Context: an optimization exercise on an open-source flow, tuned for small area. The choices shown serve that exercise and are no tape-out recipe.
RTL that was checked went through simulation tests only; none was proved equivalent to the original.
Not every run is shown, and edits may drop behaviour that the tests do not exercise.
Only the layout flow was run in runs 3 to 6; the RTL was not checked for function there.
Power and IR-drop figures of this design are not reliable: the tool's default activity estimate is inflated in some of its runs.

`design/flow/run.sh`:
```
#!/bin/bash
# synth_recipe.tcl (not shown) runs the flow's synth.tcl, then flattens the netlist and writes it again
# the make line also repeats each setting of config.mk as NAME=value (left out here)
make -C /OpenROAD-flow-scripts/flow DESIGN_CONFIG=/design/flow/config.mk WORK_HOME=/design/flow/orfs CLKGATE_MAP_FILE= SYNTH_SCRIPT=/design/flow/synth_recipe.tcl finish
```
`design/flow/config.mk`:
```
export PLATFORM = sky130hd
export DESIGN_NAME = wb_slave
export DESIGN_NICKNAME = wb_slave
export VERILOG_FILES = /design/flow/design.v
export SDC_FILE = /design/flow/constraint.sdc
export NUM_CORES = 4
export LEC_CHECK = 0
export CAP_MARGIN = 20
export CORE_MARGIN = 2
export CORE_UTILIZATION = 40
export SLEW_MARGIN = 20
```
`design/flow/constraint.sdc`:
```
create_clock -name core_clock -period 5.0 [get_ports {clk_i}]
set_input_delay 1.0000 -clock core_clock [delete_from_list [all_inputs] [get_ports {clk_i}]]
set_output_delay 1.0000 -clock core_clock [all_outputs]
set_load 0.01 [all_outputs]
```
`design/flow/design.v`:
```
`default_nettype none
module wb_slave #(
	parameter ADDR_WIDTH = 16,
	parameter DATA_WIDTH = 32,
	parameter GRANULE = 8,
	parameter REGISTER_NUM = 16,
	localparam SEL_WIDTH = DATA_WIDTH / GRANULE
	) (
	input  wire rst_i,
	input  wire clk_i,
	input  wire [ADDR_WIDTH-1:0] adr_i,
	input  wire [DATA_WIDTH-1:0] dat_i,
	output reg  [DATA_WIDTH-1:0] dat_o,
	input  wire [SEL_WIDTH-1:0]  sel_i,
	input  wire we_i,
	input  wire stb_i,
	output wire ack_o,
	output wire err_o,
	output wire stall_o,
	input  wire cyc_i
	);
	localparam [1:0] STATE_IDLE = 2'd0;
	localparam [1:0] STATE_PROCESS = 2'd1;
	localparam [1:0] STATE_STALL = 2'd2;
	localparam [1:0] STATE_WAIT_FOR_PHASE_END = 2'd3;
	reg [DATA_WIDTH-1:0] register_value [0:REGISTER_NUM-1];
	reg [ADDR_WIDTH-1:0] r_adr_i;
	reg [DATA_WIDTH-1:0] r_dat_i;
	reg [SEL_WIDTH-1:0]  r_sel_i;
	reg r_we_i;
	reg ack;
	reg err;
	reg stall;
	reg [1:0] state;
	integer i;
	always @(posedge clk_i) begin
		if (rst_i) begin
			state <= STATE_IDLE;
			ack <= 1'h0;
			err <= 1'h0;
			stall <= 1'h0;
			for (i = 0; i < REGISTER_NUM; i = i + 1) begin
				register_value[i] <= {DATA_WIDTH{1'h0}};
			end
		end
		else begin
			case (state)
				STATE_IDLE: begin
					if (stb_i) begin
						state <= STATE_PROCESS;
						r_sel_i <= sel_i;
						r_adr_i <= adr_i;
						r_we_i <= we_i;
						ack <= 1'h0;
						err <= 1'h0;
						stall <= 1'h0;
						if (we_i) begin
							r_dat_i <= dat_i;
						end
					end
				end
				STATE_PROCESS: begin
					if (r_adr_i >= REGISTER_NUM) begin
						err <= 1'h1;
						ack <= 1'h0;
						stall <= 1'h0;
					end else begin
						for (i = 0; i < SEL_WIDTH; i = i + 1) begin
							if (r_sel_i[i]) begin
								if (r_we_i && r_adr_i != 16'h0008) begin
									register_value[r_adr_i][i*GRANULE+:GRANULE] <= r_dat_i[i*GRANULE+:GRANULE];
								end else if (!r_we_i && r_adr_i != 16'h0009) begin
									dat_o[i*GRANULE+:GRANULE] <= register_value[r_adr_i][i*GRANULE+:GRANULE];
								end
							end
						end
						ack <= 1'h1;
						err <= 1'h0;
					end
					if (stb_i) begin
						stall <= 1'h1;
						state <= STATE_STALL;
					end else begin
						state <= STATE_WAIT_FOR_PHASE_END;
					end
				end
				STATE_STALL: begin 
					stall <= 1'h0;
					ack   <= 1'h0;
					err   <= 1'h0;
					state <= STATE_PROCESS;
				end
				STATE_WAIT_FOR_PHASE_END: begin
					if (~stb_i) begin
						state <= STATE_IDLE;
						ack <= 1'h0;
						err <= 1'h0;
					end
				end
			endcase
		end
	end
	assign   ack_o = ack;
	assign   err_o = err;
	assign stall_o = stall;
endmodule
`default_nettype wire
```
==> run summary, run 1 <==
Outcome
The flow ran to the end and the layout has no timing, DRC or antenna violations.

STA
Setup repair after global routing left no endpoint under its margin. The fraction of the cycle the final worst path needs is between 60% and 70%. The final critical path time including I/O delays and setup is 3.47 ns. The max-slew violation count is 0. Timing would allow up to 288 MHz.

Routing
The first-iteration detailed-routing DRC count is ~1,900. Using the TritonRoute via totals, the vias-per-cell ratio works out to 6.18. The residual DRC count is 0. The routed length per instance is around 27 µm.

Cells and area
The net count of the finished layout is 1,831. The leading cell category by total area is flip-flops and latches. The final antenna diode count is 0. In the final layout, multi-input gates take up around 29% of the cell area. In the layout the commonest cells are sky130_fd_sc_hd__edfxtp_1 (597), sky130_fd_sc_hd__nor4_1 (248), sky130_fd_sc_hd__nor4_2 (202). The fraction of final cell area spent on clock buffers and inverters in this run is 6.30%. The layout buffering overhead excluding clock cells is about 5.4%. The area used by sequential logic in the layout is 18,100 µm². The count of inverters not on the clock network in the layout is 6. The number of non-clock buffers is 193. The number of multi-input combinational cells in the layout is 901. The count of fill cells added during filler insertion is 6,058.

Worst setup path
The arrival time of data at the critical path endpoint is 3.77 ns. The startpoint identified for the worst register-to-register timing path is r_adr_i[14]. Counting cells, the worst reg-to-reg path comes to 7.

Synthesis
The count of synthesis-stage warnings from yosys is 1. The register bit total from synthesis is 606. The fraction of synthesis flops using an asynchronous set or reset pin is 0%. Sequential elements use approximately 64% of the synthesized area.

For this run, the leading register cell type out of synthesis is sky130_fd_sc_hd__edfxtp_1. By instance count, the leading cell after synthesis is sky130_fd_sc_hd__edfxtp_1. After synthesis the cells add up to between 20,000 and 30,000 µm². After synthesis, the cell types taking the most area are sky130_fd_sc_hd__edfxtp_1 (63%), sky130_fd_sc_hd__mux4_2 (10%), sky130_fd_sc_hd__nor4_2 (8.9%).

CTS
In this run, CTS created clock tree buffers numbering 66. The number of buffers on the longest clock path is 3. After clock tree synthesis, the repair step resized 0 gates. Hold repair after CTS inserted 0 buffers.

Global route
The total global routing overflow is 0. The total routing usage reported by global routing is 20.4%. The number of antenna violations at the first check in global routing came to 0. The first global-routing pass estimated 112 mm of wire.

Placed design
The final weighted congestion in routability-driven placement is ~0.8. During placement, the flow inserted port buffers numbering 90.

Hold path
Counting instances, the worst hold path has a depth of 2. In this run the worst hold path is classified as register to register.

Die
In this run the standard cell core region covers 70,000 µm². The number of tap cells added at floorplan is 940. For this configuration, the core starts out at a cell density of 40.5%.
[run 1: registers in the layout (all words and copies together), names as in the netlist, named ones only]
register / count
register_value: 512
ack: 1
dat_o: 32
r_dat_i: 32
stall: 1
err: 1
r_adr_i: 16
state: 2
r_we_i: 1
r_sel_i: 4
[run 1: metrics by stage]
stage / util, % / std cells / area (µm²) / hold WS, ns / worst slack, ns
after floorplan: - / 1775 / 28500 / 0.498 / 0.935
after global placement: 43.3 / 2643 / 30300 / 0.485 / 1.53
after detailed placement: 43.5 / 2645 / 30500 / 0.482 / 1.43
after CTS: 46.4 / 2759 / 32500 / 0.490 / 1.60
after global routing: 46.6 / 2760 / 32600 / 0.519 / 1.41
final: 46.6 / 2760 / 32600 / 0.486 / 1.53
[run 1: logic make-up (layout without fill, tap and decap cells)]
group,after synthesis,count (layout),synth area share [%]
flip-flops,606,606,63.9
AND/OR/NAND/NOR,604,604,17.1
buffers and inverters,268,313,4.96
AO/OA/AOI/OAI,132,132,3.71
multiplexers,132,132,10.3
other,1,32,0.0132
XOR/XNOR,1,1,0.0309
[run 1: worst max-delay path, cell delays in order, from the launching register on]
cell	delay, ns
sky130_fd_sc_hd__edfxtp_1	0.34
sky130_fd_sc_hd__nor4_2	0.04
sky130_fd_sc_hd__buf_4	0.15
sky130_fd_sc_hd__nand2_4	0.58
sky130_fd_sc_hd__buf_4	0.47
sky130_fd_sc_hd__buf_4	0.67
sky130_fd_sc_hd__buf_4	0.67
sky130_fd_sc_hd__nor4_1	0.15
[run 1: metal layers]
layer,global-route usage [%],part of all wire (%),wire [µm]
met5,0,0,0
met4,7.05,3.1,2300
met3,3.33,6.1,4560
met2,35.3,51,38400
met1,26.2,40,29800
[run 1: how the worst max path moves through the flow]
stage / start / endpoint / depth (start not counted)
after floorplan: rst_i / r_dat_i[0] / 3
after global placement: rst_i / register_value[15][12] / 4
after detailed placement: rst_i / register_value[14][16] / 4
after CTS: r_adr_i[14] / register_value[0][13] / 7
after global routing: r_adr_i[4] / register_value[0][14] / 7
final: r_adr_i[14] / register_value[0][13] / 7
run_1/floorplan.png
The bar under the picture is 100 µm long. Pins as bars on the die edge. Tap cells in gray.
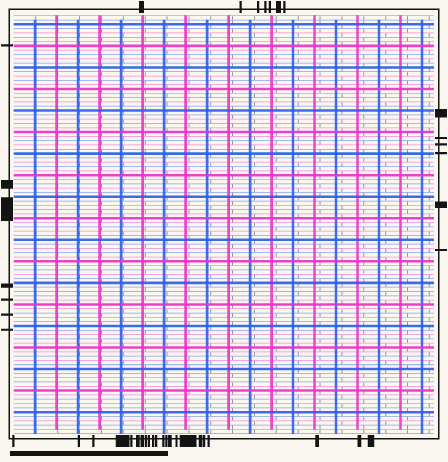
legend:
  VSS:
    color: blue
  VDD:
    color: magenta
met1 rails: 98
met5 straps: 19
height of the die: 270 µm
die width: 270 µm

run_1/class_map.png
Fill, decap, tap and diode cells in gray.
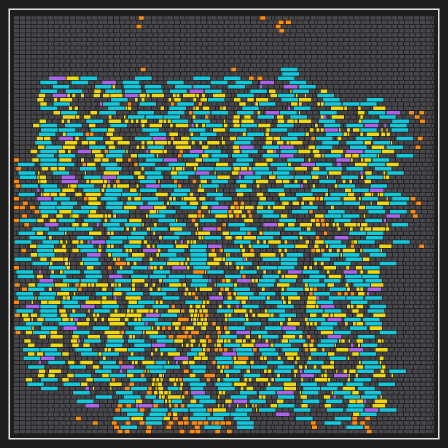
legend:
  remaining logic cells:
    color: yellow
    cells: 907
    share_of_their_area: 30%
  clock drivers and dummy loads:
    color: purple
    cells: 114
    share_of_their_area: 6.5%
  registers:
    color: cyan
    cells: 606
    share_of_their_area: 58%
  remaining buffers and delay cells:
    color: orange
    cells: 193
    share_of_their_area: 5.6%

run_1/clock_wires.png
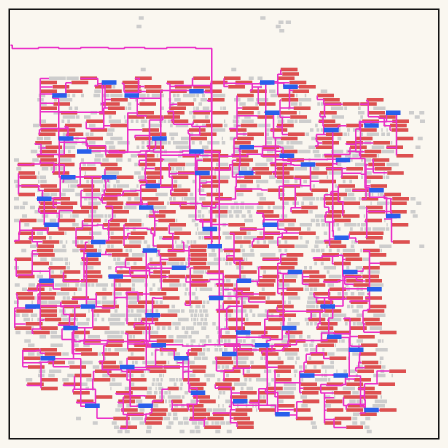
legend:
  clock wires:
    color: magenta
    length: 7,560 µm
  clock-net drivers:
    color: blue
    count: 66
  flip-flops:
    color: red
    count: 606
routed clock nets: 67
flops lie: widely spread
Post-Route Skew: 0.0238 ns
clock insertion delay at the later pin of the skew report: 0.61 ns

run_1/congestion_map.png
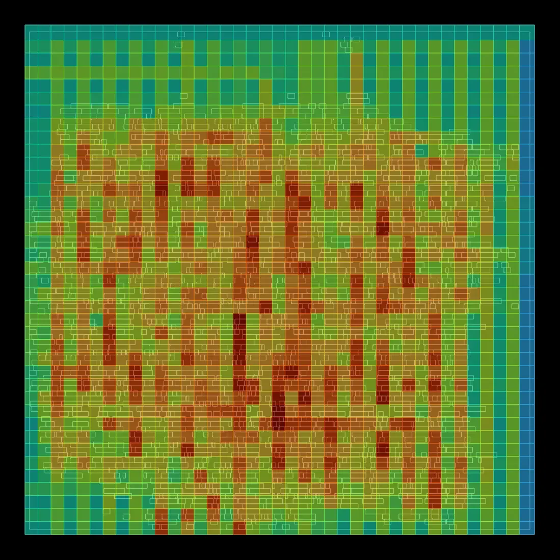

--- run 2 (diff from run 1) ---
==> design/flow/design.v (replaced) <==
`default_nettype none
module wb_slave #(
	parameter ADDR_WIDTH = 16,
	parameter DATA_WIDTH = 32,
	parameter GRANULE = 8,
	parameter REGISTER_NUM = 16,
	localparam SEL_WIDTH = DATA_WIDTH / GRANULE
	) (
	input  wire rst_i,
	input  wire clk_i,
	input  wire [ADDR_WIDTH-1:0] adr_i,
	input  wire [DATA_WIDTH-1:0] dat_i,
	output reg  [DATA_WIDTH-1:0] dat_o,
	input  wire [SEL_WIDTH-1:0]  sel_i,
	input  wire we_i,
	input  wire stb_i,
	output wire ack_o,
	output wire err_o,
	output wire stall_o,
	input  wire cyc_i
	);
	localparam [1:0] STATE_IDLE = 2'd0;
	localparam [1:0] STATE_PROCESS = 2'd1;
	localparam [1:0] STATE_WAIT_FOR_PHASE_END = 2'd2;
	localparam [1:0] STATE_STALL = 2'd3;
	reg [DATA_WIDTH-1:0] register_value [0:REGISTER_NUM-1];
	reg [3:0] r_adr;
	reg r_oor;
	reg [1:0] state;
	integer i, b;
	wire idle = (state == STATE_IDLE);
	wire capture = idle & stb_i;
	wire in_range = (adr_i[ADDR_WIDTH-1:4] == 0);
	always @(posedge clk_i) begin
		if (idle) begin
			r_adr <= adr_i[3:0];
			r_oor <= ~in_range;
		end
	end
	always @(posedge clk_i) begin
		if (rst_i) begin
			state <= STATE_IDLE;
		end else begin
			case (state)
				STATE_IDLE:               if (stb_i) state <= STATE_PROCESS;
				STATE_PROCESS:            state <= stb_i ? STATE_STALL : STATE_WAIT_FOR_PHASE_END;
				STATE_STALL:              state <= STATE_PROCESS;
				STATE_WAIT_FOR_PHASE_END: if (~stb_i) state <= STATE_IDLE;
			endcase
		end
	end
	wire [DATA_WIDTH-1:0] wdata = dat_i & {DATA_WIDTH{~rst_i}};
	wire wr = capture & we_i & in_range;
	always @(posedge clk_i) begin
		for (i = 0; i < REGISTER_NUM; i = i + 1) begin
			if (i != 8 && i != 9) begin
				for (b = 0; b < SEL_WIDTH; b = b + 1) begin
					if (rst_i | (wr & (adr_i[3:0] == i) & sel_i[b]))
						register_value[i][b*GRANULE+:GRANULE] <= wdata[b*GRANULE+:GRANULE];
				end
			end
		end
	end
	always @(*) begin
		dat_o = {DATA_WIDTH{1'b0}};
		for (i = 0; i < REGISTER_NUM; i = i + 1)
			if (i != 8 && i != 9 && r_adr == i)
				dat_o = dat_o | register_value[i];
	end
	wire phase = state[1];
	assign   ack_o = phase & ~r_oor;
	assign   err_o = phase & r_oor;
	assign stall_o = (state == STATE_STALL);
endmodule
`default_nettype wire
run_2/congestion_map.png
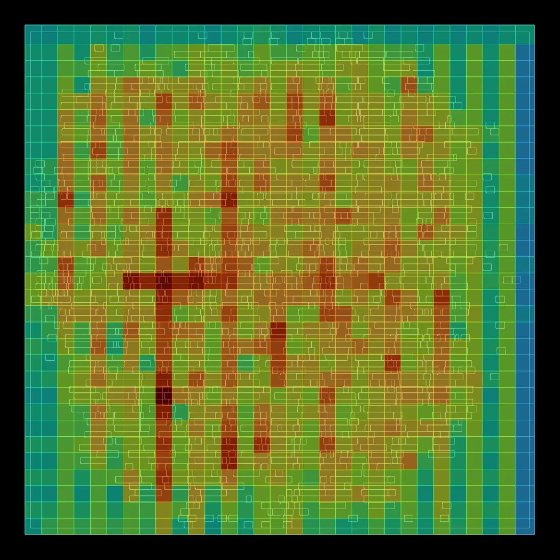
total routing resource utilization after global routing: 18.3%
met1 routing resource usage after global routing: 25.7%
met2 track utilization from global routing: 29.5%
wire length per cell after detailed routing: 23.9 µm

run_2/clock_wires.png
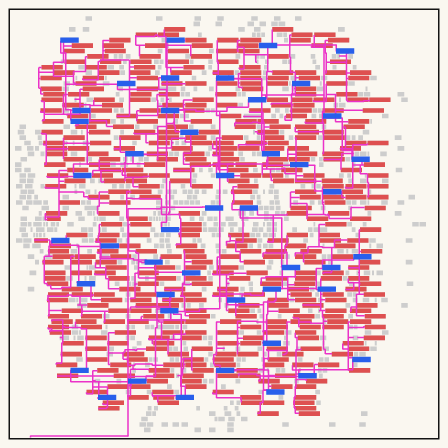
legend:
  clock-net drivers:
    color: blue
    count: 46
  flip-flops:
    color: red
    count: 455
  clock wires:
    color: magenta
    length: 5,120 µm
routed clock nets: 47

==> run 2 against run 1 <==
Count of clock-buffer cells in the layout decreased by 17. Die area shrank 37%. First-iteration DRC count fell by 50%. Maximum frequency fell by 24%. Synthesized cell count fell by 38%. Hold slack improved by 0.057 ns. Clock skew shrank 0.012 ns. Via count shrank 41%. Critical endpoint is now dat_o[2]. Largest cell class unchanged.
==> run summary, run 2 <==
Outcome
The flow ran to the end and the layout has no timing, DRC or antenna violations.

Synthesis
Yosys attributes the largest share of cell area to sky130_fd_sc_hd__edfxtp_1 (76%), sky130_fd_sc_hd__a22oi_1 (6.7%), sky130_fd_sc_hd__nor2b_1 (2.5%). The share of the Yosys chip area taken by registers is 76.6%. The count of synthesis-stage warnings from yosys is 2. The most common cell in the synthesized netlist is sky130_fd_sc_hd__edfxtp_1. Among all flip-flop cells after synthesis, the most frequent one is sky130_fd_sc_hd__edfxtp_1.

The register bit total from synthesis is around 460. The number of enable-type register cells in the synthesized netlist is between 400 and 500.

Worst setup path
The signal on the critical path passes through nor2b_4 > and3b_1 > buf_4 > a221o_1 > or4_1 > clkdlybuf4s50_1. The arrival time of data at the critical path endpoint is 3.56 ns. Grouping stages by cell kind, the critical path spends the most delay in simple AND/OR/NAND/NOR gates.

The critical path contains buffers and inverters numbering 2 combined. For this run, the slowest stage of the critical path takes 0.55 ns.

Cells and area
The register with the most flip-flops in the final layout is register_value. The library cells used most frequently in the layout, excluding fill and tap cells, are sky130_fd_sc_hd__edfxtp_1 (453), sky130_fd_sc_hd__a22oi_1 (160), sky130_fd_sc_hd__clkdlybuf4s50_1 (89). The finished cells cover 20,900 µm².

The number of antenna diodes in the final layout is 0. The largest registers in the layout are register_value: 448 flops, r_adr: 4 flops, state: 2 flops. The register with the most flip-flops in the layout has 448 of them. The post-layout net count is 1,232.

STA
The post-route clock skew is around 0.012 ns. The maximum clock rate is ~220 MHz. The worst path uses 91.2% of the clock period. Setup repair after global routing left no endpoint under its margin. The max-slew violation count is 0. The routed design could run at a clock period as short as 4.56 ns.

Routing
For this run, design rule violations remaining after detail routing come to 0. After the first detailed-routing iteration, the DRC count stood at 930. The routed via count divided by cell count is between 5 and 6.

Global route
The number of antenna violations at the first check in global routing was 0. The first global-routing pass estimated approximately 64 mm of wire. The total global routing overflow is 0.

CTS
The later pin in the worst-skew pair is clocked with a latency of 0.55 ns. The cell sitting at the root of the clock tree is a sky130_fd_sc_hd__clkbuf_16. The number of buffers on the longest clock path is 3. The CTS clock-pin slew for the worst setup and hold paths is roughly 0.060 ns. The clock sink count is between 400 and 500. The number of buffers inserted for hold repair after clock tree synthesis is 0. Once the clock tree was built, the resizer swapped 0 gates to a different size.

Hold path
The class of the worst hold path is register to register.

Placed design
The count of buffers from port buffering is 90. In this run the cell area measured after placement is 19,500 µm². The congestion estimate from routability-driven global placement came to 0.768.

Die
The die outline height is 215 µm. The region available for standard cell placement spans 44,100 µm². Once the floorplan was initialized, standard cells occupied 40.4% of the core.
[run 2: cell count changes in the layout (fill, tap and decap cells not counted), moves of 55 or more]
| cell | before | now |
|---|---|---|
| sky130_fd_sc_hd__a22oi_1 | 64 | 160 |
| sky130_fd_sc_hd__buf_4 | 96 | 41 |
| sky130_fd_sc_hd__edfxtp_1 | 597 | 453 |
| sky130_fd_sc_hd__mux4_2 | 128 | 0 |
| sky130_fd_sc_hd__nand2_1 | 71 | 13 |
| sky130_fd_sc_hd__nor4_1 | 248 | 0 |
| sky130_fd_sc_hd__nor4_2 | 202 | 1 |
| sky130_fd_sc_hd__o22ai_1 | 0 | 64 |
[run 2: kinds of logic (layout without fill, tap and decap cells)]
| logic type | after synthesis | after routing | synth area share (%) |
|---|---|---|---|
| flops | 455 | 455 | 76.6 |
| buf+inv | 87 | 217 | 2.02 |
| simple gates | 180 | 180 | 6.02 |
| fa+ha+maj | 4 | 4 | 0.281 |
| mux | 33 | 33 | 1.85 |
| compound gates | 316 | 316 | 13.3 |
[run 2: final timing paths]
path,end,slack [ns],cells past startpoint,start
hold / removal,state[0],0.54,2,state[0]
setup / recovery,dat_o[2],0.44,6,r_adr[1]
hold reg to reg,state[0],0.54,2,state[0]
setup reg to reg,register_value[12][28],1.96,7,state[1]
[run 2: routing by layer]
metal	vias up	global-route usage, %	wire length [µm]
li1	4570	-	-
met2	353	29.5	20500
met4	0	4.62	722
met5	-	0	0
met1	5069	25.7	18900
met3	54	3.61	2920
[run 2: through the flow]
stage	util [%]	instances	hold slack [ns]	setup WS, ns
2_1_floorplan	-	1075	0.488	1.91
3_3_place_gp	44.1	1715	0.520	1.02
3_5_place_dp	44.1	1715	0.528	0.894
4_1_cts	47.3	1797	0.545	0.418
5_1_grt	47.3	1797	0.562	0.333
6_report	47.3	1797	0.544	0.441
[run 2: area by class of cell]
| type | count | area [µm²] |
|---|---|---|
| Fill cell | 3807 | 23200 |
| Sequential cell | 455 | 13600 |
| Multi-Input combinational cell | 533 | 3860 |
| Clock buffer | 67 | 1320 |
| Timing Repair Buffer | 132 | 1220 |
| Tap cell | 592 | 741 |
| Clock inverter | 15 | 77.6 |
| Inverter | 3 | 11.3 |
run_2/layers.png
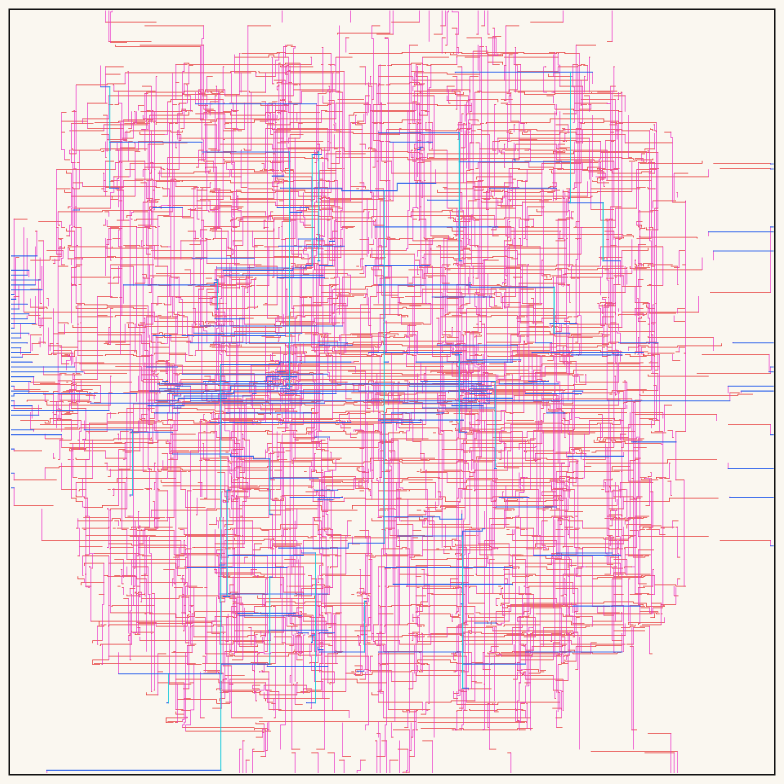

--- run 3 (diff from run 2) ---
==> design/flow/design.v (replaced) <==
`default_nettype none
module wb_slave #(
	parameter ADDR_WIDTH = 16,
	parameter DATA_WIDTH = 32,
	parameter GRANULE = 8,
	parameter REGISTER_NUM = 16,
	localparam SEL_WIDTH = DATA_WIDTH / GRANULE
	) (
	input  wire rst_i,
	input  wire clk_i,
	input  wire [ADDR_WIDTH-1:0] adr_i,
	input  wire [DATA_WIDTH-1:0] dat_i,
	output reg  [DATA_WIDTH-1:0] dat_o,
	input  wire [SEL_WIDTH-1:0]  sel_i,
	input  wire we_i,
	input  wire stb_i,
	output wire ack_o,
	output wire err_o,
	output wire stall_o,
	input  wire cyc_i
	);
	reg [1:0] state;
	reg [3:0] r_adr;
	reg r_oor;
	wire idle = ~state[1] & ~state[0];
	wire in_range = ~|adr_i[ADDR_WIDTH-1:4];
	always @(posedge clk_i) begin
		if (idle) begin
			r_adr <= adr_i[3:0];
			r_oor <= ~in_range;
		end
	end
	always @(posedge clk_i) begin
		state[1] <= ~rst_i & ((state[0] & ~state[1]) | (state[1] & ~state[0] & stb_i));
		state[0] <= ~rst_i & ((~state[1] & stb_i) | (state[1] & state[0]));
	end
	assign   ack_o = state[1] & ~r_oor;
	assign   err_o = state[1] & r_oor;
	assign stall_o = state[1] & state[0];
	wire wr = ~rst_i & idle & stb_i & we_i & in_range;
	wire [REGISTER_NUM-1:0] wdec, rdec, wrk;
	genvar gi, gb, gk;
	generate
		for (gi = 0; gi < REGISTER_NUM; gi = gi + 1) begin : g_dec
			assign wdec[gi] = (adr_i[3:0] == gi);
			assign rdec[gi] = (r_adr == gi);
			assign wrk[gi] = wr & wdec[gi];
		end
	endgenerate
	reg [DATA_WIDTH-1:0] register_value [0:REGISTER_NUM-1];
	wire [DATA_WIDTH-1:0] rd_v [0:13];
	wire [13:0] rd_s;
	generate
		for (gi = 0; gi < REGISTER_NUM; gi = gi + 1) begin : g_reg
			if (gi != 8 && gi != 9) begin : g_st
				localparam integer RI = (gi < 8) ? gi : gi - 2;
				assign rd_v[RI] = register_value[gi];
				assign rd_s[RI] = rdec[gi];
				for (gb = 0; gb < SEL_WIDTH; gb = gb + 1) begin : g_byte
					wire w, h;
					wb_byte_en u_en (.wrk(wrk[gi]), .sel(sel_i[gb]), .rst(rst_i), .w(w), .h(h));
					for (gk = 0; gk < GRANULE; gk = gk + 1) begin : g_bit
						wire nxt;
						wb_hold u_hold (
							.q(register_value[gi][gb*GRANULE+gk]),
							.d(dat_i[gb*GRANULE+gk]),
							.w(w), .h(h), .nxt(nxt));
						always @(posedge clk_i)
							register_value[gi][gb*GRANULE+gk] <= nxt;
					end
				end
			end
		end
		for (gk = 0; gk < DATA_WIDTH; gk = gk + 1) begin : g_rd
			wire o;
			wb_rdmux u_rd (
				.v({rd_v[13][gk], rd_v[12][gk], rd_v[11][gk], rd_v[10][gk],
				    rd_v[9][gk], rd_v[8][gk], rd_v[7][gk], rd_v[6][gk],
				    rd_v[5][gk], rd_v[4][gk], rd_v[3][gk], rd_v[2][gk],
				    rd_v[1][gk], rd_v[0][gk]}),
				.s(rd_s), .o(o));
			always @(*) dat_o[gk] = o;
		end
	endgenerate
endmodule
module wb_hold (
	input  wire q,
	input  wire d,
	input  wire w,
	input  wire h,
	output wire nxt
	);
	assign nxt = (q & h) | (d & w);
endmodule
module wb_byte_en (
	input  wire wrk,
	input  wire sel,
	input  wire rst,
	output wire w,
	output wire h
	);
	assign w = wrk & sel;
	assign h = ~(rst | w);
endmodule
module wb_rdmux (
	input  wire [13:0] v,
	input  wire [13:0] s,
	output wire o
	);
	wire [3:0] y;
	genvar g;
	generate
		for (g = 0; g < 4; g = g + 1) begin : g_aoi
			wb_aoi222 u_aoi (
				.a1(v[3*g]), .a2(s[3*g]), .b1(v[3*g+1]), .b2(s[3*g+1]),
				.c1(v[3*g+2]), .c2(s[3*g+2]), .y(y[g]));
		end
	endgenerate
	wb_rdout u_out (.y(y), .a1(v[12]), .a2(s[12]), .b1(v[13]), .b2(s[13]), .o(o));
endmodule
module wb_aoi222 (
	input  wire a1, a2, b1, b2, c1, c2,
	output wire y
	);
	assign y = ~((a1 & a2) | (b1 & b2) | (c1 & c2));
endmodule
module wb_rdout (
	input  wire [3:0] y,
	input  wire a1, a2, b1, b2,
	output wire o
	);
	assign o = ~&y | (a1 & a2) | (b1 & b2);
endmodule
`default_nettype wire
--- a/design/flow/config.mk
+++ b/design/flow/config.mk
@@ -10,2 +10,5 @@
 export CORE_UTILIZATION = 40
+export CTS_BUF_LIST = sky130_fd_sc_hd__clkbuf_4
+export CTS_CLUSTER_SIZE = 50
 export SLEW_MARGIN = 20
+export SYNTH_HIERARCHICAL = 1
run_3/layers.png
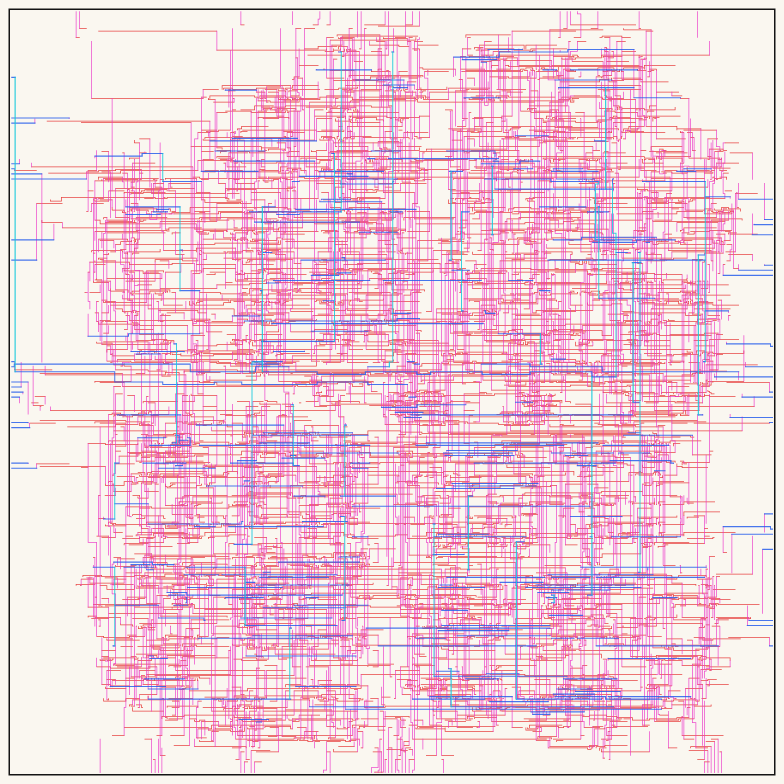
legend:
  M4:
    color: cyan
    wire_length: 1,130 µm
  M3:
    color: blue
    wire_length: 4,410 µm
  M2:
    color: magenta
    wire_length: 24.4 mm
  M1:
    color: red
    wire_length: 23.5 mm

run_3/class_map.png
Fill, decap, tap and diode cells in gray.
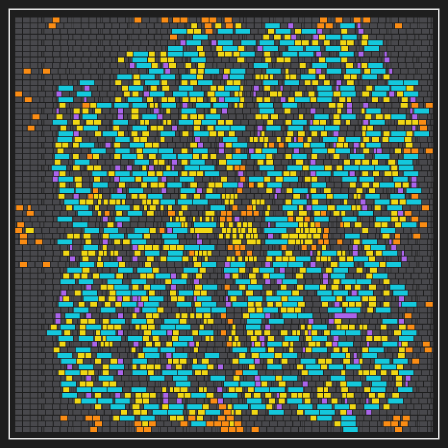
legend:
  registers:
    color: cyan
    cells: 455
    share_of_their_area: 49%
  remaining buffers and delay cells:
    color: orange
    cells: 138
    share_of_their_area: 6.8%
  clock drivers and dummy loads:
    color: purple
    cells: 198
    share_of_their_area: 7.3%
  remaining logic cells:
    color: yellow
    cells: 811
    share_of_their_area: 37%
cell row count: 73
Final Util: 48.4%

==> run 3 against run 2 <==
Still clean. Global-route usage is 6.8 points higher. Flip-flop and latch count stayed put. Register-to-register slack gained 0.24 ns. Wire length grew 24%. Sequential share of layout area decreased by 18 points. Critical endpoint is now dat_o[29]. Largest cell class unchanged.
==> run summary, run 3 <==
Outcome
The flow ran to the end and the layout has no timing, DRC or antenna violations.

Cells and area
The sequential share of cell area is 47.7%. In the final layout, clock buffers and inverters account for under 10% of the cell area. The total number of sequential cells is 455. The final antenna diode count is 3. The register with the most flip-flops in the layout has 448 of them. The post-layout instance count excluding filler cells is 2,130. The area used by sequential logic in the layout is 9160 µm². The multi-input logic portion of the cell area is 35.3%. After layout, the inverter instance count without clock inverters stands at 1. After routing the design area is 19,200 µm². The number of multi-input combinational cells in the layout is 810. The top cell types in the final layout, fill and taps aside, are sky130_fd_sc_hd__dfxtp_1 (450), sky130_fd_sc_hd__a22o_1 (448), sky130_fd_sc_hd__clkbuf_4 (155). In the final layout, the registers with the most flip-flops are register_value: 448 flops, r_adr: 4 flops, state: 2 flops. The layout has 3,694 filler cells. At the end of the flow, the number of nets in the layout was about 1,600. The leading cell category by total area is flip-flops and latches.

Die
The total core area is roughly 40,000 µm². The die outline height is approximately 200 µm. The floorplan step set the die width to 205 µm. Once the floorplan was initialized, standard cells occupied about two fifths of the core.

STA
Setup repair after global routing left no endpoint under its margin. The tightest hold path in the finished design has a slack of 0.484 ns. The final critical path time including I/O delays and setup is ~4.8 ns.

The max-slew violation count came to 0.

Global route
The met2 demand-to-capacity share in global routing is 38.0%. Global routing consumed, over all layers together, 25.1% of the routing resources. The total global routing overflow is 0. Global routing used 5.42% of the available met3 tracks. The number of antenna violations at the first check in global routing is 2.

Synthesis
Counting flops with a built-in enable in the synthesized netlist gives 5. The Yosys step of the flow raised 9 warnings. After synthesis, the share of flip-flops with an asynchronous set or reset is 0%. In the post-synthesis netlist, the cell with the most instances is sky130_fd_sc_hd__dfxtp_1. Summing every instance area after synthesis gives between 15,000 and 20,000 µm².

After synthesis, flip-flops and latches occupy 56.8% of the total area. The register bit total from synthesis is around 460.

Routing
For this block, the initial DRC count from the detailed router was 1,836. After detailed routing, the average wire length per cell comes to 25.1 µm. After detailed routing, the number of remaining DRC violations is 0.

Worst setup path
The endpoint identified for the worst register-to-register timing path is register_value[15][19]. The highest cell delay on the worst timing path is roughly 0.91 ns. The number of buffer and inverter instances along the worst setup path is 2. In this design, the largest share of critical-path delay is due to simple AND/OR/NAND/NOR gates. The launch point of the worst reg-to-reg path is state[0]. The worst reg-to-reg setup slack is 2.20 ns.

CTS
The CTS root buffer is sky130_fd_sc_hd__clkbuf_4. The clock drives between 400 and 500 sinks. The longest clock path from root to sink contains 3 buffers.

The number of hold buffers added after CTS was 0. Counting the buffers created by CTS gives 113. Clock-pin slew was measured on the worst setup and hold paths at 0.06 ns.

Placed design
During placement, the flow inserted port buffers numbering 90. The instance count after placement with tap cells included is roughly 1,900. At the end of routability-driven placement, the weighted congestion stood at 0.833.

Summing all placed instances gives a cell area of 17,800 µm².

Hold path
Counting instances, the worst hold path has a depth of 1.
==> run 3: cell count changes after synthesis, moves of 64 or more <==
cell                       change
sky130_fd_sc_hd__nor2b_1      -70
sky130_fd_sc_hd__a222oi_1    +128
sky130_fd_sc_hd__dfxtp_1     +448
sky130_fd_sc_hd__a22oi_1     -160
sky130_fd_sc_hd__clkbuf_1     -65
sky130_fd_sc_hd__edfxtp_1    -448
sky130_fd_sc_hd__a22o_1      +448
sky130_fd_sc_hd__o22ai_1      -64
==> run 3: kinds of logic (layout without fill, tap and decap cells) <==
| kind of cell | Yosys count | after routing | share of synthesized area, % |
|---|---|---|---|
| AND/OR/NAND/NOR | 144 | 144 | 5.48 |
| AO/OA/AOI/OAI | 666 | 666 | 36.1 |
| other | 0 | 3 | 0 |
| buffers and inverters | 35 | 337 | 1.61 |
| flip-flops | 455 | 455 | 56.8 |
==> run 3: how the worst max path moves through the flow <==
stage	depth (start not counted)	slack (ns)	from	to
after detailed placement	7	0.75	adr_i[10]	register_value[15][28]
after floorplan	5	0.58	r_adr[0]	dat_o[0]
after CTS	7	0.13	r_adr[0]	dat_o[24]
final	7	0.17	r_adr[3]	dat_o[29]
after global routing	7	0.03	r_adr[0]	dat_o[29]
after global placement	7	0.75	adr_i[10]	register_value[15][24]
==> run 3: timing repair <==
item / 4_1_cts / 5_1_grt
hold endpoints to repair: 0 / 0
endpoints found under the setup margin: 0 / 1
resized for setup: 0 / 1
==> run 3: per-layer routing <==
| metal | vias to the layer above | routed length [µm] |
|---|---|---|
| li1 | 6142 | - |
| met1 | 6838 | 23500 |
| met2 | 609 | 24400 |
| met3 | 78 | 4410 |
| met4 | 0 | 1130 |
| met5 | - | 0 |
==> run 3: Yosys stat by module (local to each module, per instance), excerpt <==
module / cells inside / flops+latches / area, µm²
wb_hold: 1 / 0 / 8.76
wb_slave: 548 / 455 / 9760
wb_byte_en: 2 / 0 / 11.3
wb_rdout: 2 / 0 / 16.3
wb_aoi222: 1 / 0 / 10.0
run_3/congestion_map.png
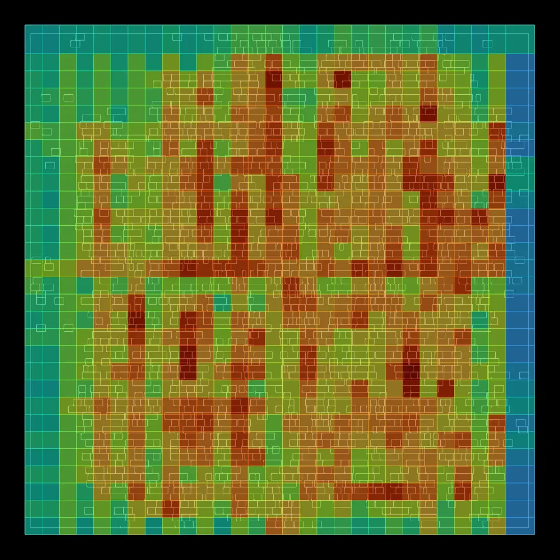

--- run 4 (diff from run 3) ---
--- a/design/flow/config.mk
+++ b/design/flow/config.mk
@@ -10,4 +10,2 @@
 export CORE_UTILIZATION = 40
-export CTS_BUF_LIST = sky130_fd_sc_hd__clkbuf_4
-export CTS_CLUSTER_SIZE = 50
 export SLEW_MARGIN = 20
run_4/congestion_map.png
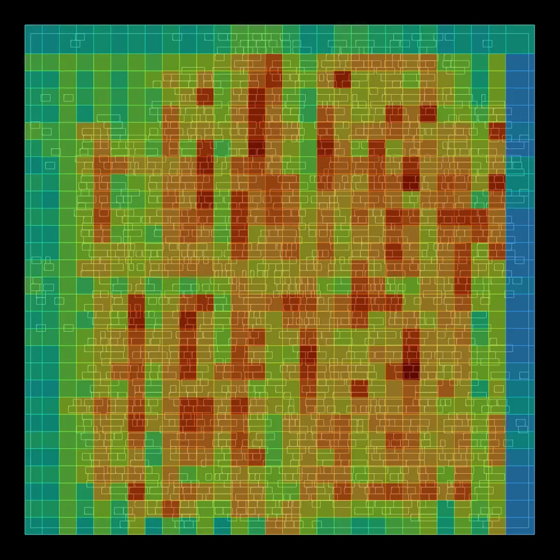
met1 routing resource usage after global routing: 35.8%
most utilized layer in the global route result: met2
global-route track usage on met3: 3.83%
met2 track utilization from global routing: 38.1%

==> run 4 against run 3 <==
Critical endpoint is now dat_o[24]. Wire length shrank 1.1%. Clock skew shrank 0.015 ns. First-iteration DRC count grew 7.1%. Critical path depth is the same.
==> run summary, run 4 <==
Outcome
The run finished with no timing, DRC or antenna violations.

Global route
The largest net degree at the start of global routing is around 60. The first global-routing pass estimated 79.3 mm of wire. For this run the aggregate overflow at the end of global routing stands at 0.

The total routing usage reported by global routing is between 20% and 30%. The number of antenna violations at the first check in global routing is 1.

STA
The maximum clock rate is 215 MHz. Of the available clock period, the critical path in the final layout requires between 90% and 100%. Setup repair after global routing left no endpoint under its margin. The final critical path time including I/O delays and setup is 4.66 ns.

The post-route clock skew is 0.00564 ns. The max-slew violation count is 0.

Worst setup path
Counting cells, the worst reg-to-reg path comes to 6. Data arrives at the worst endpoint at 3.66 ns.

Synthesis
The primary flip-flop cell chosen by synthesis mapping is sky130_fd_sc_hd__dfxtp_1. The number of enable-type register cells in the synthesized netlist is 5. The share of the yosys chip area belonging to registers is 56.8%. The count of synthesis-stage warnings from yosys is 9.

The fraction of synthesis flops using an asynchronous set or reset pin is 0%. Among all cell types in the netlist, the one instantiated most often is sky130_fd_sc_hd__dfxtp_1. The netlist area before placement is 16,100 µm². Counting flops and latches in the post-synthesis netlist gives roughly 460. Yosys attributes the largest share of cell area to sky130_fd_sc_hd__dfxtp_1 (56%), sky130_fd_sc_hd__a22o_1 (24%), sky130_fd_sc_hd__a222oi_1 (7.9%).

CTS
TritonCTS built the clock tree. The clock reaches the later pin of the worst-skew pair after ~0.58 ns. The number of buffers on the longest clock path is 3. The clock sink count is about 460.

The cell sitting at the root of the clock tree is a sky130_fd_sc_hd__clkbuf_16. In this run, post-CTS hold repair placed 0 buffers. Once the clock tree was built, the resizer swapped 0 gates to a different size. The CTS clock-pin slew for the worst setup and hold paths is 0.06 ns. The number of clock buffers added by TritonCTS is 47.

The count of buffers added by post-CTS timing repair for setup is 0.

Placed design
The total placed instance area is around 18,000 µm². The congestion estimate from routability-driven global placement came to 0.833. Buffers placed on the I/O ports in this run total 90.

Cells and area
Leaving out fill and tap cells, the most frequent cells in the layout are sky130_fd_sc_hd__dfxtp_1 (450), sky130_fd_sc_hd__a22o_1 (448), sky130_fd_sc_hd__a222oi_1 (128). The post-layout instance area is 19,400 µm². The post-route core utilization is 48.8%. In the final layout, the registers with the most flip-flops are register_value: 448 flops, r_adr: 4 flops, state: 2 flops. The final antenna diode count is 0. More flip-flops sit in one register than any other, and that register is register_value. In the final design database the tool counted 1,510 nets.

The count of fill cells added during filler insertion is ~3,600. The area used by multi-input combinational logic is 6770 µm². The register with the most flip-flops in the layout has 448 of them. Across the whole layout, storage elements account for around 9200 µm².

Routing
After detailed routing, the number of vias per cell comes to 6.61. In this run, the number of DRC markers left after iteration 0 of detailed routing was 1,967. For this run, design rule violations remaining after detail routing come to 0. After detailed routing, the average wire length per cell comes to approximately 26 µm.

Hold path
The class of the worst hold path is register to register. Counting instances, the worst hold path has a depth of 1.

Die
The number of top-level pins is 92. The number of standard-cell rows in the floorplan is 73.
run_4/floorplan.png
The bar under the picture is 50 µm long. Pins as bars on the die edge. Tap cells in gray.
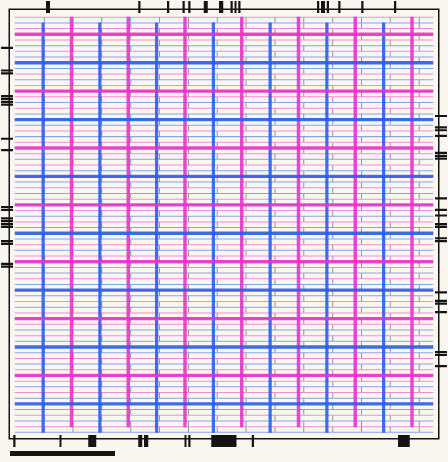
legend:
  VSS:
    color: blue
  VDD:
    color: magenta
tap cells: 525
rows: 73
met4 straps: 14
signal pins: 92
standard cell core area: 39,700 µm²
die width: 205 µm

==> run 4: final timing paths <==
path                            slack, ns                   from                      to
worst max-delay path                 0.34               r_adr[0]               dat_o[24]
worst min-delay path                 0.48  register_value[1][15]   register_value[1][15]
worst max register to register       2.16               state[0]  register_value[15][28]
worst min register to register       0.48  register_value[1][15]   register_value[1][15]
==> run 4: cells by family (layout without fill, tap and decap cells) <==
family | after synthesis | count (layout) | share of synthesized area (%)
and+or+nand+nor | 144 | 144 | 5.48
DFF | 455 | 455 | 56.8
AOI/OAI and AO/OA | 666 | 666 | 36.1
buffers and inverters | 35 | 225 | 1.61
==> run 4: area by class of cell <==
class                      count  area share, %
sequential                   455           47.2
multi-input combinational    810           34.9
clock buffer                  68           7.21
timing repair buffer         138           6.47
tap                          525           3.39
clock inverter                18          0.755
inverter                       1         0.0194
==> run 4: modules after synthesis, one instance, submodules excluded, a selection <==
module	flops+latches	area [µm²]
wb_rdout	0	16.3
wb_byte_en	0	11.3
wb_hold	0	8.76
wb_slave	455	9760
wb_aoi222	0	10.0
==> run 4: stage by stage <==
step           worst slack, ns  hold slack (ns)  instances
2_1_floorplan            0.581            0.455       1300
3_3_place_gp             0.747            0.466       1928
3_5_place_dp             0.753            0.470       1929
4_1_cts                  0.357            0.487       2015
5_1_grt                  0.197            0.493       2015
6_report                 0.345            0.485       2015
==> run 4: critical path: stages, from the launching register on <==
cell and delay [ns]:
sky130_fd_sc_hd__edfxtp_1 0.49, sky130_fd_sc_hd__nand2b_1 0.31, sky130_fd_sc_hd__nor2_2 0.83, sky130_fd_sc_hd__buf_4 0.30
sky130_fd_sc_hd__a222oi_1 0.13, sky130_fd_sc_hd__nand4_1 0.23, sky130_fd_sc_hd__a221o_1 0.19, sky130_fd_sc_hd__clkdlybuf4s50_1 0.57
==> run 4: layer usage <==
layer	part of all wire, %	up-vias	track usage, %	wire length (µm)
met4	2.1	2	7.17	1130
li1	-	5933	-	-
met1	45	6745	35.8	23700
met3	7.2	82	3.83	3780
met5	0.032	-	0	17
met2	46	550	38.1	24100
run_4/layers.png
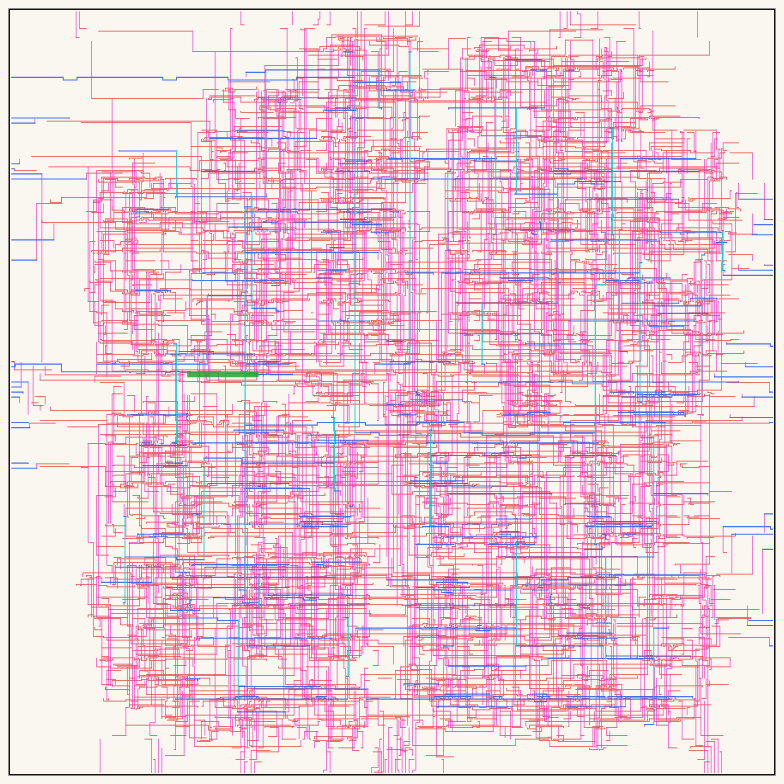

--- run 5 (diff from run 4) ---
--- a/design/flow/config.mk
+++ b/design/flow/config.mk
@@ -10,2 +10,5 @@
 export CORE_UTILIZATION = 40
+export CTS_BUF_LIST = sky130_fd_sc_hd__clkbuf_16
+export CTS_CLUSTER_DIAMETER = 100
+export CTS_CLUSTER_SIZE = 30
 export SLEW_MARGIN = 20
run_5/layers.png
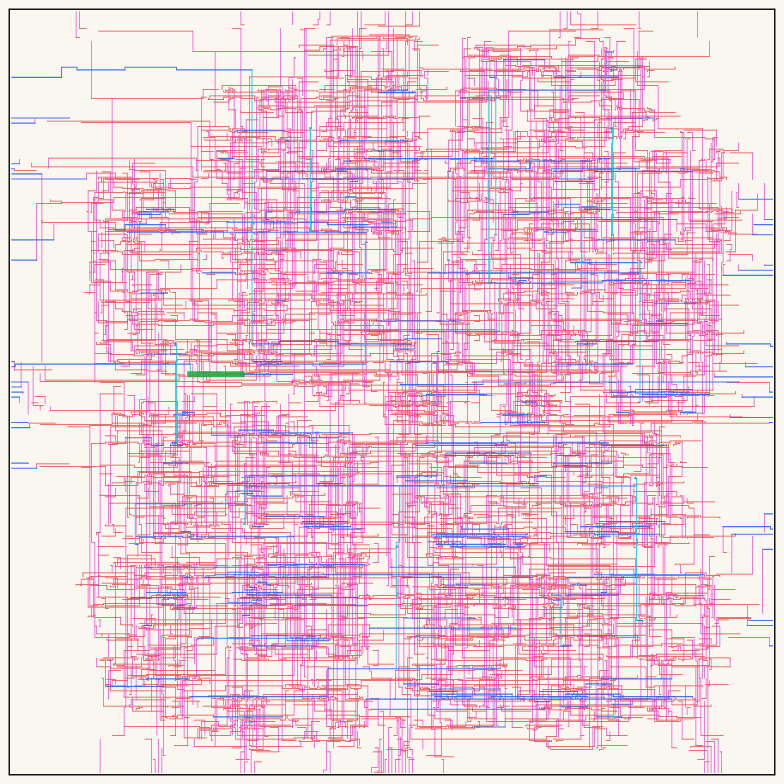
legend:
  M1:
    color: red
    wire_length: 23.5 mm
  M2:
    color: magenta
    wire_length: 24.1 mm
  M5:
    color: green
    wire_length: 13.8 µm
  M3:
    color: blue
    wire_length: 3,740 µm
  M4:
    color: cyan
    wire_length: 558 µm
Final Routed Wirelength: 52.0 mm
total via count after detailed routing: 13,000
wire length per cell after detailed routing: 26.6 µm

run_5/clock_wires.png
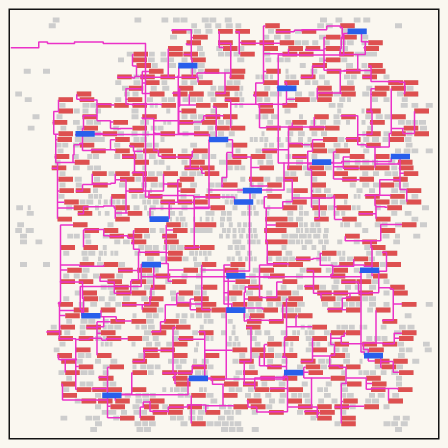
legend:
  flip-flops:
    color: red
    count: 455
  clock wires:
    color: magenta
    length: 4,670 µm
  clock-net drivers:
    color: blue
    count: 19
routed clock nets: 20
flops lie: widely spread
clock insertion delay at the later pin of the skew report: 0.54 ns
Post-Route Skew: 0.0131 ns

==> run 5 against run 4 <==
Register-to-register slack gained 0.04 ns. Cell count shrank 3.1%. Clock skew grew 0.0075 ns. Largest cell class unchanged. Critical endpoint unchanged.
==> run summary, run 5 <==
Outcome
The flow ran to the end and the layout has no timing, DRC or antenna violations.

Placed design
Once placement finished, the instance area stood at 17,800 µm². The count of buffers from port buffering is 90.

STA
After layout, the minimum clock period comes to 4.66 ns. The max-slew violation count is 0. The maximum clock rate is between 200 and 250 MHz. The final worst hold slack is roughly 0.50 ns.

Synthesis
The Yosys step of the flow raised 9 warnings. By area the synthesized netlist is led by sky130_fd_sc_hd__dfxtp_1 (56%), sky130_fd_sc_hd__a22o_1 (24%), sky130_fd_sc_hd__a222oi_1 (7.9%). In the synthesized netlist the async set-or-reset flop fraction comes to 0%. In this run the cell area of the synthesized design comes to 16,100 µm². The primary flip-flop cell chosen by synthesis mapping is sky130_fd_sc_hd__dfxtp_1. The most common cell in the synthesized netlist is sky130_fd_sc_hd__dfxtp_1. In this run, synthesis inferred 5 flip-flops with an integrated enable. The register bit total from synthesis is 455.

Worst setup path
Among all stages on the critical path, the largest delay is contributed by sky130_fd_sc_hd__nor2_2. In this run the worst setup path terminates at dat_o[24]. The endpoint identified for the worst register-to-register timing path is register_value[15][22]. The highest cell delay on the worst timing path is 0.85 ns. Data arrives at the worst endpoint at between 3 and 4 ns. The worst register-to-register path begins at state[0]. The worst reg-to-reg setup slack is 2.20 ns.

CTS
Post-CTS timing repair inserted 0 buffers for setup. The CTS clock-pin slew for the worst setup and hold paths is 0.11 ns. The CTS root buffer is sky130_fd_sc_hd__clkbuf_16. For this design, the CTS-stage hold fixing added 0 buffers. The clock net in this run drives a total of 455 sinks. The CTS tree is built. The clock passes through at most 3 buffers. The number of gates resized after CTS was 0.

Die
The total core area is 39,700 µm². Measured along the y axis, the die boundary spans 205 µm. The number of standard-cell rows in the floorplan is 73. The number of top-level pins is 92.

Global route
The total global routing overflow is 0. The global-route wire length before repair is between 70 and 80 mm. For this run, the total global-route usage over all layers was measured as 24.0%. The number of antenna violations at the first check in global routing is 1.

Cells and area
The library cells used most frequently in the layout, excluding fill and tap cells, are sky130_fd_sc_hd__dfxtp_1 (450), sky130_fd_sc_hd__a22o_1 (448), sky130_fd_sc_hd__a222oi_1 (128). In the final layout, the registers with the most flip-flops are register_value: 448 flops, r_adr: 4 flops, state: 2 flops. Ranked by flip-flop count, first place goes to register_value.

Once layout is done, the placed cells without fillers occupy 18,400 µm². The number of antenna diodes in the final layout is 0.

Hold path
The class of the worst hold path is register to register.
## run 5: critical path, delay by kind of cell, from the launching register on
family | cells | cell delay, ns
flops | 1 | 0.51
simple gates | 3 | 1.40
buf+inv | 2 | 0.87
compound gates | 2 | 0.33
## run 5: cell families after synthesis
kind of cell | synth area share [%]
DFF | 56.8
and+or+nand+nor | 5.48
buffers and inverters | 1.61
AOI/OAI and AO/OA | 36.1
## run 5: how the worst min path moves through the flow
stage / startpoint / endpoint / cells after the start
finish: register_value[15][25] / register_value[15][25] / 1
global route: register_value[3][31] / register_value[3][31] / 1
CTS: register_value[11][21] / register_value[11][21] / 1
detailed placement: register_value[11][20] / register_value[11][20] / 1
global placement: register_value[3][26] / register_value[3][26] / 1
floorplan: register_value[0][0] / register_value[0][0] / 1
## run 5: layer usage
metal | wire (µm) | track usage [%]
met1 | 23500 | 35.8
met2 | 24100 | 37.9
met5 | 13 | 0
met3 | 3740 | 2.82
met4 | 557 | 3.34
## run 5: through the flow
stage | util [%] | setup slack (ns) | std cells
6_report | 46.3 | 0.342 | 1953
4_1_cts | 46.3 | 0.377 | 1953
2_1_floorplan | - | 0.581 | 1300
3_3_place_gp | 44.9 | 0.747 | 1928
3_5_place_dp | 44.9 | 0.753 | 1929
5_1_grt | 46.3 | 0.190 | 1953
## run 5: per-module statistics from Yosys (local to each module, per instance), excerpt
module | copies in the design | area, µm²
wb_byte_en | 56 | 11.3
wb_slave | 1 | 9760
wb_rdout | 32 | 16.3
wb_aoi222 | 128 | 10.0
wb_hold | 448 | 8.76
## run 5: cell type report
type                            instances  area [µm²]  share of cell area, %
Tap cell                              525         657                   3.57
Sequential cell                       455        9160                   49.8
Multi-Input combinational cell        810        6770                   36.8
Inverter                                1        3.75                 0.0204
Timing Repair Buffer                  138        1250                   6.81
Clock buffer                           19         475                   2.58
Clock inverter                          5        87.6                  0.476
run_5/clock_nets.png
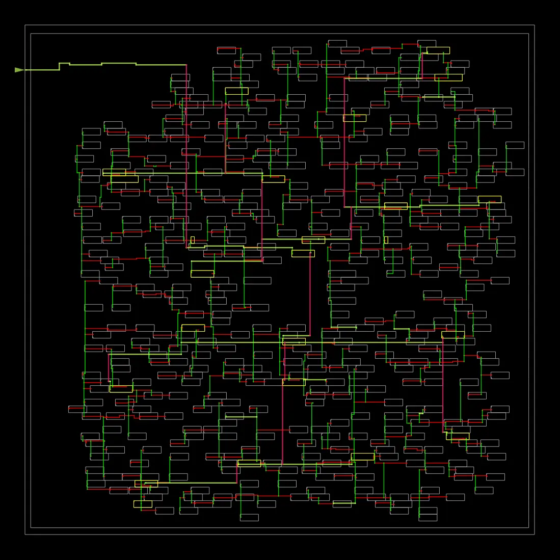

--- run 6 (diff from run 5) ---
==> design/flow/flow/run.sh (new file) <==
#!/bin/bash
# The standard layout (standard.sh, with its standard synthesis), with two
# changes passed to ORFS through its own variables:
#  - port buffers use the smallest buffer cell instead of the resizer's pick;
#  - clock tree: larger sink clusters of clkbuf_16 and no dummy loads.
# The full output of the run goes to layout.log in this folder; ORFS's per-step
# logs stay under orfs/logs/.
set -euo pipefail
export BUFFER_PORTS_ARGS="-buffer_cell sky130_fd_sc_hd__buf_1"
export CTS_ARGS="-sink_clustering_enable -repair_clock_nets -sink_clustering_size 30 -sink_clustering_max_diameter 100 -buf_list sky130_fd_sc_hd__clkbuf_16 -dont_use_dummy_load"
bash standard.sh > layout.log 2>&1
==> design/flow/standard.sh (new file) <==
#!/bin/bash
# synth_recipe.tcl (not shown) runs the flow's synth.tcl, then flattens the netlist and writes it again
# the make line also repeats each setting of config.mk as NAME=value (left out here)
make -C /OpenROAD-flow-scripts/flow DESIGN_CONFIG=/design/flow/config.mk WORK_HOME=/design/flow/orfs CLKGATE_MAP_FILE= SYNTH_SCRIPT=/design/flow/synth_recipe.tcl "${@:-finish}"
removed: design/flow/run.sh
run_6/clock_nets.png
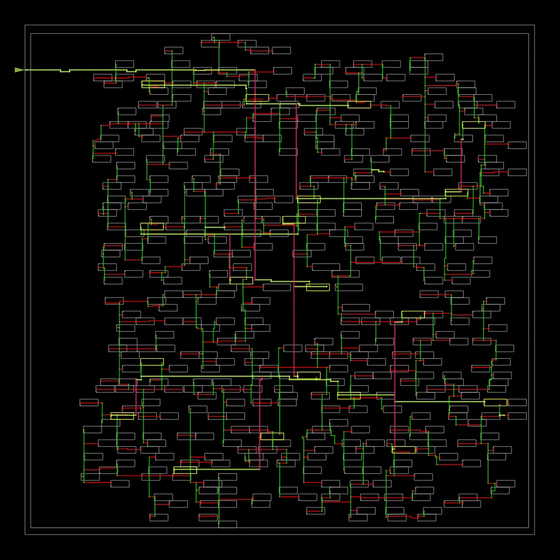
number of CTS-inserted buffers: 19

run_6/class_map.png
Fill, decap, tap and diode cells in gray.
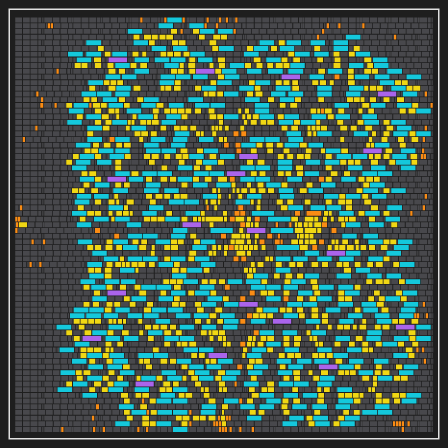
legend:
  remaining logic cells:
    color: yellow
    cells: 811
    share_of_their_area: 40%
  registers:
    color: cyan
    cells: 455
    share_of_their_area: 54%
  remaining buffers and delay cells:
    color: orange
    cells: 129
    share_of_their_area: 3.8%
  clock-net drivers:
    color: purple
    cells: 19
    share_of_their_area: 2.8%
Final Util: 44.6%
fin area: 17,700 µm²

==> run 6 against run 5 <==
Register-to-register slack better by 0.04 ns. Non-clock buffer count down 9. Maximum frequency up 9.6%. Critical path type unchanged. Global-route usage up 0.095 points. Cell count down 0.72%. Design area down 3.7%.
==> run summary, run 6 <==
Outcome
The flow ran to the end and the layout has no timing, DRC or antenna violations.

CTS
The later pin in the worst-skew pair is clocked with a latency of about 0.54 ns. The number of buffers inserted for hold repair after clock tree synthesis is 0. Once the clock tree was built, the resizer swapped 0 gates to a different size. The CTS clock-pin slew for the worst setup and hold paths is about 0.11 ns.

Global route
The largest net degree at the start of global routing is 59. In the global route stage, overall resource usage came out at approximately a quarter. The global-route wire length before repair is 77.5 mm.

Hold path
The startpoint identified for the worst hold timing path is register_value[12][21]. In this run the worst hold path is classified as register to register.

Worst setup path
Broken down by cell family, the worst path's largest delay share belongs to simple AND/OR/NAND/NOR gates. The worst reg-to-reg setup slack is 2.24 ns. The arrival time of data at the critical path endpoint is 3.25 ns.

Placed design
Prior to clock tree synthesis, the placed netlist has a worst setup slack of 1.10 ns. Once placement finished, the instance area stood at 17,200 µm².

Routing
Using the TritonRoute via totals, the vias-per-cell ratio works out to 6.72. Summed over all layers, the routed wires come to 52.1 mm.

Synthesis
Counting flops with a built-in enable in the synthesized netlist gives 5. The primary flip-flop cell chosen by synthesis mapping is sky130_fd_sc_hd__dfxtp_1.

Die
The number of top-level pins is 92.

STA
The final critical path time including I/O delays and setup is about 4.2 ns. The maximum clock rate is roughly 240 MHz. After layout, the worst path uses between 80% and 90% of the clock period.

Cells and area
The register containing the most flip-flops in the final layout is register_value.
run 6: cell count changes in the layout (fill, tap and decap cells not counted), sizes merged:
cell,before,now
clkdlybuf4s50,89,0
inv,4,1
buf,49,125
bufinv,2,0
clkbuf,19,23
run 6: cells by family (layout without fill, tap and decap cells):
| group | Yosys count | in the layout |
|---|---|---|
| AO/OA/AOI/OAI | 666 | 666 |
| flip-flops | 455 | 455 |
| AND/OR/NAND/NOR | 144 | 144 |
| buffers and inverters | 35 | 149 |
run 6: layout make-up:
cell class / count / area [µm²]
Timing Repair Buffer: 129 / 648
Fill cell: 3675 / 22000
Inverter: 1 / 3.75
Tap cell: 525 / 657
Sequential cell: 455 / 9160
Multi-Input combinational cell: 810 / 6790
Clock buffer: 19 / 475
run 6: layer usage:
metal	vias to the layer above	global-route usage [%]	wire length, µm
li1	5813	-	-
met1	6620	35.6	23500
met2	515	36.1	23300
met3	75	4.09	4130
met4	6	6.26	1150
met5	-	0	34
run 6: worst max-delay path by stage:
| stage | from | endpoint | slack, ns | depth (start not counted) |
|---|---|---|---|---|
| after global routing | r_adr[3] | dat_o[12] | 0.59 | 7 |
| after floorplan | r_adr[0] | dat_o[0] | 0.58 | 5 |
| final | r_adr[2] | dat_o[2] | 0.75 | 7 |
| after CTS | r_adr[3] | dat_o[12] | 0.78 | 7 |
| after global placement | adr_i[10] | register_value[4][25] | 1.04 | 7 |
| after detailed placement | adr_i[10] | register_value[3][8] | 1.10 | 7 |
run 6: per-stage QoR:
stage               cells  hold slack, ns
floorplan            1300           0.455
global placement     1919           0.465
detailed placement   1919           0.470
CTS                  1938           0.482
global route         1939           0.505
finish               1939           0.481
run 6: modules after synthesis (local to each module, per instance), a selection:
module / copies in the design / flops+latches / cell area [µm²] / cells inside
wb_rdout: 32 / 0 / 16.3 / 2
wb_slave: 1 / 455 / 9760 / 548
wb_hold: 448 / 0 / 8.76 / 1
wb_byte_en: 56 / 0 / 11.3 / 2
wb_aoi222: 128 / 0 / 10.0 / 1
run_6/layers.png
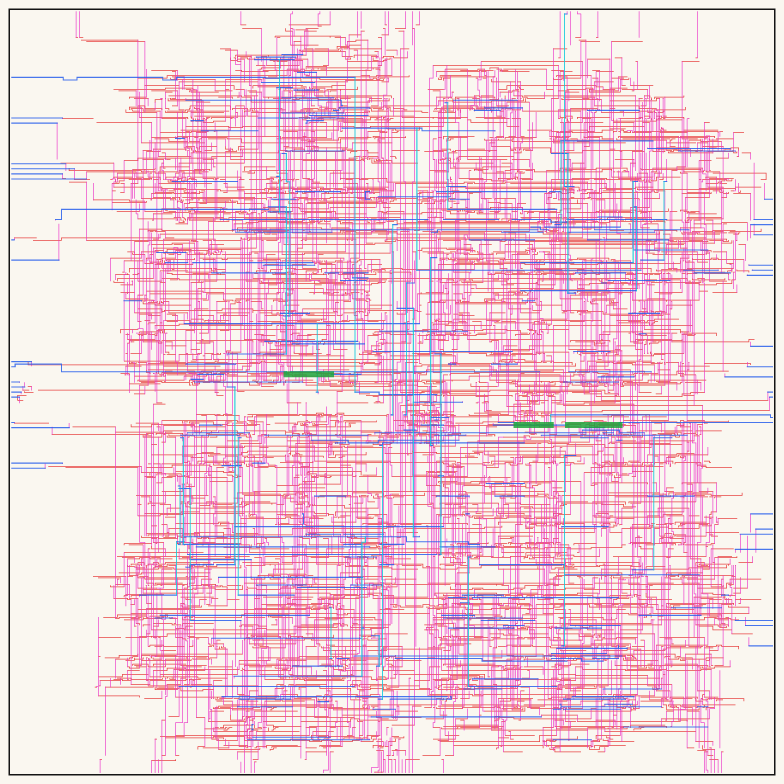

--- run 7 (diff from run 6) ---
--- a/design/flow/design.v
+++ b/design/flow/design.v
@@ -40,3 +40,4 @@
 	wire wr = ~rst_i & idle & stb_i & we_i & in_range;
-	wire [REGISTER_NUM-1:0] wdec, rdec, wrk;
+	wire [REGISTER_NUM-1:0] wdec, rdec, wrk_n;
+	wire [SEL_WIDTH-1:0] sel_n = ~sel_i;
 	genvar gi, gb, gk;
@@ -46,3 +47,3 @@
 			assign rdec[gi] = (r_adr == gi);
-			assign wrk[gi] = wr & wdec[gi];
+			assign wrk_n[gi] = ~(wr & wdec[gi]);
 		end
@@ -60,3 +61,3 @@
 					wire w, h;
-					wb_byte_en u_en (.wrk(wrk[gi]), .sel(sel_i[gb]), .rst(rst_i), .w(w), .h(h));
+					wb_byte_en u_en (.wrk_n(wrk_n[gi]), .sel_n(sel_n[gb]), .rst(rst_i), .w(w), .h(h));
 					for (gk = 0; gk < GRANULE; gk = gk + 1) begin : g_bit
@@ -95,4 +96,4 @@
 module wb_byte_en (
-	input  wire wrk,
-	input  wire sel,
+	input  wire wrk_n,
+	input  wire sel_n,
 	input  wire rst,
@@ -101,4 +102,11 @@
 	);
-	assign w = wrk & sel;
-	assign h = ~(rst | w);
+	wb_nor2 u_w (.a(wrk_n), .b(sel_n), .y(w));
+	wb_nor2 u_h (.a(rst), .b(w), .y(h));
+endmodule
+module wb_nor2 (
+	input  wire a,
+	input  wire b,
+	output wire y
+	);
+	assign y = ~(a | b);
 endmodule
--- a/design/flow/flow/run.sh
+++ b/design/flow/flow/run.sh
@@ -9,2 +9,3 @@
 export BUFFER_PORTS_ARGS="-buffer_cell sky130_fd_sc_hd__buf_1"
+export GPL_KEEP_OVERFLOW=0
 export CTS_ARGS="-sink_clustering_enable -repair_clock_nets -sink_clustering_size 30 -sink_clustering_max_diameter 100 -buf_list sky130_fd_sc_hd__clkbuf_16 -dont_use_dummy_load"
--- a/design/flow/config.mk
+++ b/design/flow/config.mk
@@ -9,3 +9,3 @@
 export CORE_MARGIN = 2
-export CORE_UTILIZATION = 40
+export CORE_UTILIZATION = 65
 export CTS_BUF_LIST = sky130_fd_sc_hd__clkbuf_16
run_7/layers.png
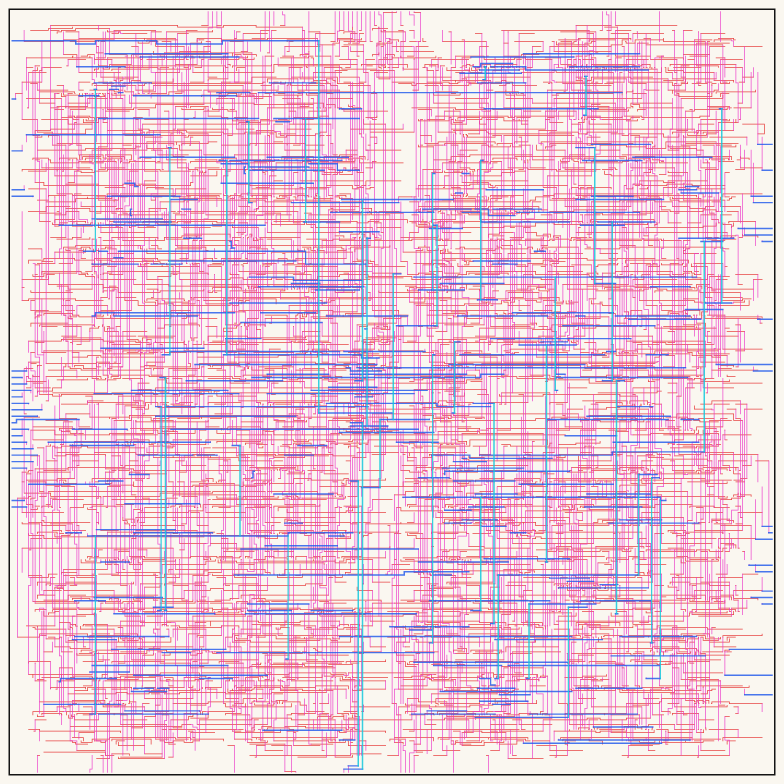
legend:
  M1:
    color: red
    wire_length: 19,900 µm
  M3:
    color: blue
    wire_length: 4,340 µm
  M4:
    color: cyan
    wire_length: 1,310 µm
  M2:
    color: magenta
    wire_length: 22.0 mm

==> run 7 against run 6 <==
Still clean on timing, DRC and antenna. Synthesized cell count is 0.38% higher. Wire length is 8.9% lower. Critical path depth is 1 higher. Worst setup slack better by 0.041 ns. Clock skew is 0.0021 ns lower. Largest cell class unchanged.
==> run summary, run 7 <==
Outcome
The flow ran to the end and the layout has no timing, DRC or antenna violations.

Routing
For this run, design rule violations remaining after detail routing come to 0. The final route contains 13,000 vias. The first-iteration detailed-routing DRC count is 2,187. The total length of routed wires is 47.5 mm.

The routed via count divided by cell count is between 7 and 8.

Cells and area
The count of fill cells added during filler insertion is 1,828. The register with the most flip-flops in the layout has around 450 of them. After the flow finishes, the layout carries non-filler instances totaling 1,733.

Synthesis
Sorting the synthesized cells by area gives the leading types as sky130_fd_sc_hd__dfxtp_1 (57%), sky130_fd_sc_hd__a22o_1 (25%), sky130_fd_sc_hd__a222oi_1 (8.0%). The most used flip-flop cell after synthesis is sky130_fd_sc_hd__dfxtp_1. The most common cell in the synthesized netlist is sky130_fd_sc_hd__dfxtp_1. The share of the yosys chip area belonging to registers is 57.5%. Yosys mapped a number of flops with a built-in enable equal to 5. The count of synthesis-stage warnings from yosys is 9. The netlist area before placement is roughly 16,000 µm². After synthesis the netlist holds a flip-flop and latch count of around 460.

Worst setup path
The critical path goes through nand2b_1 > nor3_2 > buf_6 > buf_6 > a222oi_1 > nand4_1 > a221o_1 > buf_1. The capture point of the worst reg-to-reg path is register_value[15][23]. The highest cell delay on the worst timing path is 0.50 ns. The top cell family by delay on the critical path is simple AND/OR/NAND/NOR gates. The critical path's slowest cell is sky130_fd_sc_hd__edfxtp_1. The number of cells on the worst reg-to-reg path is 6. The dominant cell type by count on the critical path is sky130_fd_sc_hd__buf_6. The arrival time of data at the critical path endpoint is 3.21 ns.

Global route
The number of antenna violations at the first check in global routing is 2. The largest net degree at the start of global routing is 32. The total global routing overflow is 0.

The global-route wire length before repair is 72.0 mm.

Placed design
The congestion estimate from routability-driven global placement came to 0.825. In this run the tool buffered the top-level ports with 90 buffer cells.

CTS
The clock sink count is approximately 460. Clock-pin slew was measured on the worst setup and hold paths at 0.11 ns. The count of buffers added by post-CTS timing repair for setup is 0. The tree is rooted in a sky130_fd_sc_hd__clkbuf_16. The number of buffers created by CTS is 19. The insertion delay to the later sink of the worst-skew pair is 0.53 ns. The number of buffers inserted for hold repair after clock tree synthesis is 0.

STA
Setup repair after global routing left no endpoint under its margin. The maximum clock rate is 238 MHz. Clock skew on the completed layout was measured at just over 0.06 ns.

The max-slew violation count is 0. The final critical path time including I/O delays and setup is 4.21 ns.

Die
The number of top-level pins is a little over 90. The total core area is 24,200 µm². The die outline height is 160 µm.

Hold path
The start point of the worst hold path is register_value[12][19].
run_7/clock_wires.png
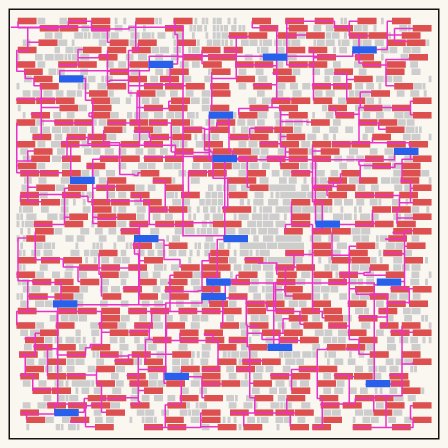
legend:
  clock-net drivers:
    color: blue
    count: 19
  flip-flops:
    color: red
    count: 455
  clock wires:
    color: magenta
    length: 4,170 µm
flops lie: widely spread
routed clock nets: 20

==> run 7: layout make-up <==
| class | count | area [µm²] | share of cell area [%] |
|---|---|---|---|
| Timing Repair Buffer | 118 | 757 | 4.35 |
| Multi-Input combinational cell | 810 | 6570 | 37.8 |
| Inverter | 5 | 18.8 | 0.108 |
| Tap cell | 324 | 405 | 2.33 |
| Clock buffer | 19 | 475 | 2.73 |
| Antenna cell | 2 | 5.00 | 0.0288 |
| Sequential cell | 455 | 9160 | 52.7 |
==> run 7: modules after synthesis, one instance, submodules excluded, excerpt <==
module / area [µm²] / copies in the design / cells inside
wb_rdout: 16.3 / 32 / 2
wb_slave: 9770 / 1 / 553
wb_aoi222: 10.0 / 128 / 1
wb_hold: 8.76 / 448 / 1
wb_nor2: 3.75 / 112 / 1
==> run 7: cell families after synthesis <==
group	Yosys count	share of synthesized area (%)
AO/OA/AOI/OAI	610	34.8
flip-flops	455	57.5
buffers and inverters	40	1.78
AND/OR/NAND/NOR	200	5.91
==> run 7: worst register-to-register path, stage by stage (launching register included) <==
cell and delay (ns):
sky130_fd_sc_hd__dfxtp_1 0.37, sky130_fd_sc_hd__nor4b_1 0.27, sky130_fd_sc_hd__and3_1 0.51, sky130_fd_sc_hd__nand4_1 0.68, sky130_fd_sc_hd__nor2_1 0.77, sky130_fd_sc_hd__nor2_1 0.33, sky130_fd_sc_hd__a22o_1 0.29
==> run 7: worst max path at each step <==
stage	start	endpoint	slack (ns)	cells after the start
global placement	r_adr[1]	dat_o[16]	-2.60	5
global route	r_adr[0]	dat_o[16]	0.72	8
detailed placement	rst_i	register_value[14][16]	0.75	7
CTS	r_adr[0]	dat_o[18]	0.88	8
floorplan	r_adr[0]	dat_o[0]	0.58	5
finish	r_adr[0]	dat_o[18]	0.79	8
==> run 7: layer usage <==
layer	global-route usage (%)	up-vias	wire, µm
met1	50.1	6496	19900
li1	-	5751	-
met2	56.3	649	22000
met5	0	-	0
met3	5.17	81	4340
met4	10.7	0	1310
run_7/class_map.png
Fill, decap, tap and diode cells in gray.
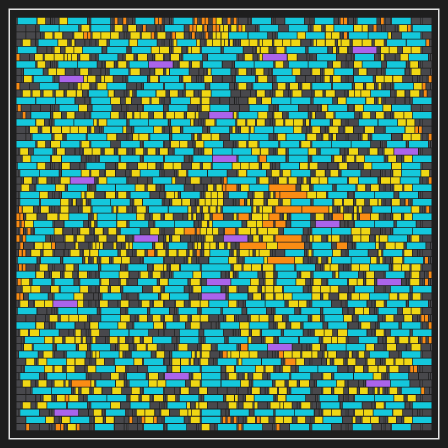

--- run 8 (diff from run 7) ---
--- a/design/flow/config.mk
+++ b/design/flow/config.mk
@@ -9,3 +9,3 @@
 export CORE_MARGIN = 2
-export CORE_UTILIZATION = 65
+export CORE_UTILIZATION = 40
 export CTS_BUF_LIST = sky130_fd_sc_hd__clkbuf_16
run_8/class_map.png
Fill, decap, tap and diode cells in gray.
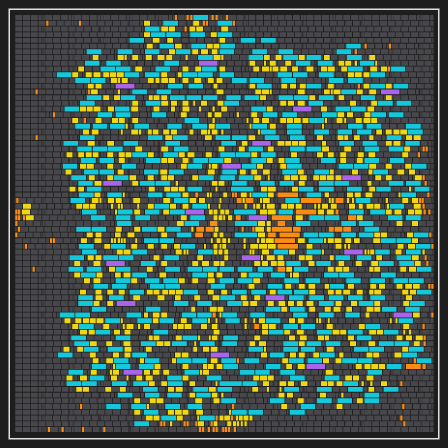
legend:
  remaining buffers and delay cells:
    color: orange
    cells: 119
    share_of_their_area: 4.5%
  remaining logic cells:
    color: yellow
    cells: 815
    share_of_their_area: 39%
  registers:
    color: cyan
    cells: 455
    share_of_their_area: 54%
  clock-net drivers:
    color: purple
    cells: 19
    share_of_their_area: 2.8%
fin area: 17,600 µm²
Final Util: 44.6%
standard cell core area: 39,500 µm²
sequential fraction of total cell area: 51.9%

run_8/clock_nets.png
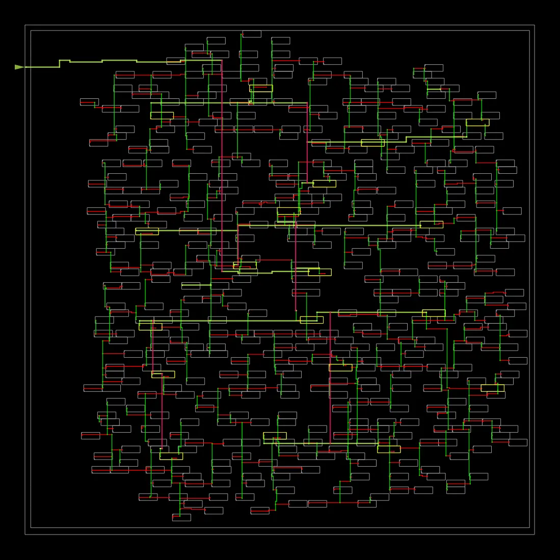
Post-Route Skew: 0.0573 ns
Layout clock buffers: 19
number of clock sinks: 455
Seq cells: 455

==> run 8 against run 7 <==
Still clean. Register-to-register slack worse by 0.09 ns. Die area is 61% higher. Synthesized cell count is the same. Wire length up 8.4%. Cell count up 12%. Maximum frequency fell by 0.39%. Critical path type unchanged.
==> run summary, run 8 <==
Worst setup path
The highest cell delay on the worst timing path is roughly 0.75 ns. Among the stages of the critical path, the cell type that occurs most often is sky130_fd_sc_hd__buf_6. The slowest stage of the critical path is the sky130_fd_sc_hd__nor3_2 cell. Walking the worst path, the cells encountered are nand2b_1 > nor3_2 > buf_6 > buf_6 > a222oi_1 > nand4_1 > a221o_1 > buf_1. In this design, the largest share of critical-path delay is due to simple AND/OR/NAND/NOR gates. For the worst setup path, the data arrival time is 3.22 ns.

CTS
The number of buffers created by CTS is 19. After clock tree synthesis, the setup repair step added 0 buffers. The CTS root buffer is sky130_fd_sc_hd__clkbuf_16.

Synthesis
Summing the sequential cell areas from Yosys gives between 50% and 60% of the chip area. The most used flip-flop cell after synthesis is sky130_fd_sc_hd__dfxtp_1. The most common cell in the synthesized netlist is sky130_fd_sc_hd__dfxtp_1. The netlist area before placement is 15,900 µm². The fraction of synthesis flops using an asynchronous set or reset pin is 0%.

The synthesized design contains between 400 and 500 register bits.

Routing
The met2 layer wire length in the routed design is 23.8 mm. After detailed routing, the wire length on met1 is 23.0 mm. After detailed routing, the number of vias per cell comes to 6.65. After detailed routing, the total wire length is 51.5 mm.

Cells and area
The count of fill cells added during filler insertion is 3,650. The register containing the most flip-flops in the final layout is register_value. The top cell types in the final layout, fill and taps aside, are sky130_fd_sc_hd__dfxtp_1 (450), sky130_fd_sc_hd__a22o_1 (448), sky130_fd_sc_hd__a222oi_1 (128). In the final layout, the registers with the most flip-flops are register_value: 448 flops, r_adr: 4 flops, state: 2 flops.

Die
Row generation in the floorplan step produced 73 rows. The initial core utilization is 40.2%. The die outline height is a little over 200 µm.

STA
Setup repair after global routing left no endpoint under its margin. In the post-route analysis, the smallest setup slack over all paths is roughly 0.78 ns. The max-slew violation count is 0. Dividing the final minimum period by the clock period gives a little over four fifths.

Counting I/O delays and the setup requirement, the final critical path takes approximately 4.2 ns.

Outcome
The run finished with no timing, DRC or antenna violations.

Global route
The total global routing overflow is 0. The first global-routing pass estimated 77.5 mm of wire.
run 8: cell count changes in the layout (fill, tap and decap cells not counted), sizes merged:
cell / delta
buf: +1
diode: -2
run 8: layer usage:
| metal | up-vias | track usage [%] |
|---|---|---|
| met1 | 6541 | 34.5 |
| met4 | 0 | 5.97 |
| met5 | - | 0 |
| met2 | 500 | 38.5 |
| li1 | 5748 | - |
| met3 | 69 | 3.13 |
run 8: logic make-up after synthesis:
kind of cell	count (synthesis)	synth area share, %
compound gates	610	34.8
buf+inv	40	1.78
flops	455	57.5
simple gates	200	5.91
run 8: cell type report:
type / instances / area, µm² / area share (%)
Sequential cell: 455 / 9160 / 51.9
Multi-Input combinational cell: 810 / 6570 / 37.2
Timing Repair Buffer: 119 / 771 / 4.37
Tap cell: 525 / 657 / 3.72
Clock buffer: 19 / 475 / 2.69
Inverter: 5 / 18.8 / 0.106
run 8: worst paths after layout:
kind | to | cells past startpoint | from | slack [ns]
max | dat_o[25] | 8 | r_adr[0] | 0.78
min | register_value[12][29] | 1 | register_value[12][29] | 0.49
max reg2reg | register_value[15][6] | 6 | state[1] | 1.59
min reg2reg | register_value[12][29] | 1 | register_value[12][29] | 0.49
run 8: per-module statistics from Yosys, one instance, submodules excluded, excerpt:
module     area, µm²  cells inside  flip-flops and latches  copies in the design
wb_rdout        16.3             2                       0                    32
wb_slave        9770           553                     455                     1
wb_aoi222       10.0             1                       0                   128
wb_hold         8.76             1                       0                   448
wb_nor2         3.75             1                       0                   112
run 8: per-stage QoR:
step	instance area, µm²	hold WS [ns]	cells
2_1_floorplan	15900	0.455	1305
3_3_place_gp	16600	0.466	1885
3_5_place_dp	17200	0.470	1914
4_1_cts	17600	0.489	1933
5_1_grt	17600	0.509	1933
6_report	17600	0.486	1933
run_8/clock_wires.png
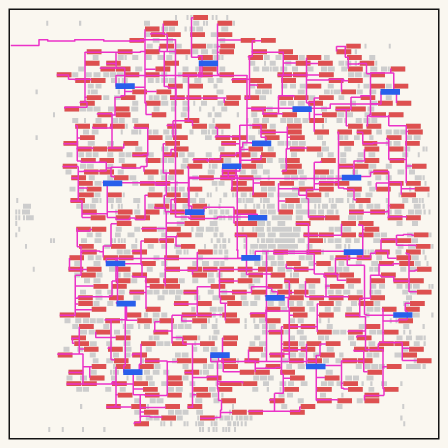

--- run 9 (diff from run 8) ---
--- a/design/flow/flow/run.sh
+++ b/design/flow/flow/run.sh
@@ -9,3 +9,2 @@
 export BUFFER_PORTS_ARGS="-buffer_cell sky130_fd_sc_hd__buf_1"
-export GPL_KEEP_OVERFLOW=0
 export CTS_ARGS="-sink_clustering_enable -repair_clock_nets -sink_clustering_size 30 -sink_clustering_max_diameter 100 -buf_list sky130_fd_sc_hd__clkbuf_16 -dont_use_dummy_load"
run_9/clock_wires.png
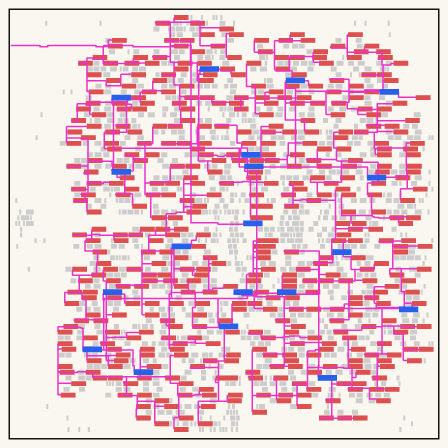
legend:
  clock wires:
    color: magenta
    length: 4,510 µm
  flip-flops:
    color: red
    count: 455
  clock-net drivers:
    color: blue
    count: 19
flops lie: widely spread
clock insertion delay at the later pin of the skew report: 0.55 ns
Post-Route Skew: 0.0588 ns

==> run 9 against run 8 <==
Highest routed layer unchanged. Non-clock buffer count increased by 48. Worst setup slack improved by 0.026 ns. Count of clock-buffer cells in the layout unchanged. Still clean on timing, DRC and antenna.
==> run summary, run 9 <==
Outcome
The flow ran to the end and the layout has no timing, DRC or antenna violations.

Routing
The first-iteration detailed-routing DRC count is 1,639. In the final routed layout, each cell accounts on average for about 26 µm. The routed via count divided by cell count is 6.53. The number of vias after detailed routing is 12,900. After detailed routing, the number of remaining DRC violations is 0.

CTS
The number of gates resized after CTS was 0. The number of buffers on the longest clock path is 3. In this run the post-CTS setup repair buffer count came out at 0.

After clock tree synthesis, the clock-pin slew on the worst setup and hold paths is 0.11 ns. Buffers inserted to repair hold after CTS numbered 0. The CTS tree is built. Clock tree synthesis inserted a total of 19 buffers. The CTS root buffer is sky130_fd_sc_hd__clkbuf_16.

Cells and area
The area used by sequential logic in the layout is approximately 9200 µm². The register containing the most flip-flops in the final layout is register_value. The post-layout instance count excluding filler cells is 1,984. Fill cells in the final layout number around 3,700. In the layout the commonest cells are sky130_fd_sc_hd__dfxtp_1 (450), sky130_fd_sc_hd__a22o_1 (448), sky130_fd_sc_hd__a222oi_1 (128).

The area used by multi-input combinational logic is roughly 6500 µm². The post-layout net count is approximately 1,500.

Synthesis
Summing every instance area after synthesis gives approximately 16,000 µm². The share of the yosys chip area belonging to registers is 57.5%. The count of synthesis-stage warnings from yosys is 9. Yosys mapped a number of flops with a built-in enable equal to 5. Synthesis inferred 455 register bits. In the synthesized netlist the dominant register cell turns out to be sky130_fd_sc_hd__dfxtp_1.

STA
The maximum clock rate is 238 MHz. The final critical path time including I/O delays and setup is 4.20 ns. The fraction of the cycle the final worst path needs is 84.0%.

The max-slew violation count is 0.

Global route
The total overflow left after global routing is 0. The largest net degree at the start of global routing is 59. The number of antenna violations at the first check in global routing is 3.

Worst setup path
Walking the worst path, the cells encountered are nand2b_1 > nor2_2 > buf_4 > a222oi_1 > nand4_1 > a221o_1 > buf_1. Among cell families on the critical path, the largest total delay comes from simple AND/OR/NAND/NOR gates. The largest single stage delay on the critical path is 0.76 ns. Counting cells, the worst reg-to-reg path comes to 6. Among all stages on the critical path, the largest delay is contributed by sky130_fd_sc_hd__nor2_2. The arrival time of data at the critical path endpoint is ~3.2 ns. The critical path crosses 7 cells after its start point.

Placed design
The count of buffers from port buffering is 90. The instance count after placement with tap cells included is 1,962. The final weighted congestion in routability-driven placement is 0.802.

Die
During I/O placement, the number of pins put on the boundary was 92. Once the floorplan was initialized, standard cells occupied 40.2% of the core. The floorplan step defined a core boundary enclosing 39,500 µm².

The floorplan step set the die height to 203 µm.

Hold path
Along the worst hold path, the cell count comes to 1.
run_9/class_map.png
Fill, decap, tap and diode cells in gray.
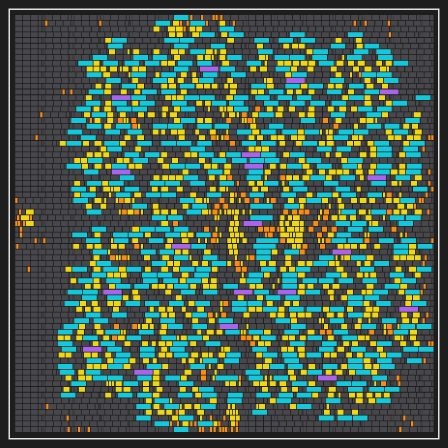
legend:
  clock-net drivers:
    color: purple
    cells: 19
    share_of_their_area: 2.8%
  remaining buffers and delay cells:
    color: orange
    cells: 167
    share_of_their_area: 5.4%
  registers:
    color: cyan
    cells: 455
    share_of_their_area: 54%
  remaining logic cells:
    color: yellow
    cells: 815
    share_of_their_area: 38%

-- run 9: changes by cell type in the layout (fill, tap and decap cells not counted) --
cell                       change
sky130_fd_sc_hd__buf_4        +73
sky130_fd_sc_hd__buf_6        -13
sky130_fd_sc_hd__buf_16        -8
sky130_fd_sc_hd__nor2_2        +7
sky130_fd_sc_hd__nor2_4        -7
sky130_fd_sc_hd__buf_2         -4
sky130_fd_sc_hd__diode_2       +3
sky130_fd_sc_hd__buf_12        -1
sky130_fd_sc_hd__clkbuf_2      +1
-- run 9: routing by layer --
| layer | GRT usage [%] | share of wire (%) | vias to the layer above |
|---|---|---|---|
| li1 | - | - | 5851 |
| met1 | 34.1 | 45 | 6518 |
| met2 | 37.9 | 46 | 509 |
| met3 | 2.48 | 6.5 | 71 |
| met4 | 6.20 | 2.5 | 0 |
| met5 | 0 | 0 | - |
-- run 9: final timing paths --
check | slack (ns) | end | start
max reg2reg | 2.00 | register_value[1][23] | state[1]
min | 0.49 | register_value[12][27] | register_value[12][27]
max | 0.80 | dat_o[18] | r_adr[3]
min reg2reg | 0.49 | register_value[12][27] | register_value[12][27]
-- run 9: final cells by class --
class / instances / share of cell area (%)
antenna: 3 / 0.0423
clock buffer: 19 / 2.68
inverter: 5 / 0.106
multi-input combinational: 810 / 36.8
sequential: 455 / 51.5
tap: 525 / 3.70
timing repair buffer: 167 / 5.16
-- run 9: stage by stage --
stage	area (µm²)	worst slack (ns)	hold WS (ns)
2_1_floorplan	15900	0.581	0.455
3_3_place_gp	17300	1.23	0.465
3_5_place_dp	17300	1.20	0.470
4_1_cts	17800	0.800	0.483
5_1_grt	17800	0.667	0.506
6_report	17800	0.802	0.486
-- run 9: logic make-up (layout without fill, tap and decap cells) --
kind of cell | count (synthesis) | after routing | synth area share [%]
simple gates | 200 | 200 | 5.91
other cells | 0 | 3 | 0
flops | 455 | 455 | 57.5
compound gates | 610 | 610 | 34.8
buf+inv | 40 | 191 | 1.78
run_9/congestion_map.png
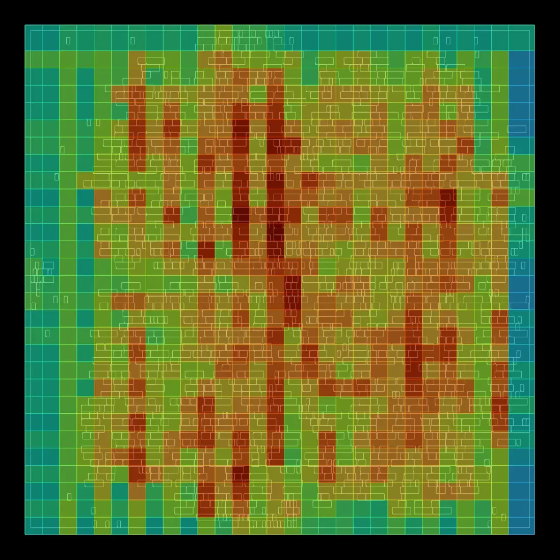

--- run 10 (diff from run 9) ---
--- a/design/flow/flow/run.sh
+++ b/design/flow/flow/run.sh
@@ -9,3 +9,3 @@
 export BUFFER_PORTS_ARGS="-buffer_cell sky130_fd_sc_hd__buf_1"
-export CTS_ARGS="-sink_clustering_enable -repair_clock_nets -sink_clustering_size 30 -sink_clustering_max_diameter 100 -buf_list sky130_fd_sc_hd__clkbuf_16 -dont_use_dummy_load"
+export CTS_ARGS="-sink_clustering_enable -repair_clock_nets -sink_clustering_size 25 -sink_clustering_max_diameter 150 -buf_list sky130_fd_sc_hd__clkbuf_16 -dont_use_dummy_load"
 bash standard.sh > layout.log 2>&1
run_10/congestion_map.png
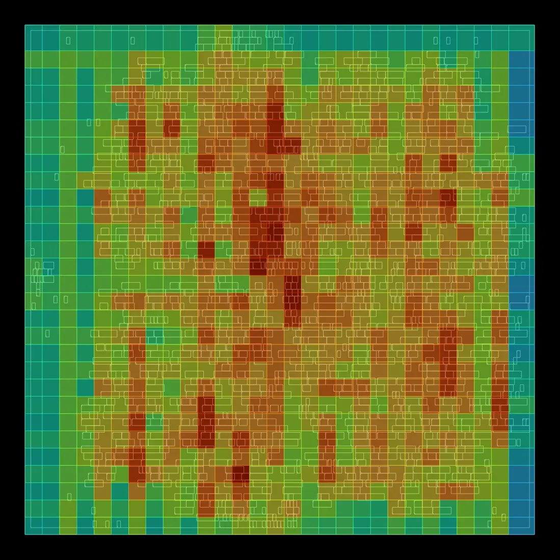
global-route track usage on met3: 2.81%
Final Util: 45.1%
met1 routing resource usage after global routing: 34.1%
total routing resource utilization after global routing: 23.7%

run_10/class_map.png
Fill, decap, tap and diode cells in gray.
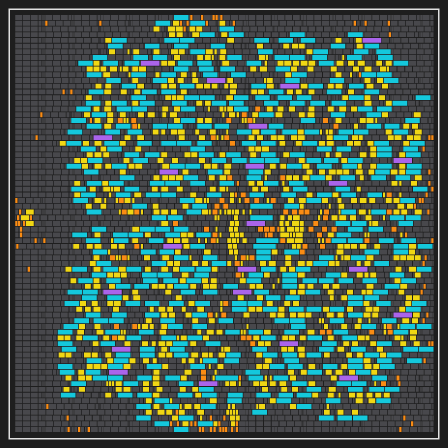
legend:
  registers:
    color: cyan
    cells: 455
    share_of_their_area: 53%
  clock-net drivers:
    color: purple
    cells: 22
    share_of_their_area: 3.2%
  remaining logic cells:
    color: yellow
    cells: 815
    share_of_their_area: 38%
  remaining buffers and delay cells:
    color: orange
    cells: 167
    share_of_their_area: 5.3%
fin area: 17,800 µm²
sequential fraction of total cell area: 51.3%

==> run 10 against run 9 <==
Still clean. Sequential share of layout area is 0.22 points lower. Register-to-register slack better by 0.02 ns. Highest routed layer unchanged. Synthesized cell count stayed put. Hold slack worse by 0.0024 ns. Critical path depth stayed put.
==> run summary, run 10 <==
Outcome
The flow ran to the end and the layout has no timing, DRC or antenna violations.

Global route
The largest net degree at the start of global routing is between 50 and 60. The number of antenna violations at the first check in global routing came to 3.

Die
The die outline height is roughly 200 µm. 92 I/O pins were placed. The initial utilization of the core area, before any placement, comes to 40.2%.

The horizontal extent of the die is between 200 and 250 µm. The total core area is 39,500 µm².

Placed design
The final weighted congestion in routability-driven placement is 0.802.

STA
The final critical path time including I/O delays and setup is 4.22 ns. The max-slew violation count is 0. Between clock sinks in the finished design, the worst skew comes to ~0.050 ns. Setup repair after global routing left no endpoint under its margin.

Routing
For this run, design rule violations remaining after detail routing come to 0. Dividing the detail-routed wire length by the instance count gives 25.6 µm.

Worst setup path
The highest cell delay on the worst timing path is 0.75 ns. In this design, the largest share of critical-path delay is due to simple AND/OR/NAND/NOR gates. The worst setup path startpoint is r_adr[0].

Synthesis
The number of enable-type register cells in the synthesized netlist is 5.

CTS
Once the clock tree was built, the resizer swapped 0 gates to a different size. After clock tree synthesis, the clock-pin slew on the worst setup and hold paths is around 0.1 ns.
[run 10: cell counts after synthesis]
No cell type changed its count.
[run 10: worst paths after layout]
| path | depth (start not counted) | to | slack, ns |
|---|---|---|---|
| setup / recovery | 7 | dat_o[25] | 0.78 |
| hold / removal | 1 | register_value[13][26] | 0.48 |
| hold reg to reg | 1 | register_value[13][26] | 0.48 |
| setup reg to reg | 6 | register_value[1][22] | 2.02 |
[run 10: cell type report]
cell class	instances	area, µm²	share of cell area, %
antenna	3	7.51	0.0421
clock buffer	22	551	3.09
multi-input combinational	810	6530	36.6
sequential	455	9160	51.3
timing repair buffer	167	917	5.14
inverter	5	18.8	0.105
tap	525	657	3.68
[run 10: metrics by stage]
stage	std cells	instance area, µm²	hold slack (ns)	setup slack, ns
floorplan	1305	15900	0.455	0.581
global placement	1962	17300	0.465	1.23
detailed placement	1962	17300	0.470	1.20
CTS	1984	17800	0.483	0.795
global route	1986	17800	0.504	0.651
finish	1987	17800	0.483	0.780
[run 10: cells by family after synthesis]
family	share of synthesized area (%)
AO/OA/AOI/OAI	34.8
flip-flops	57.5
AND/OR/NAND/NOR	5.91
buffers and inverters	1.78
[run 10: worst register-to-register path, stage by stage (launching register included)]
cell and delay (ns):
sky130_fd_sc_hd__dfxtp_1 0.36, sky130_fd_sc_hd__nor4b_1 0.27, sky130_fd_sc_hd__and3_1 0.51, sky130_fd_sc_hd__nand4_1 0.50, sky130_fd_sc_hd__nor2_1 0.63, sky130_fd_sc_hd__nor2_1 0.31, sky130_fd_sc_hd__a22o_1 0.29
[run 10: metal layers]
metal	GRT usage (%)	share of wire, %	vias up
li1	-	-	5866
met1	34.1	45	6522
met2	38.0	46	489
met3	2.81	7.0	65
met4	5.63	2.2	0
met5	0	0	-
[run 10: per-module statistics from Yosys (local to each module, per instance), excerpt]
module | cell area (µm²) | cells | flip-flops and latches | copies in the design
wb_slave | 9770 | 553 | 455 | 1
wb_rdout | 16.3 | 2 | 0 | 32
wb_aoi222 | 10.0 | 1 | 0 | 128
wb_hold | 8.76 | 1 | 0 | 448
wb_nor2 | 3.75 | 1 | 0 | 112
run_10/clock_wires.png
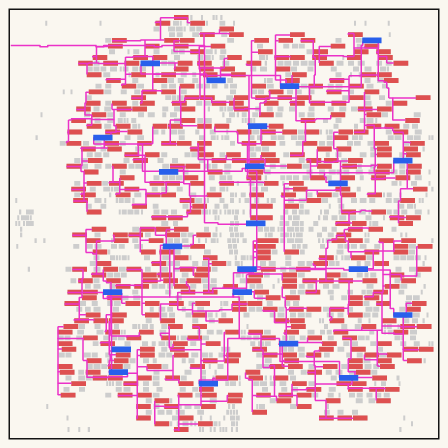

--- run 11 (diff from run 10) ---
--- a/design/flow/design.v
+++ b/design/flow/design.v
@@ -40,3 +40,3 @@
 	wire wr = ~rst_i & idle & stb_i & we_i & in_range;
-	wire [REGISTER_NUM-1:0] wdec, rdec, wrk_n;
+	wire [REGISTER_NUM-1:0] wdec, wrk_n;
 	wire [SEL_WIDTH-1:0] sel_n = ~sel_i;
@@ -46,3 +46,2 @@
 			assign wdec[gi] = (adr_i[3:0] == gi);
-			assign rdec[gi] = (r_adr == gi);
 			assign wrk_n[gi] = ~(wr & wdec[gi]);
@@ -52,3 +51,3 @@
 	wire [DATA_WIDTH-1:0] rd_v [0:13];
-	wire [13:0] rd_s;
+	wire [13:0] rd_s [0:SEL_WIDTH-1];
 	generate
@@ -58,3 +57,2 @@
 				assign rd_v[RI] = register_value[gi];
-				assign rd_s[RI] = rdec[gi];
 				for (gb = 0; gb < SEL_WIDTH; gb = gb + 1) begin : g_byte
@@ -74,2 +72,8 @@
 		end
+		wire [3:0] lo_n, hi_n;
+		wb_predec u_plo (.a(r_adr[1:0]), .y_n(lo_n));
+		wb_predec u_phi (.a(r_adr[3:2]), .y_n(hi_n));
+		for (gb = 0; gb < SEL_WIDTH; gb = gb + 1) begin : g_rdec
+			wb_rdec u_dec (.lo_n(lo_n), .hi_n(hi_n), .s(rd_s[gb]));
+		end
 		for (gk = 0; gk < DATA_WIDTH; gk = gk + 1) begin : g_rd
@@ -81,3 +85,3 @@
 				    rd_v[1][gk], rd_v[0][gk]}),
-				.s(rd_s), .o(o));
+				.s(rd_s[gk/GRANULE]), .o(o));
 			always @(*) dat_o[gk] = o;
@@ -111,2 +115,22 @@
 	assign y = ~(a | b);
+endmodule
+module wb_rdec (
+	input  wire [3:0] lo_n,
+	input  wire [3:0] hi_n,
+	output wire [13:0] s
+	);
+	genvar g;
+	generate
+		for (g = 0; g < 16; g = g + 1) begin : g_s
+			if (g < 8 || g >= 10) begin : g_st
+				wb_nor2 u_s (.a(lo_n[g % 4]), .b(hi_n[g / 4]), .y(s[g < 8 ? g : g - 2]));
+			end
+		end
+	endgenerate
+endmodule
+module wb_predec (
+	input  wire [1:0] a,
+	output wire [3:0] y_n
+	);
+	assign y_n = ~(4'b0001 << a);
 endmodule
--- a/design/flow/flow/run.sh
+++ b/design/flow/flow/run.sh
@@ -9,3 +9,4 @@
 export BUFFER_PORTS_ARGS="-buffer_cell sky130_fd_sc_hd__buf_1"
-export CTS_ARGS="-sink_clustering_enable -repair_clock_nets -sink_clustering_size 25 -sink_clustering_max_diameter 150 -buf_list sky130_fd_sc_hd__clkbuf_16 -dont_use_dummy_load"
+export GPL_KEEP_OVERFLOW=0
+export CTS_ARGS="-sink_clustering_enable -repair_clock_nets -sink_clustering_size 30 -sink_clustering_max_diameter 100 -buf_list sky130_fd_sc_hd__clkbuf_16 -dont_use_dummy_load"
 bash standard.sh > layout.log 2>&1
run_11/clock_wires.png
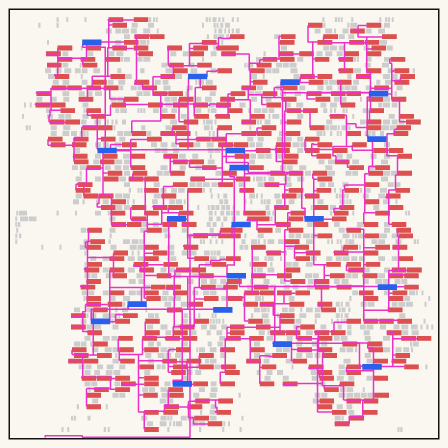
legend:
  clock wires:
    color: magenta
    length: 4,550 µm
  flip-flops:
    color: red
    count: 455
  clock-net drivers:
    color: blue
    count: 19
flops lie: widely spread
Post-Route Skew: 0.0675 ns

run_11/layers.png
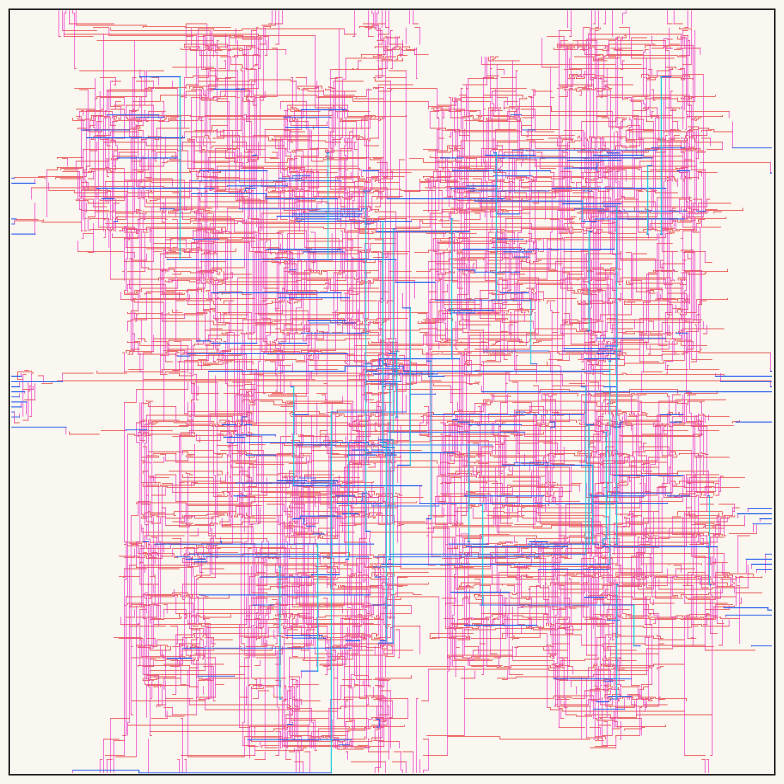
legend:
  M3:
    color: blue
    wire_length: 3,290 µm
  M4:
    color: cyan
    wire_length: 1,340 µm
  M1:
    color: red
    wire_length: 22.6 mm
  M2:
    color: magenta
    wire_length: 22.9 mm

==> run 11 against run 10 <==
Still clean on timing, DRC and antenna. Utilization is 1.5 points lower. Critical path depth shrank 1. Via count down 0.91%. Register-to-register slack worse by 0.43 ns. Clock skew increased by 0.017 ns. Synthesized cell count grew 3.4%. Cell count shrank 1.8%. Hold slack gained 0.0067 ns. Sequential share of layout area is 1.6 points higher. Largest cell class unchanged.
==> run summary, run 11 <==
Global route
The number of antenna violations at the first check in global routing is 3. The total routing usage reported by global routing is between 20% and 30%. The first global-routing pass estimated 75.1 mm of wire. The largest net degree at the start of global routing is 33. The most crowded layer after global routing is met2.

Global routing used 2.59% of the available met3 tracks. The met2 demand-to-capacity share in global routing is 36.5%.

CTS
Gates resized during post-CTS repair numbered 0. The number of buffers on the longest clock path is 3. Hold repair after CTS inserted 0 buffers. The clock sink count is 455.

The root buffer cell chosen for the clock tree is sky130_fd_sc_hd__clkbuf_16. The count of buffers added by post-CTS timing repair for setup is 0. Clock tree synthesis inserted a total of 19 buffers.

TritonCTS built the clock tree. After clock tree synthesis, the clock-pin slew on the worst setup and hold paths is 0.11 ns. Clock latency on the worst-skew pair, taken at its later pin, is ~0.54 ns.

Synthesis
The netlist area before placement is ~16,000 µm². The register bit total from synthesis is around 460. The primary flip-flop cell chosen by synthesis mapping is sky130_fd_sc_hd__dfxtp_1. Yosys attributes the largest share of cell area to sky130_fd_sc_hd__dfxtp_1 (56%), sky130_fd_sc_hd__a22o_1 (24%), sky130_fd_sc_hd__a222oi_1 (8.0%). The count of synthesis-stage warnings from yosys is 9.

After synthesis, flip-flops and latches occupy a little under three fifths of the total area. The synthesized design contains 5 enable-type register cells. sky130_fd_sc_hd__dfxtp_1 is the most common cell in the netlist.

Die
The number of top-level pins is 92. The total core area is 39,700 µm². The initial core utilization is 40.5%. The die outline height is a little over 200 µm. The horizontal extent of the die is 204 µm. After floorplanning, the core was divided into between 70 and 80 placement rows.

Cells and area
In the final design database the tool counted 1,483 nets. The register with the most flip-flops in the layout has 448 of them. Leaving out fill and tap cells, the most frequent cells in the layout are sky130_fd_sc_hd__dfxtp_1 (450), sky130_fd_sc_hd__a22o_1 (448), sky130_fd_sc_hd__nor2_1 (173).

The register containing the most flip-flops in the final layout is register_value.

STA
Based on the critical path, the design can be clocked at up to between 200 and 250 MHz. The fraction of the cycle the final worst path needs is 92.7%. The final critical path time including I/O delays and setup is between 4 and 5 ns. The max-slew violation count is 0.

Worst setup path
The highest cell delay on the worst timing path is 0.94 ns. The slowest stage of the critical path is the sky130_fd_sc_hd__nand2b_1 cell. Walking the worst path, the cells encountered are nand2b_1 > nor2_1 > a222oi_1 > nand4_1 > a221o_1 > buf_1.

Outcome
The flow ran to the end and the layout has no timing, DRC or antenna violations.

Placed design
The worst setup slack before clock tree synthesis is 0.337 ns. The count of buffers from port buffering is 90. At the end of routability-driven placement, the weighted congestion stood at 0.834.

Routing
The residual DRC count is 0. The routed layout has ~13,000 vias. The routed length per instance is 25.7 µm. The first-iteration detailed-routing DRC count is 1,609.

Hold path
The class of the worst hold path is register to register.
run 11: cell count changes after synthesis, sizes merged:
| cell | previous run | this run |
|---|---|---|
| nor3 | 5 | 0 |
| nor2 | 126 | 174 |
| or2 | 0 | 2 |
| nor4 | 2 | 1 |
run 11: routing by layer:
| metal | vias to the layer above | share of wire (%) |
|---|---|---|
| met1 | 6407 | 45 |
| met3 | 76 | 6.6 |
| met2 | 504 | 46 |
| met5 | - | 0 |
| li1 | 5837 | - |
| met4 | 0 | 2.7 |
run 11: layout make-up:
cell class,count,area [µm²]
fill,3751,22400
sequential,455,9160
multi-input combinational,854,6640
tap,525,657
clock buffer,19,475
timing repair buffer,91,359
inverter,5,18.8
antenna,3,7.51
run 11: kinds of logic (layout without fill, tap and decap cells):
group	after synthesis	in the layout	synth area share, %
other	0	3	0
flip-flops	455	455	57.0
buffers and inverters	40	115	1.76
AO/OA/AOI/OAI	610	610	34.4
AND/OR/NAND/NOR	244	244	6.86
run 11: worst reg2reg max path: cells and delay by family, from the launching register on:
kind               cells  cell delay (ns)
AOI/OAI and AO/OA      1             0.29
DFF                    1             0.37
and+or+nand+nor        5             2.64
run 11: per-module statistics from Yosys (local to each module, per instance), a selection:
| module | cells | flops+latches |
|---|---|---|
| wb_rdout | 2 | 0 |
| wb_slave | 533 | 455 |
| wb_aoi222 | 1 | 0 |
| wb_hold | 1 | 0 |
| wb_predec | 4 | 0 |
| wb_nor2 | 1 | 0 |
run 11: worst paths after layout:
check                        from  slack (ns)  cells after the start                     end
max                      r_adr[0]        0.37                      6               dat_o[18]
min          register_value[6][7]        0.49                      1    register_value[6][7]
max reg2reg              state[1]        1.59                      6  register_value[14][19]
min reg2reg  register_value[6][7]        0.49                      1    register_value[6][7]
run 11: through the flow:
stage	area, µm²	instances	setup TNS (ns)	hold WS, ns
after floorplan	16100	1349	0	0.455
after global routing	17300	1951	0	0.507
after global placement	16800	1929	-248.87	0.466
final	17300	1952	0	0.490
after detailed placement	16800	1930	0	0.470
after CTS	17300	1949	0	0.487
run_11/class_map.png
Fill, decap, tap and diode cells in gray.
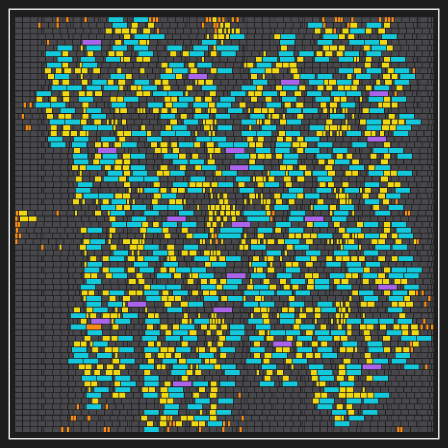

--- run 12 (diff from run 11) ---
==> design/flow/flow/run.sh (replaced) <==
#!/bin/bash
# The standard layout (standard.sh, with its standard synthesis), with two
# changes passed to ORFS through its own variables:
#  - port buffers use the smallest buffer cell instead of the resizer's pick;
#  - clock tree: sink clusters of ten under clkbuf_4 and no dummy loads.
# The full output of the run goes to layout.log in this folder; ORFS's per-step
# logs stay under orfs/logs/.
set -euo pipefail
export BUFFER_PORTS_ARGS="-buffer_cell sky130_fd_sc_hd__buf_1"
export GPL_KEEP_OVERFLOW=0
export CTS_ARGS="-sink_clustering_enable -repair_clock_nets -sink_clustering_size 10 -sink_clustering_max_diameter 100 -buf_list sky130_fd_sc_hd__clkbuf_4 -dont_use_dummy_load"
bash standard.sh > layout.log 2>&1
run_12/class_map.png
Fill, decap, tap and diode cells in gray.
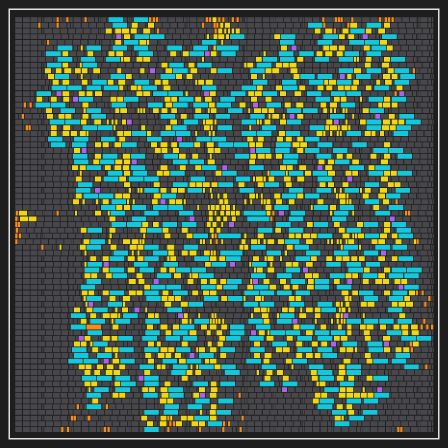
legend:
  remaining buffers and delay cells:
    color: orange
    cells: 91
    share_of_their_area: 2.2%
  registers:
    color: cyan
    cells: 455
    share_of_their_area: 55%
  clock-net drivers:
    color: purple
    cells: 51
    share_of_their_area: 2.3%
  remaining logic cells:
    color: yellow
    cells: 859
    share_of_their_area: 40%

==> run 12 against run 11 <==
Still clean on timing, DRC and antenna. Sequential share of layout area rose by 0.27 points. Critical path depth did not move. Hold slack got worse by 0.025 ns. Die area unchanged. Cell count increased by 1.7%. Critical endpoint is now dat_o[28]. Largest cell class unchanged.
==> run summary, run 12 <==
Worst setup path
The number of cells traversed by the worst register-to-register path is 6. The launch point of the worst reg-to-reg path is state[1]. The highest cell delay on the worst timing path is 0.86 ns. The signal on the critical path passes through nand2_1 > nor2_1 > a222oi_1 > nand4_1 > a221o_1 > buf_1. The critical path ends at dat_o[28]. In this run the critical register-to-register path is captured at register_value[15][0].

The arrival time of data at the critical path endpoint is between 3 and 4 ns.

Cells and area
The finished layout holds 1,985 standard cells, fillers aside. The post-route core utilization is 43.4%. The register containing the most flip-flops in the final layout is register_value.

Placed design
In this run the tool buffered the top-level ports with 90 buffer cells.

Die
The number of top-level pins is 92. The core region is 39,700 µm². The number of standard-cell rows in the floorplan is 73.

Global route
The first global-routing pass estimated 75.9 mm of wire.

STA
Hold is met by 0.465 ns. The maximum clock rate is 208 MHz. After routing, the total negative slack on setup checks comes to 0 ns.

Hold path
The startpoint identified for the worst hold timing path is adr_i[15].

CTS
The CTS tree is built.

Routing
Summing over every cut layer, the via total after detailed routing is 12,900. The met2 layer wire length in the routed design is around 23 mm. The wire length the detailed router placed on met1 is 22.7 mm.

Synthesis
The share of the yosys chip area belonging to registers is 57.0%. The count of synthesis-stage warnings from yosys is 9.

Outcome
The run finished with no timing, DRC or antenna violations.

Power
run_12/clock_nets.png
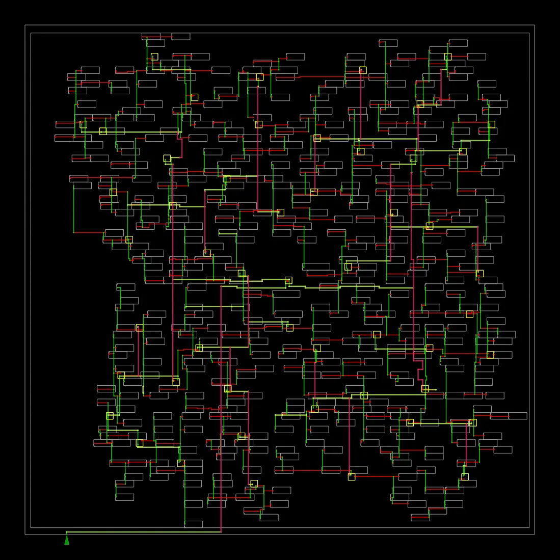
Post-Route Skew: 0.0451 ns
clock insertion delay at the later pin of the skew report: 0.79 ns

==> run 12: per-stage QoR <==
stage / instance area, µm² / worst slack [ns]
final: 17200 / 0.194
after global routing: 17200 / 0.0763
after CTS: 17200 / 0.170
after detailed placement: 16800 / 0.337
after global placement: 16800 / -0.764
after floorplan: 16100 / 2.14
==> run 12: cells by family (layout without fill, tap and decap cells) <==
| logic type | count (synthesis) | after routing | share of synthesized area (%) |
|---|---|---|---|
| buffers and inverters | 40 | 147 | 1.76 |
| other | 0 | 4 | 0 |
| and+or+nand+nor | 244 | 244 | 6.86 |
| AOI/OAI and AO/OA | 610 | 610 | 34.4 |
| DFF | 455 | 455 | 57.0 |
==> run 12: area by class of cell <==
type / instances / area, µm²
clock buffers: 51 / 383
well taps: 525 / 657
repair buffers: 91 / 359
diodes: 4 / 10.0
inverters: 5 / 18.8
multi-input cells: 854 / 6640
flip-flops and latches: 455 / 9160
fillers: 3782 / 22500
==> run 12: Yosys stat by module, one instance, submodules excluded, excerpt <==
module	cells inside	flip-flops and latches	area (µm²)	times used
wb_predec	4	0	22.5	2
wb_rdout	2	0	16.3	32
wb_hold	1	0	8.76	448
wb_aoi222	1	0	10.0	128
wb_slave	533	455	9680	1
wb_nor2	1	0	3.75	168
==> run 12: critical path: cells and delay by family, from the launching register on <==
family | cells | cell delay, ns
simple gates | 3 | 1.45
compound gates | 2 | 0.98
flops | 1 | 0.44
buf+inv | 1 | 0.14
==> run 12: repair_timing <==
action / in CTS / in global routing
setup buffers: 0 / 0
hold endpoints to repair: 0 / 0
resized for setup: 0 / 1
setup endpoints to repair: 0 / 1
==> run 12: worst min-delay path by stage <==
stage | slack (ns) | to | cells past startpoint
finish | 0.47 | r_oor | 3
detailed placement | 0.47 | register_value[3][31] | 1
global route | 0.45 | r_adr[0] | 1
global placement | 0.47 | register_value[11][24] | 1
floorplan | 0.46 | register_value[0][0] | 1
CTS | 0.40 | r_oor | 3
==> run 12: layer usage <==
layer / up-vias / global-route usage [%]
li1: 5910 / -
met1: 6409 / 32.9
met2: 528 / 36.8
met3: 101 / 3.69
met4: 0 / 9.29
met5: - / 0

==> gallery <==
Wiring by layer.
image #1
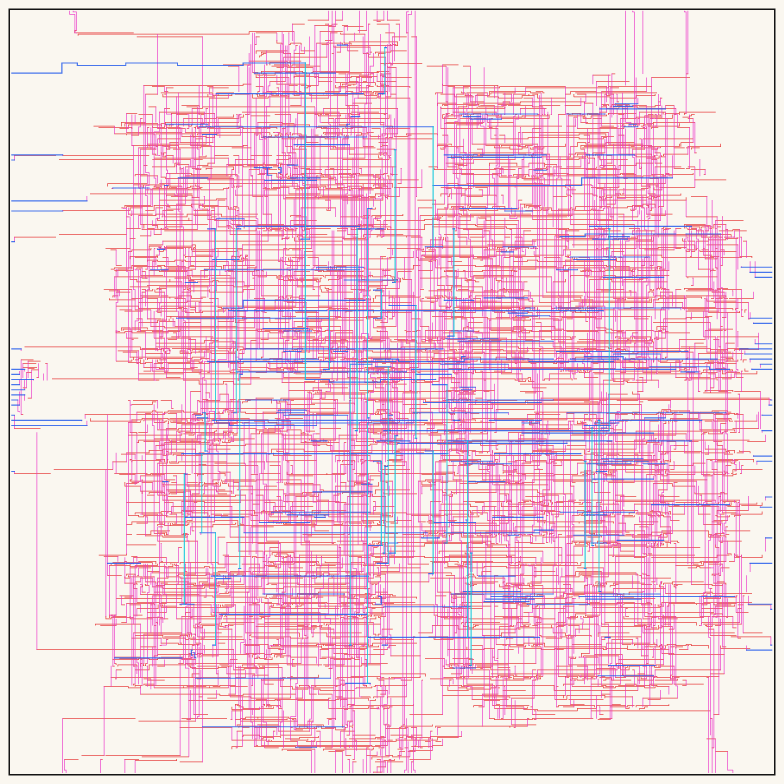
image #2
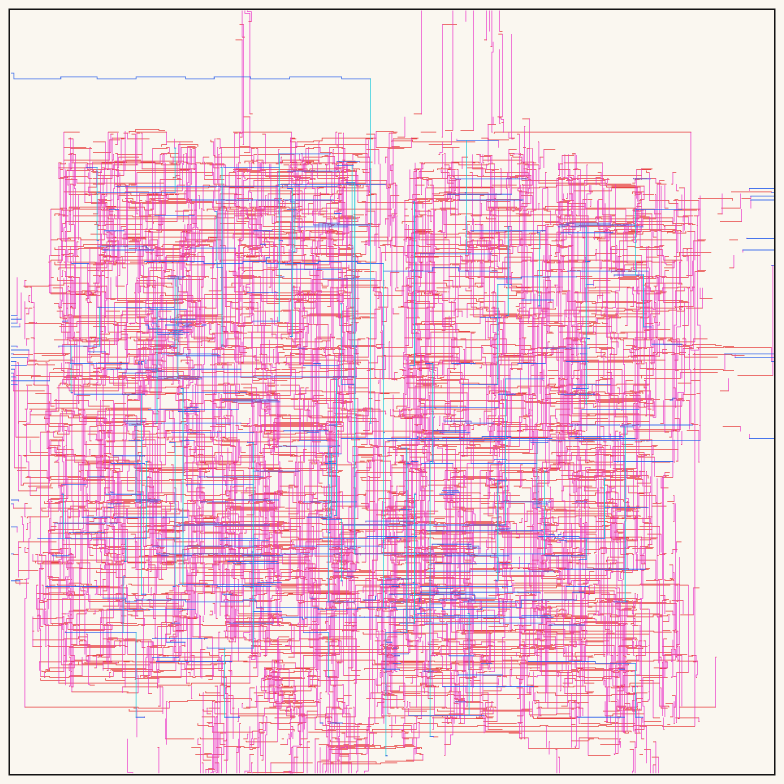
image #3
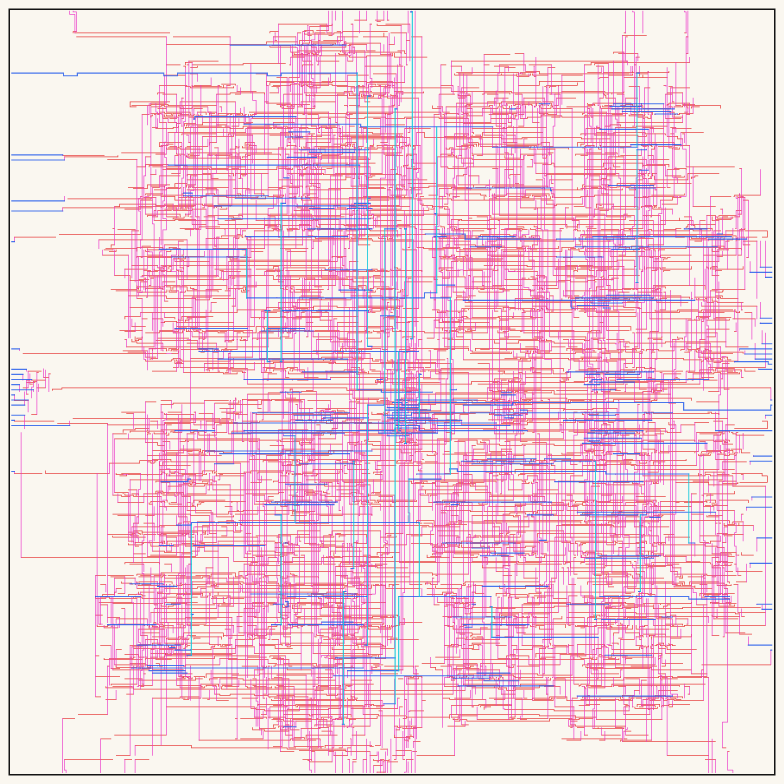
image #4
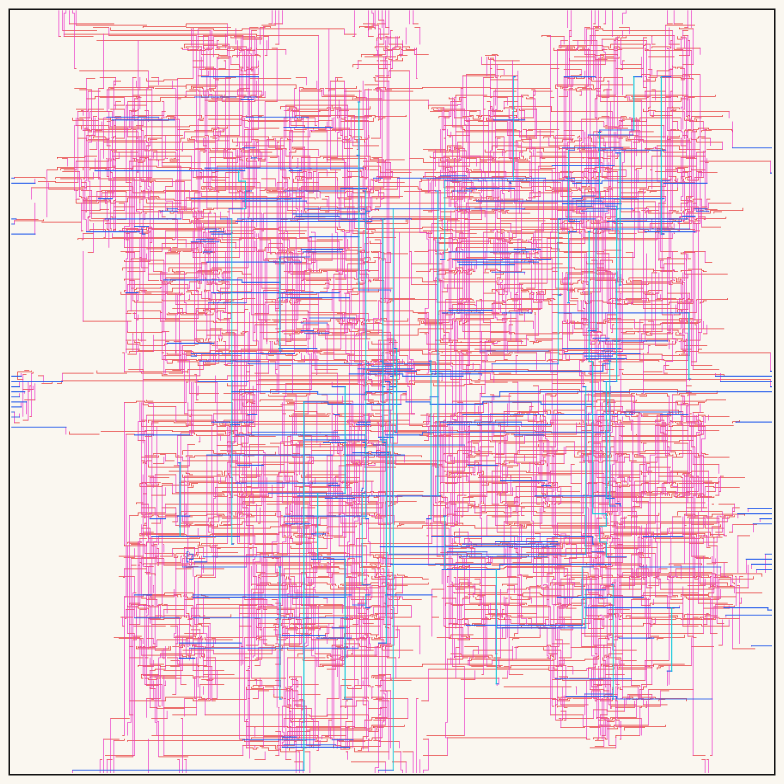
- most wire: image #2
| picture | from |
|---|---|
| image #3 | run 10 |
| image #1 | run 8 |
| image #2 | run 1 |
| image #4 | run 12 |


## Gallery

Placed cells, one color a class.
Fill, decap, tap and diode cells in gray.
shot_01.png
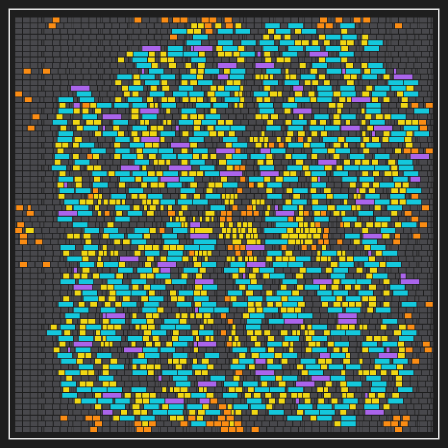
shot_02.png
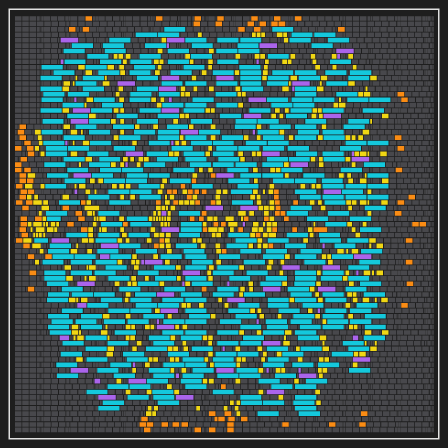
- run 2 = shot_02.png
- run 4 = shot_01.png

Key to shot_02.png:
legend:
  remaining logic cells:
    color: yellow
    cells: 536
    share_of_their_area: 19%
  clock drivers and dummy loads:
    color: purple
    cells: 82
    share_of_their_area: 7.0%
  registers:
    color: cyan
    cells: 455
    share_of_their_area: 68%
  remaining buffers and delay cells:
    color: orange
    cells: 132
    share_of_their_area: 6.1%

-- re-timing with driven ports --
No port has a modelled driver above. Below, the same layouts with a new extraction and two added sets of constraints.
Step 1 sets driving cells, clkbuf_16 on the clock port and buf_2 on the other inputs (assumed; they add their load-dependent delay and slew).
Step 2 adds t to the input delays and takes it off the output delays; t is the mean of the earliest and latest rising clock arrival at the registers after step 1. Input paths then give back, and output paths get back, about the clock's delay inside the block.
a / b / c = ideal / step 1 / step 2; a / b = the first two.
| run | t (ns) | setup slack, ns | worst register clock-pin slew, ns | worst slew at a driven data input, ns |
|---|---|---|---|---|
| run 1 | 0.655 | 1.528 / 1.528 / 1.395 | 0.06 / 0.06 | 0.06 |
| run 2 | 0.605 | 0.441 / 0.386 / 0.930 | 0.07 / 0.07 | 0.05 |
| run 3 | 0.833 | 0.172 / 0.125 / 0.763 | 0.07 / 0.07 | 0.08 |
| run 4 | 0.631 | 0.345 / 0.287 / 0.716 | 0.06 / 0.06 | 0.08 |
| run 5 | 0.587 | 0.342 / 0.288 / 0.770 | 0.12 / 0.12 | 0.08 |
| run 6 | 0.568 | 0.751 / 0.694 / 1.180 | 0.12 / 0.12 | 0.10 |
| run 7 | 0.560 | 0.792 / 0.738 / 0.676 | 0.11 / 0.11 | 0.09 |
| run 8 | 0.568 | 0.776 / 0.720 / 0.574 | 0.12 / 0.12 | 0.12 |
| run 9 | 0.577 | 0.802 / 0.747 / 1.109 | 0.12 / 0.12 | 0.10 |
| run 10 | 0.576 | 0.780 / 0.724 / 1.140 | 0.10 / 0.10 | 0.10 |
| run 11 | 0.564 | 0.367 / 0.314 / 0.382 | 0.12 / 0.12 | 0.12 |
| run 12 | 0.831 | 0.194 / 0.145 / 0.238 | 0.12 / 0.12 | 0.11 |
After both steps every run listed still meets setup and hold. For run 8, which loses most, drivers alone change the setup slack by -0.056 ns; drivers and shift together by -0.202 ns.
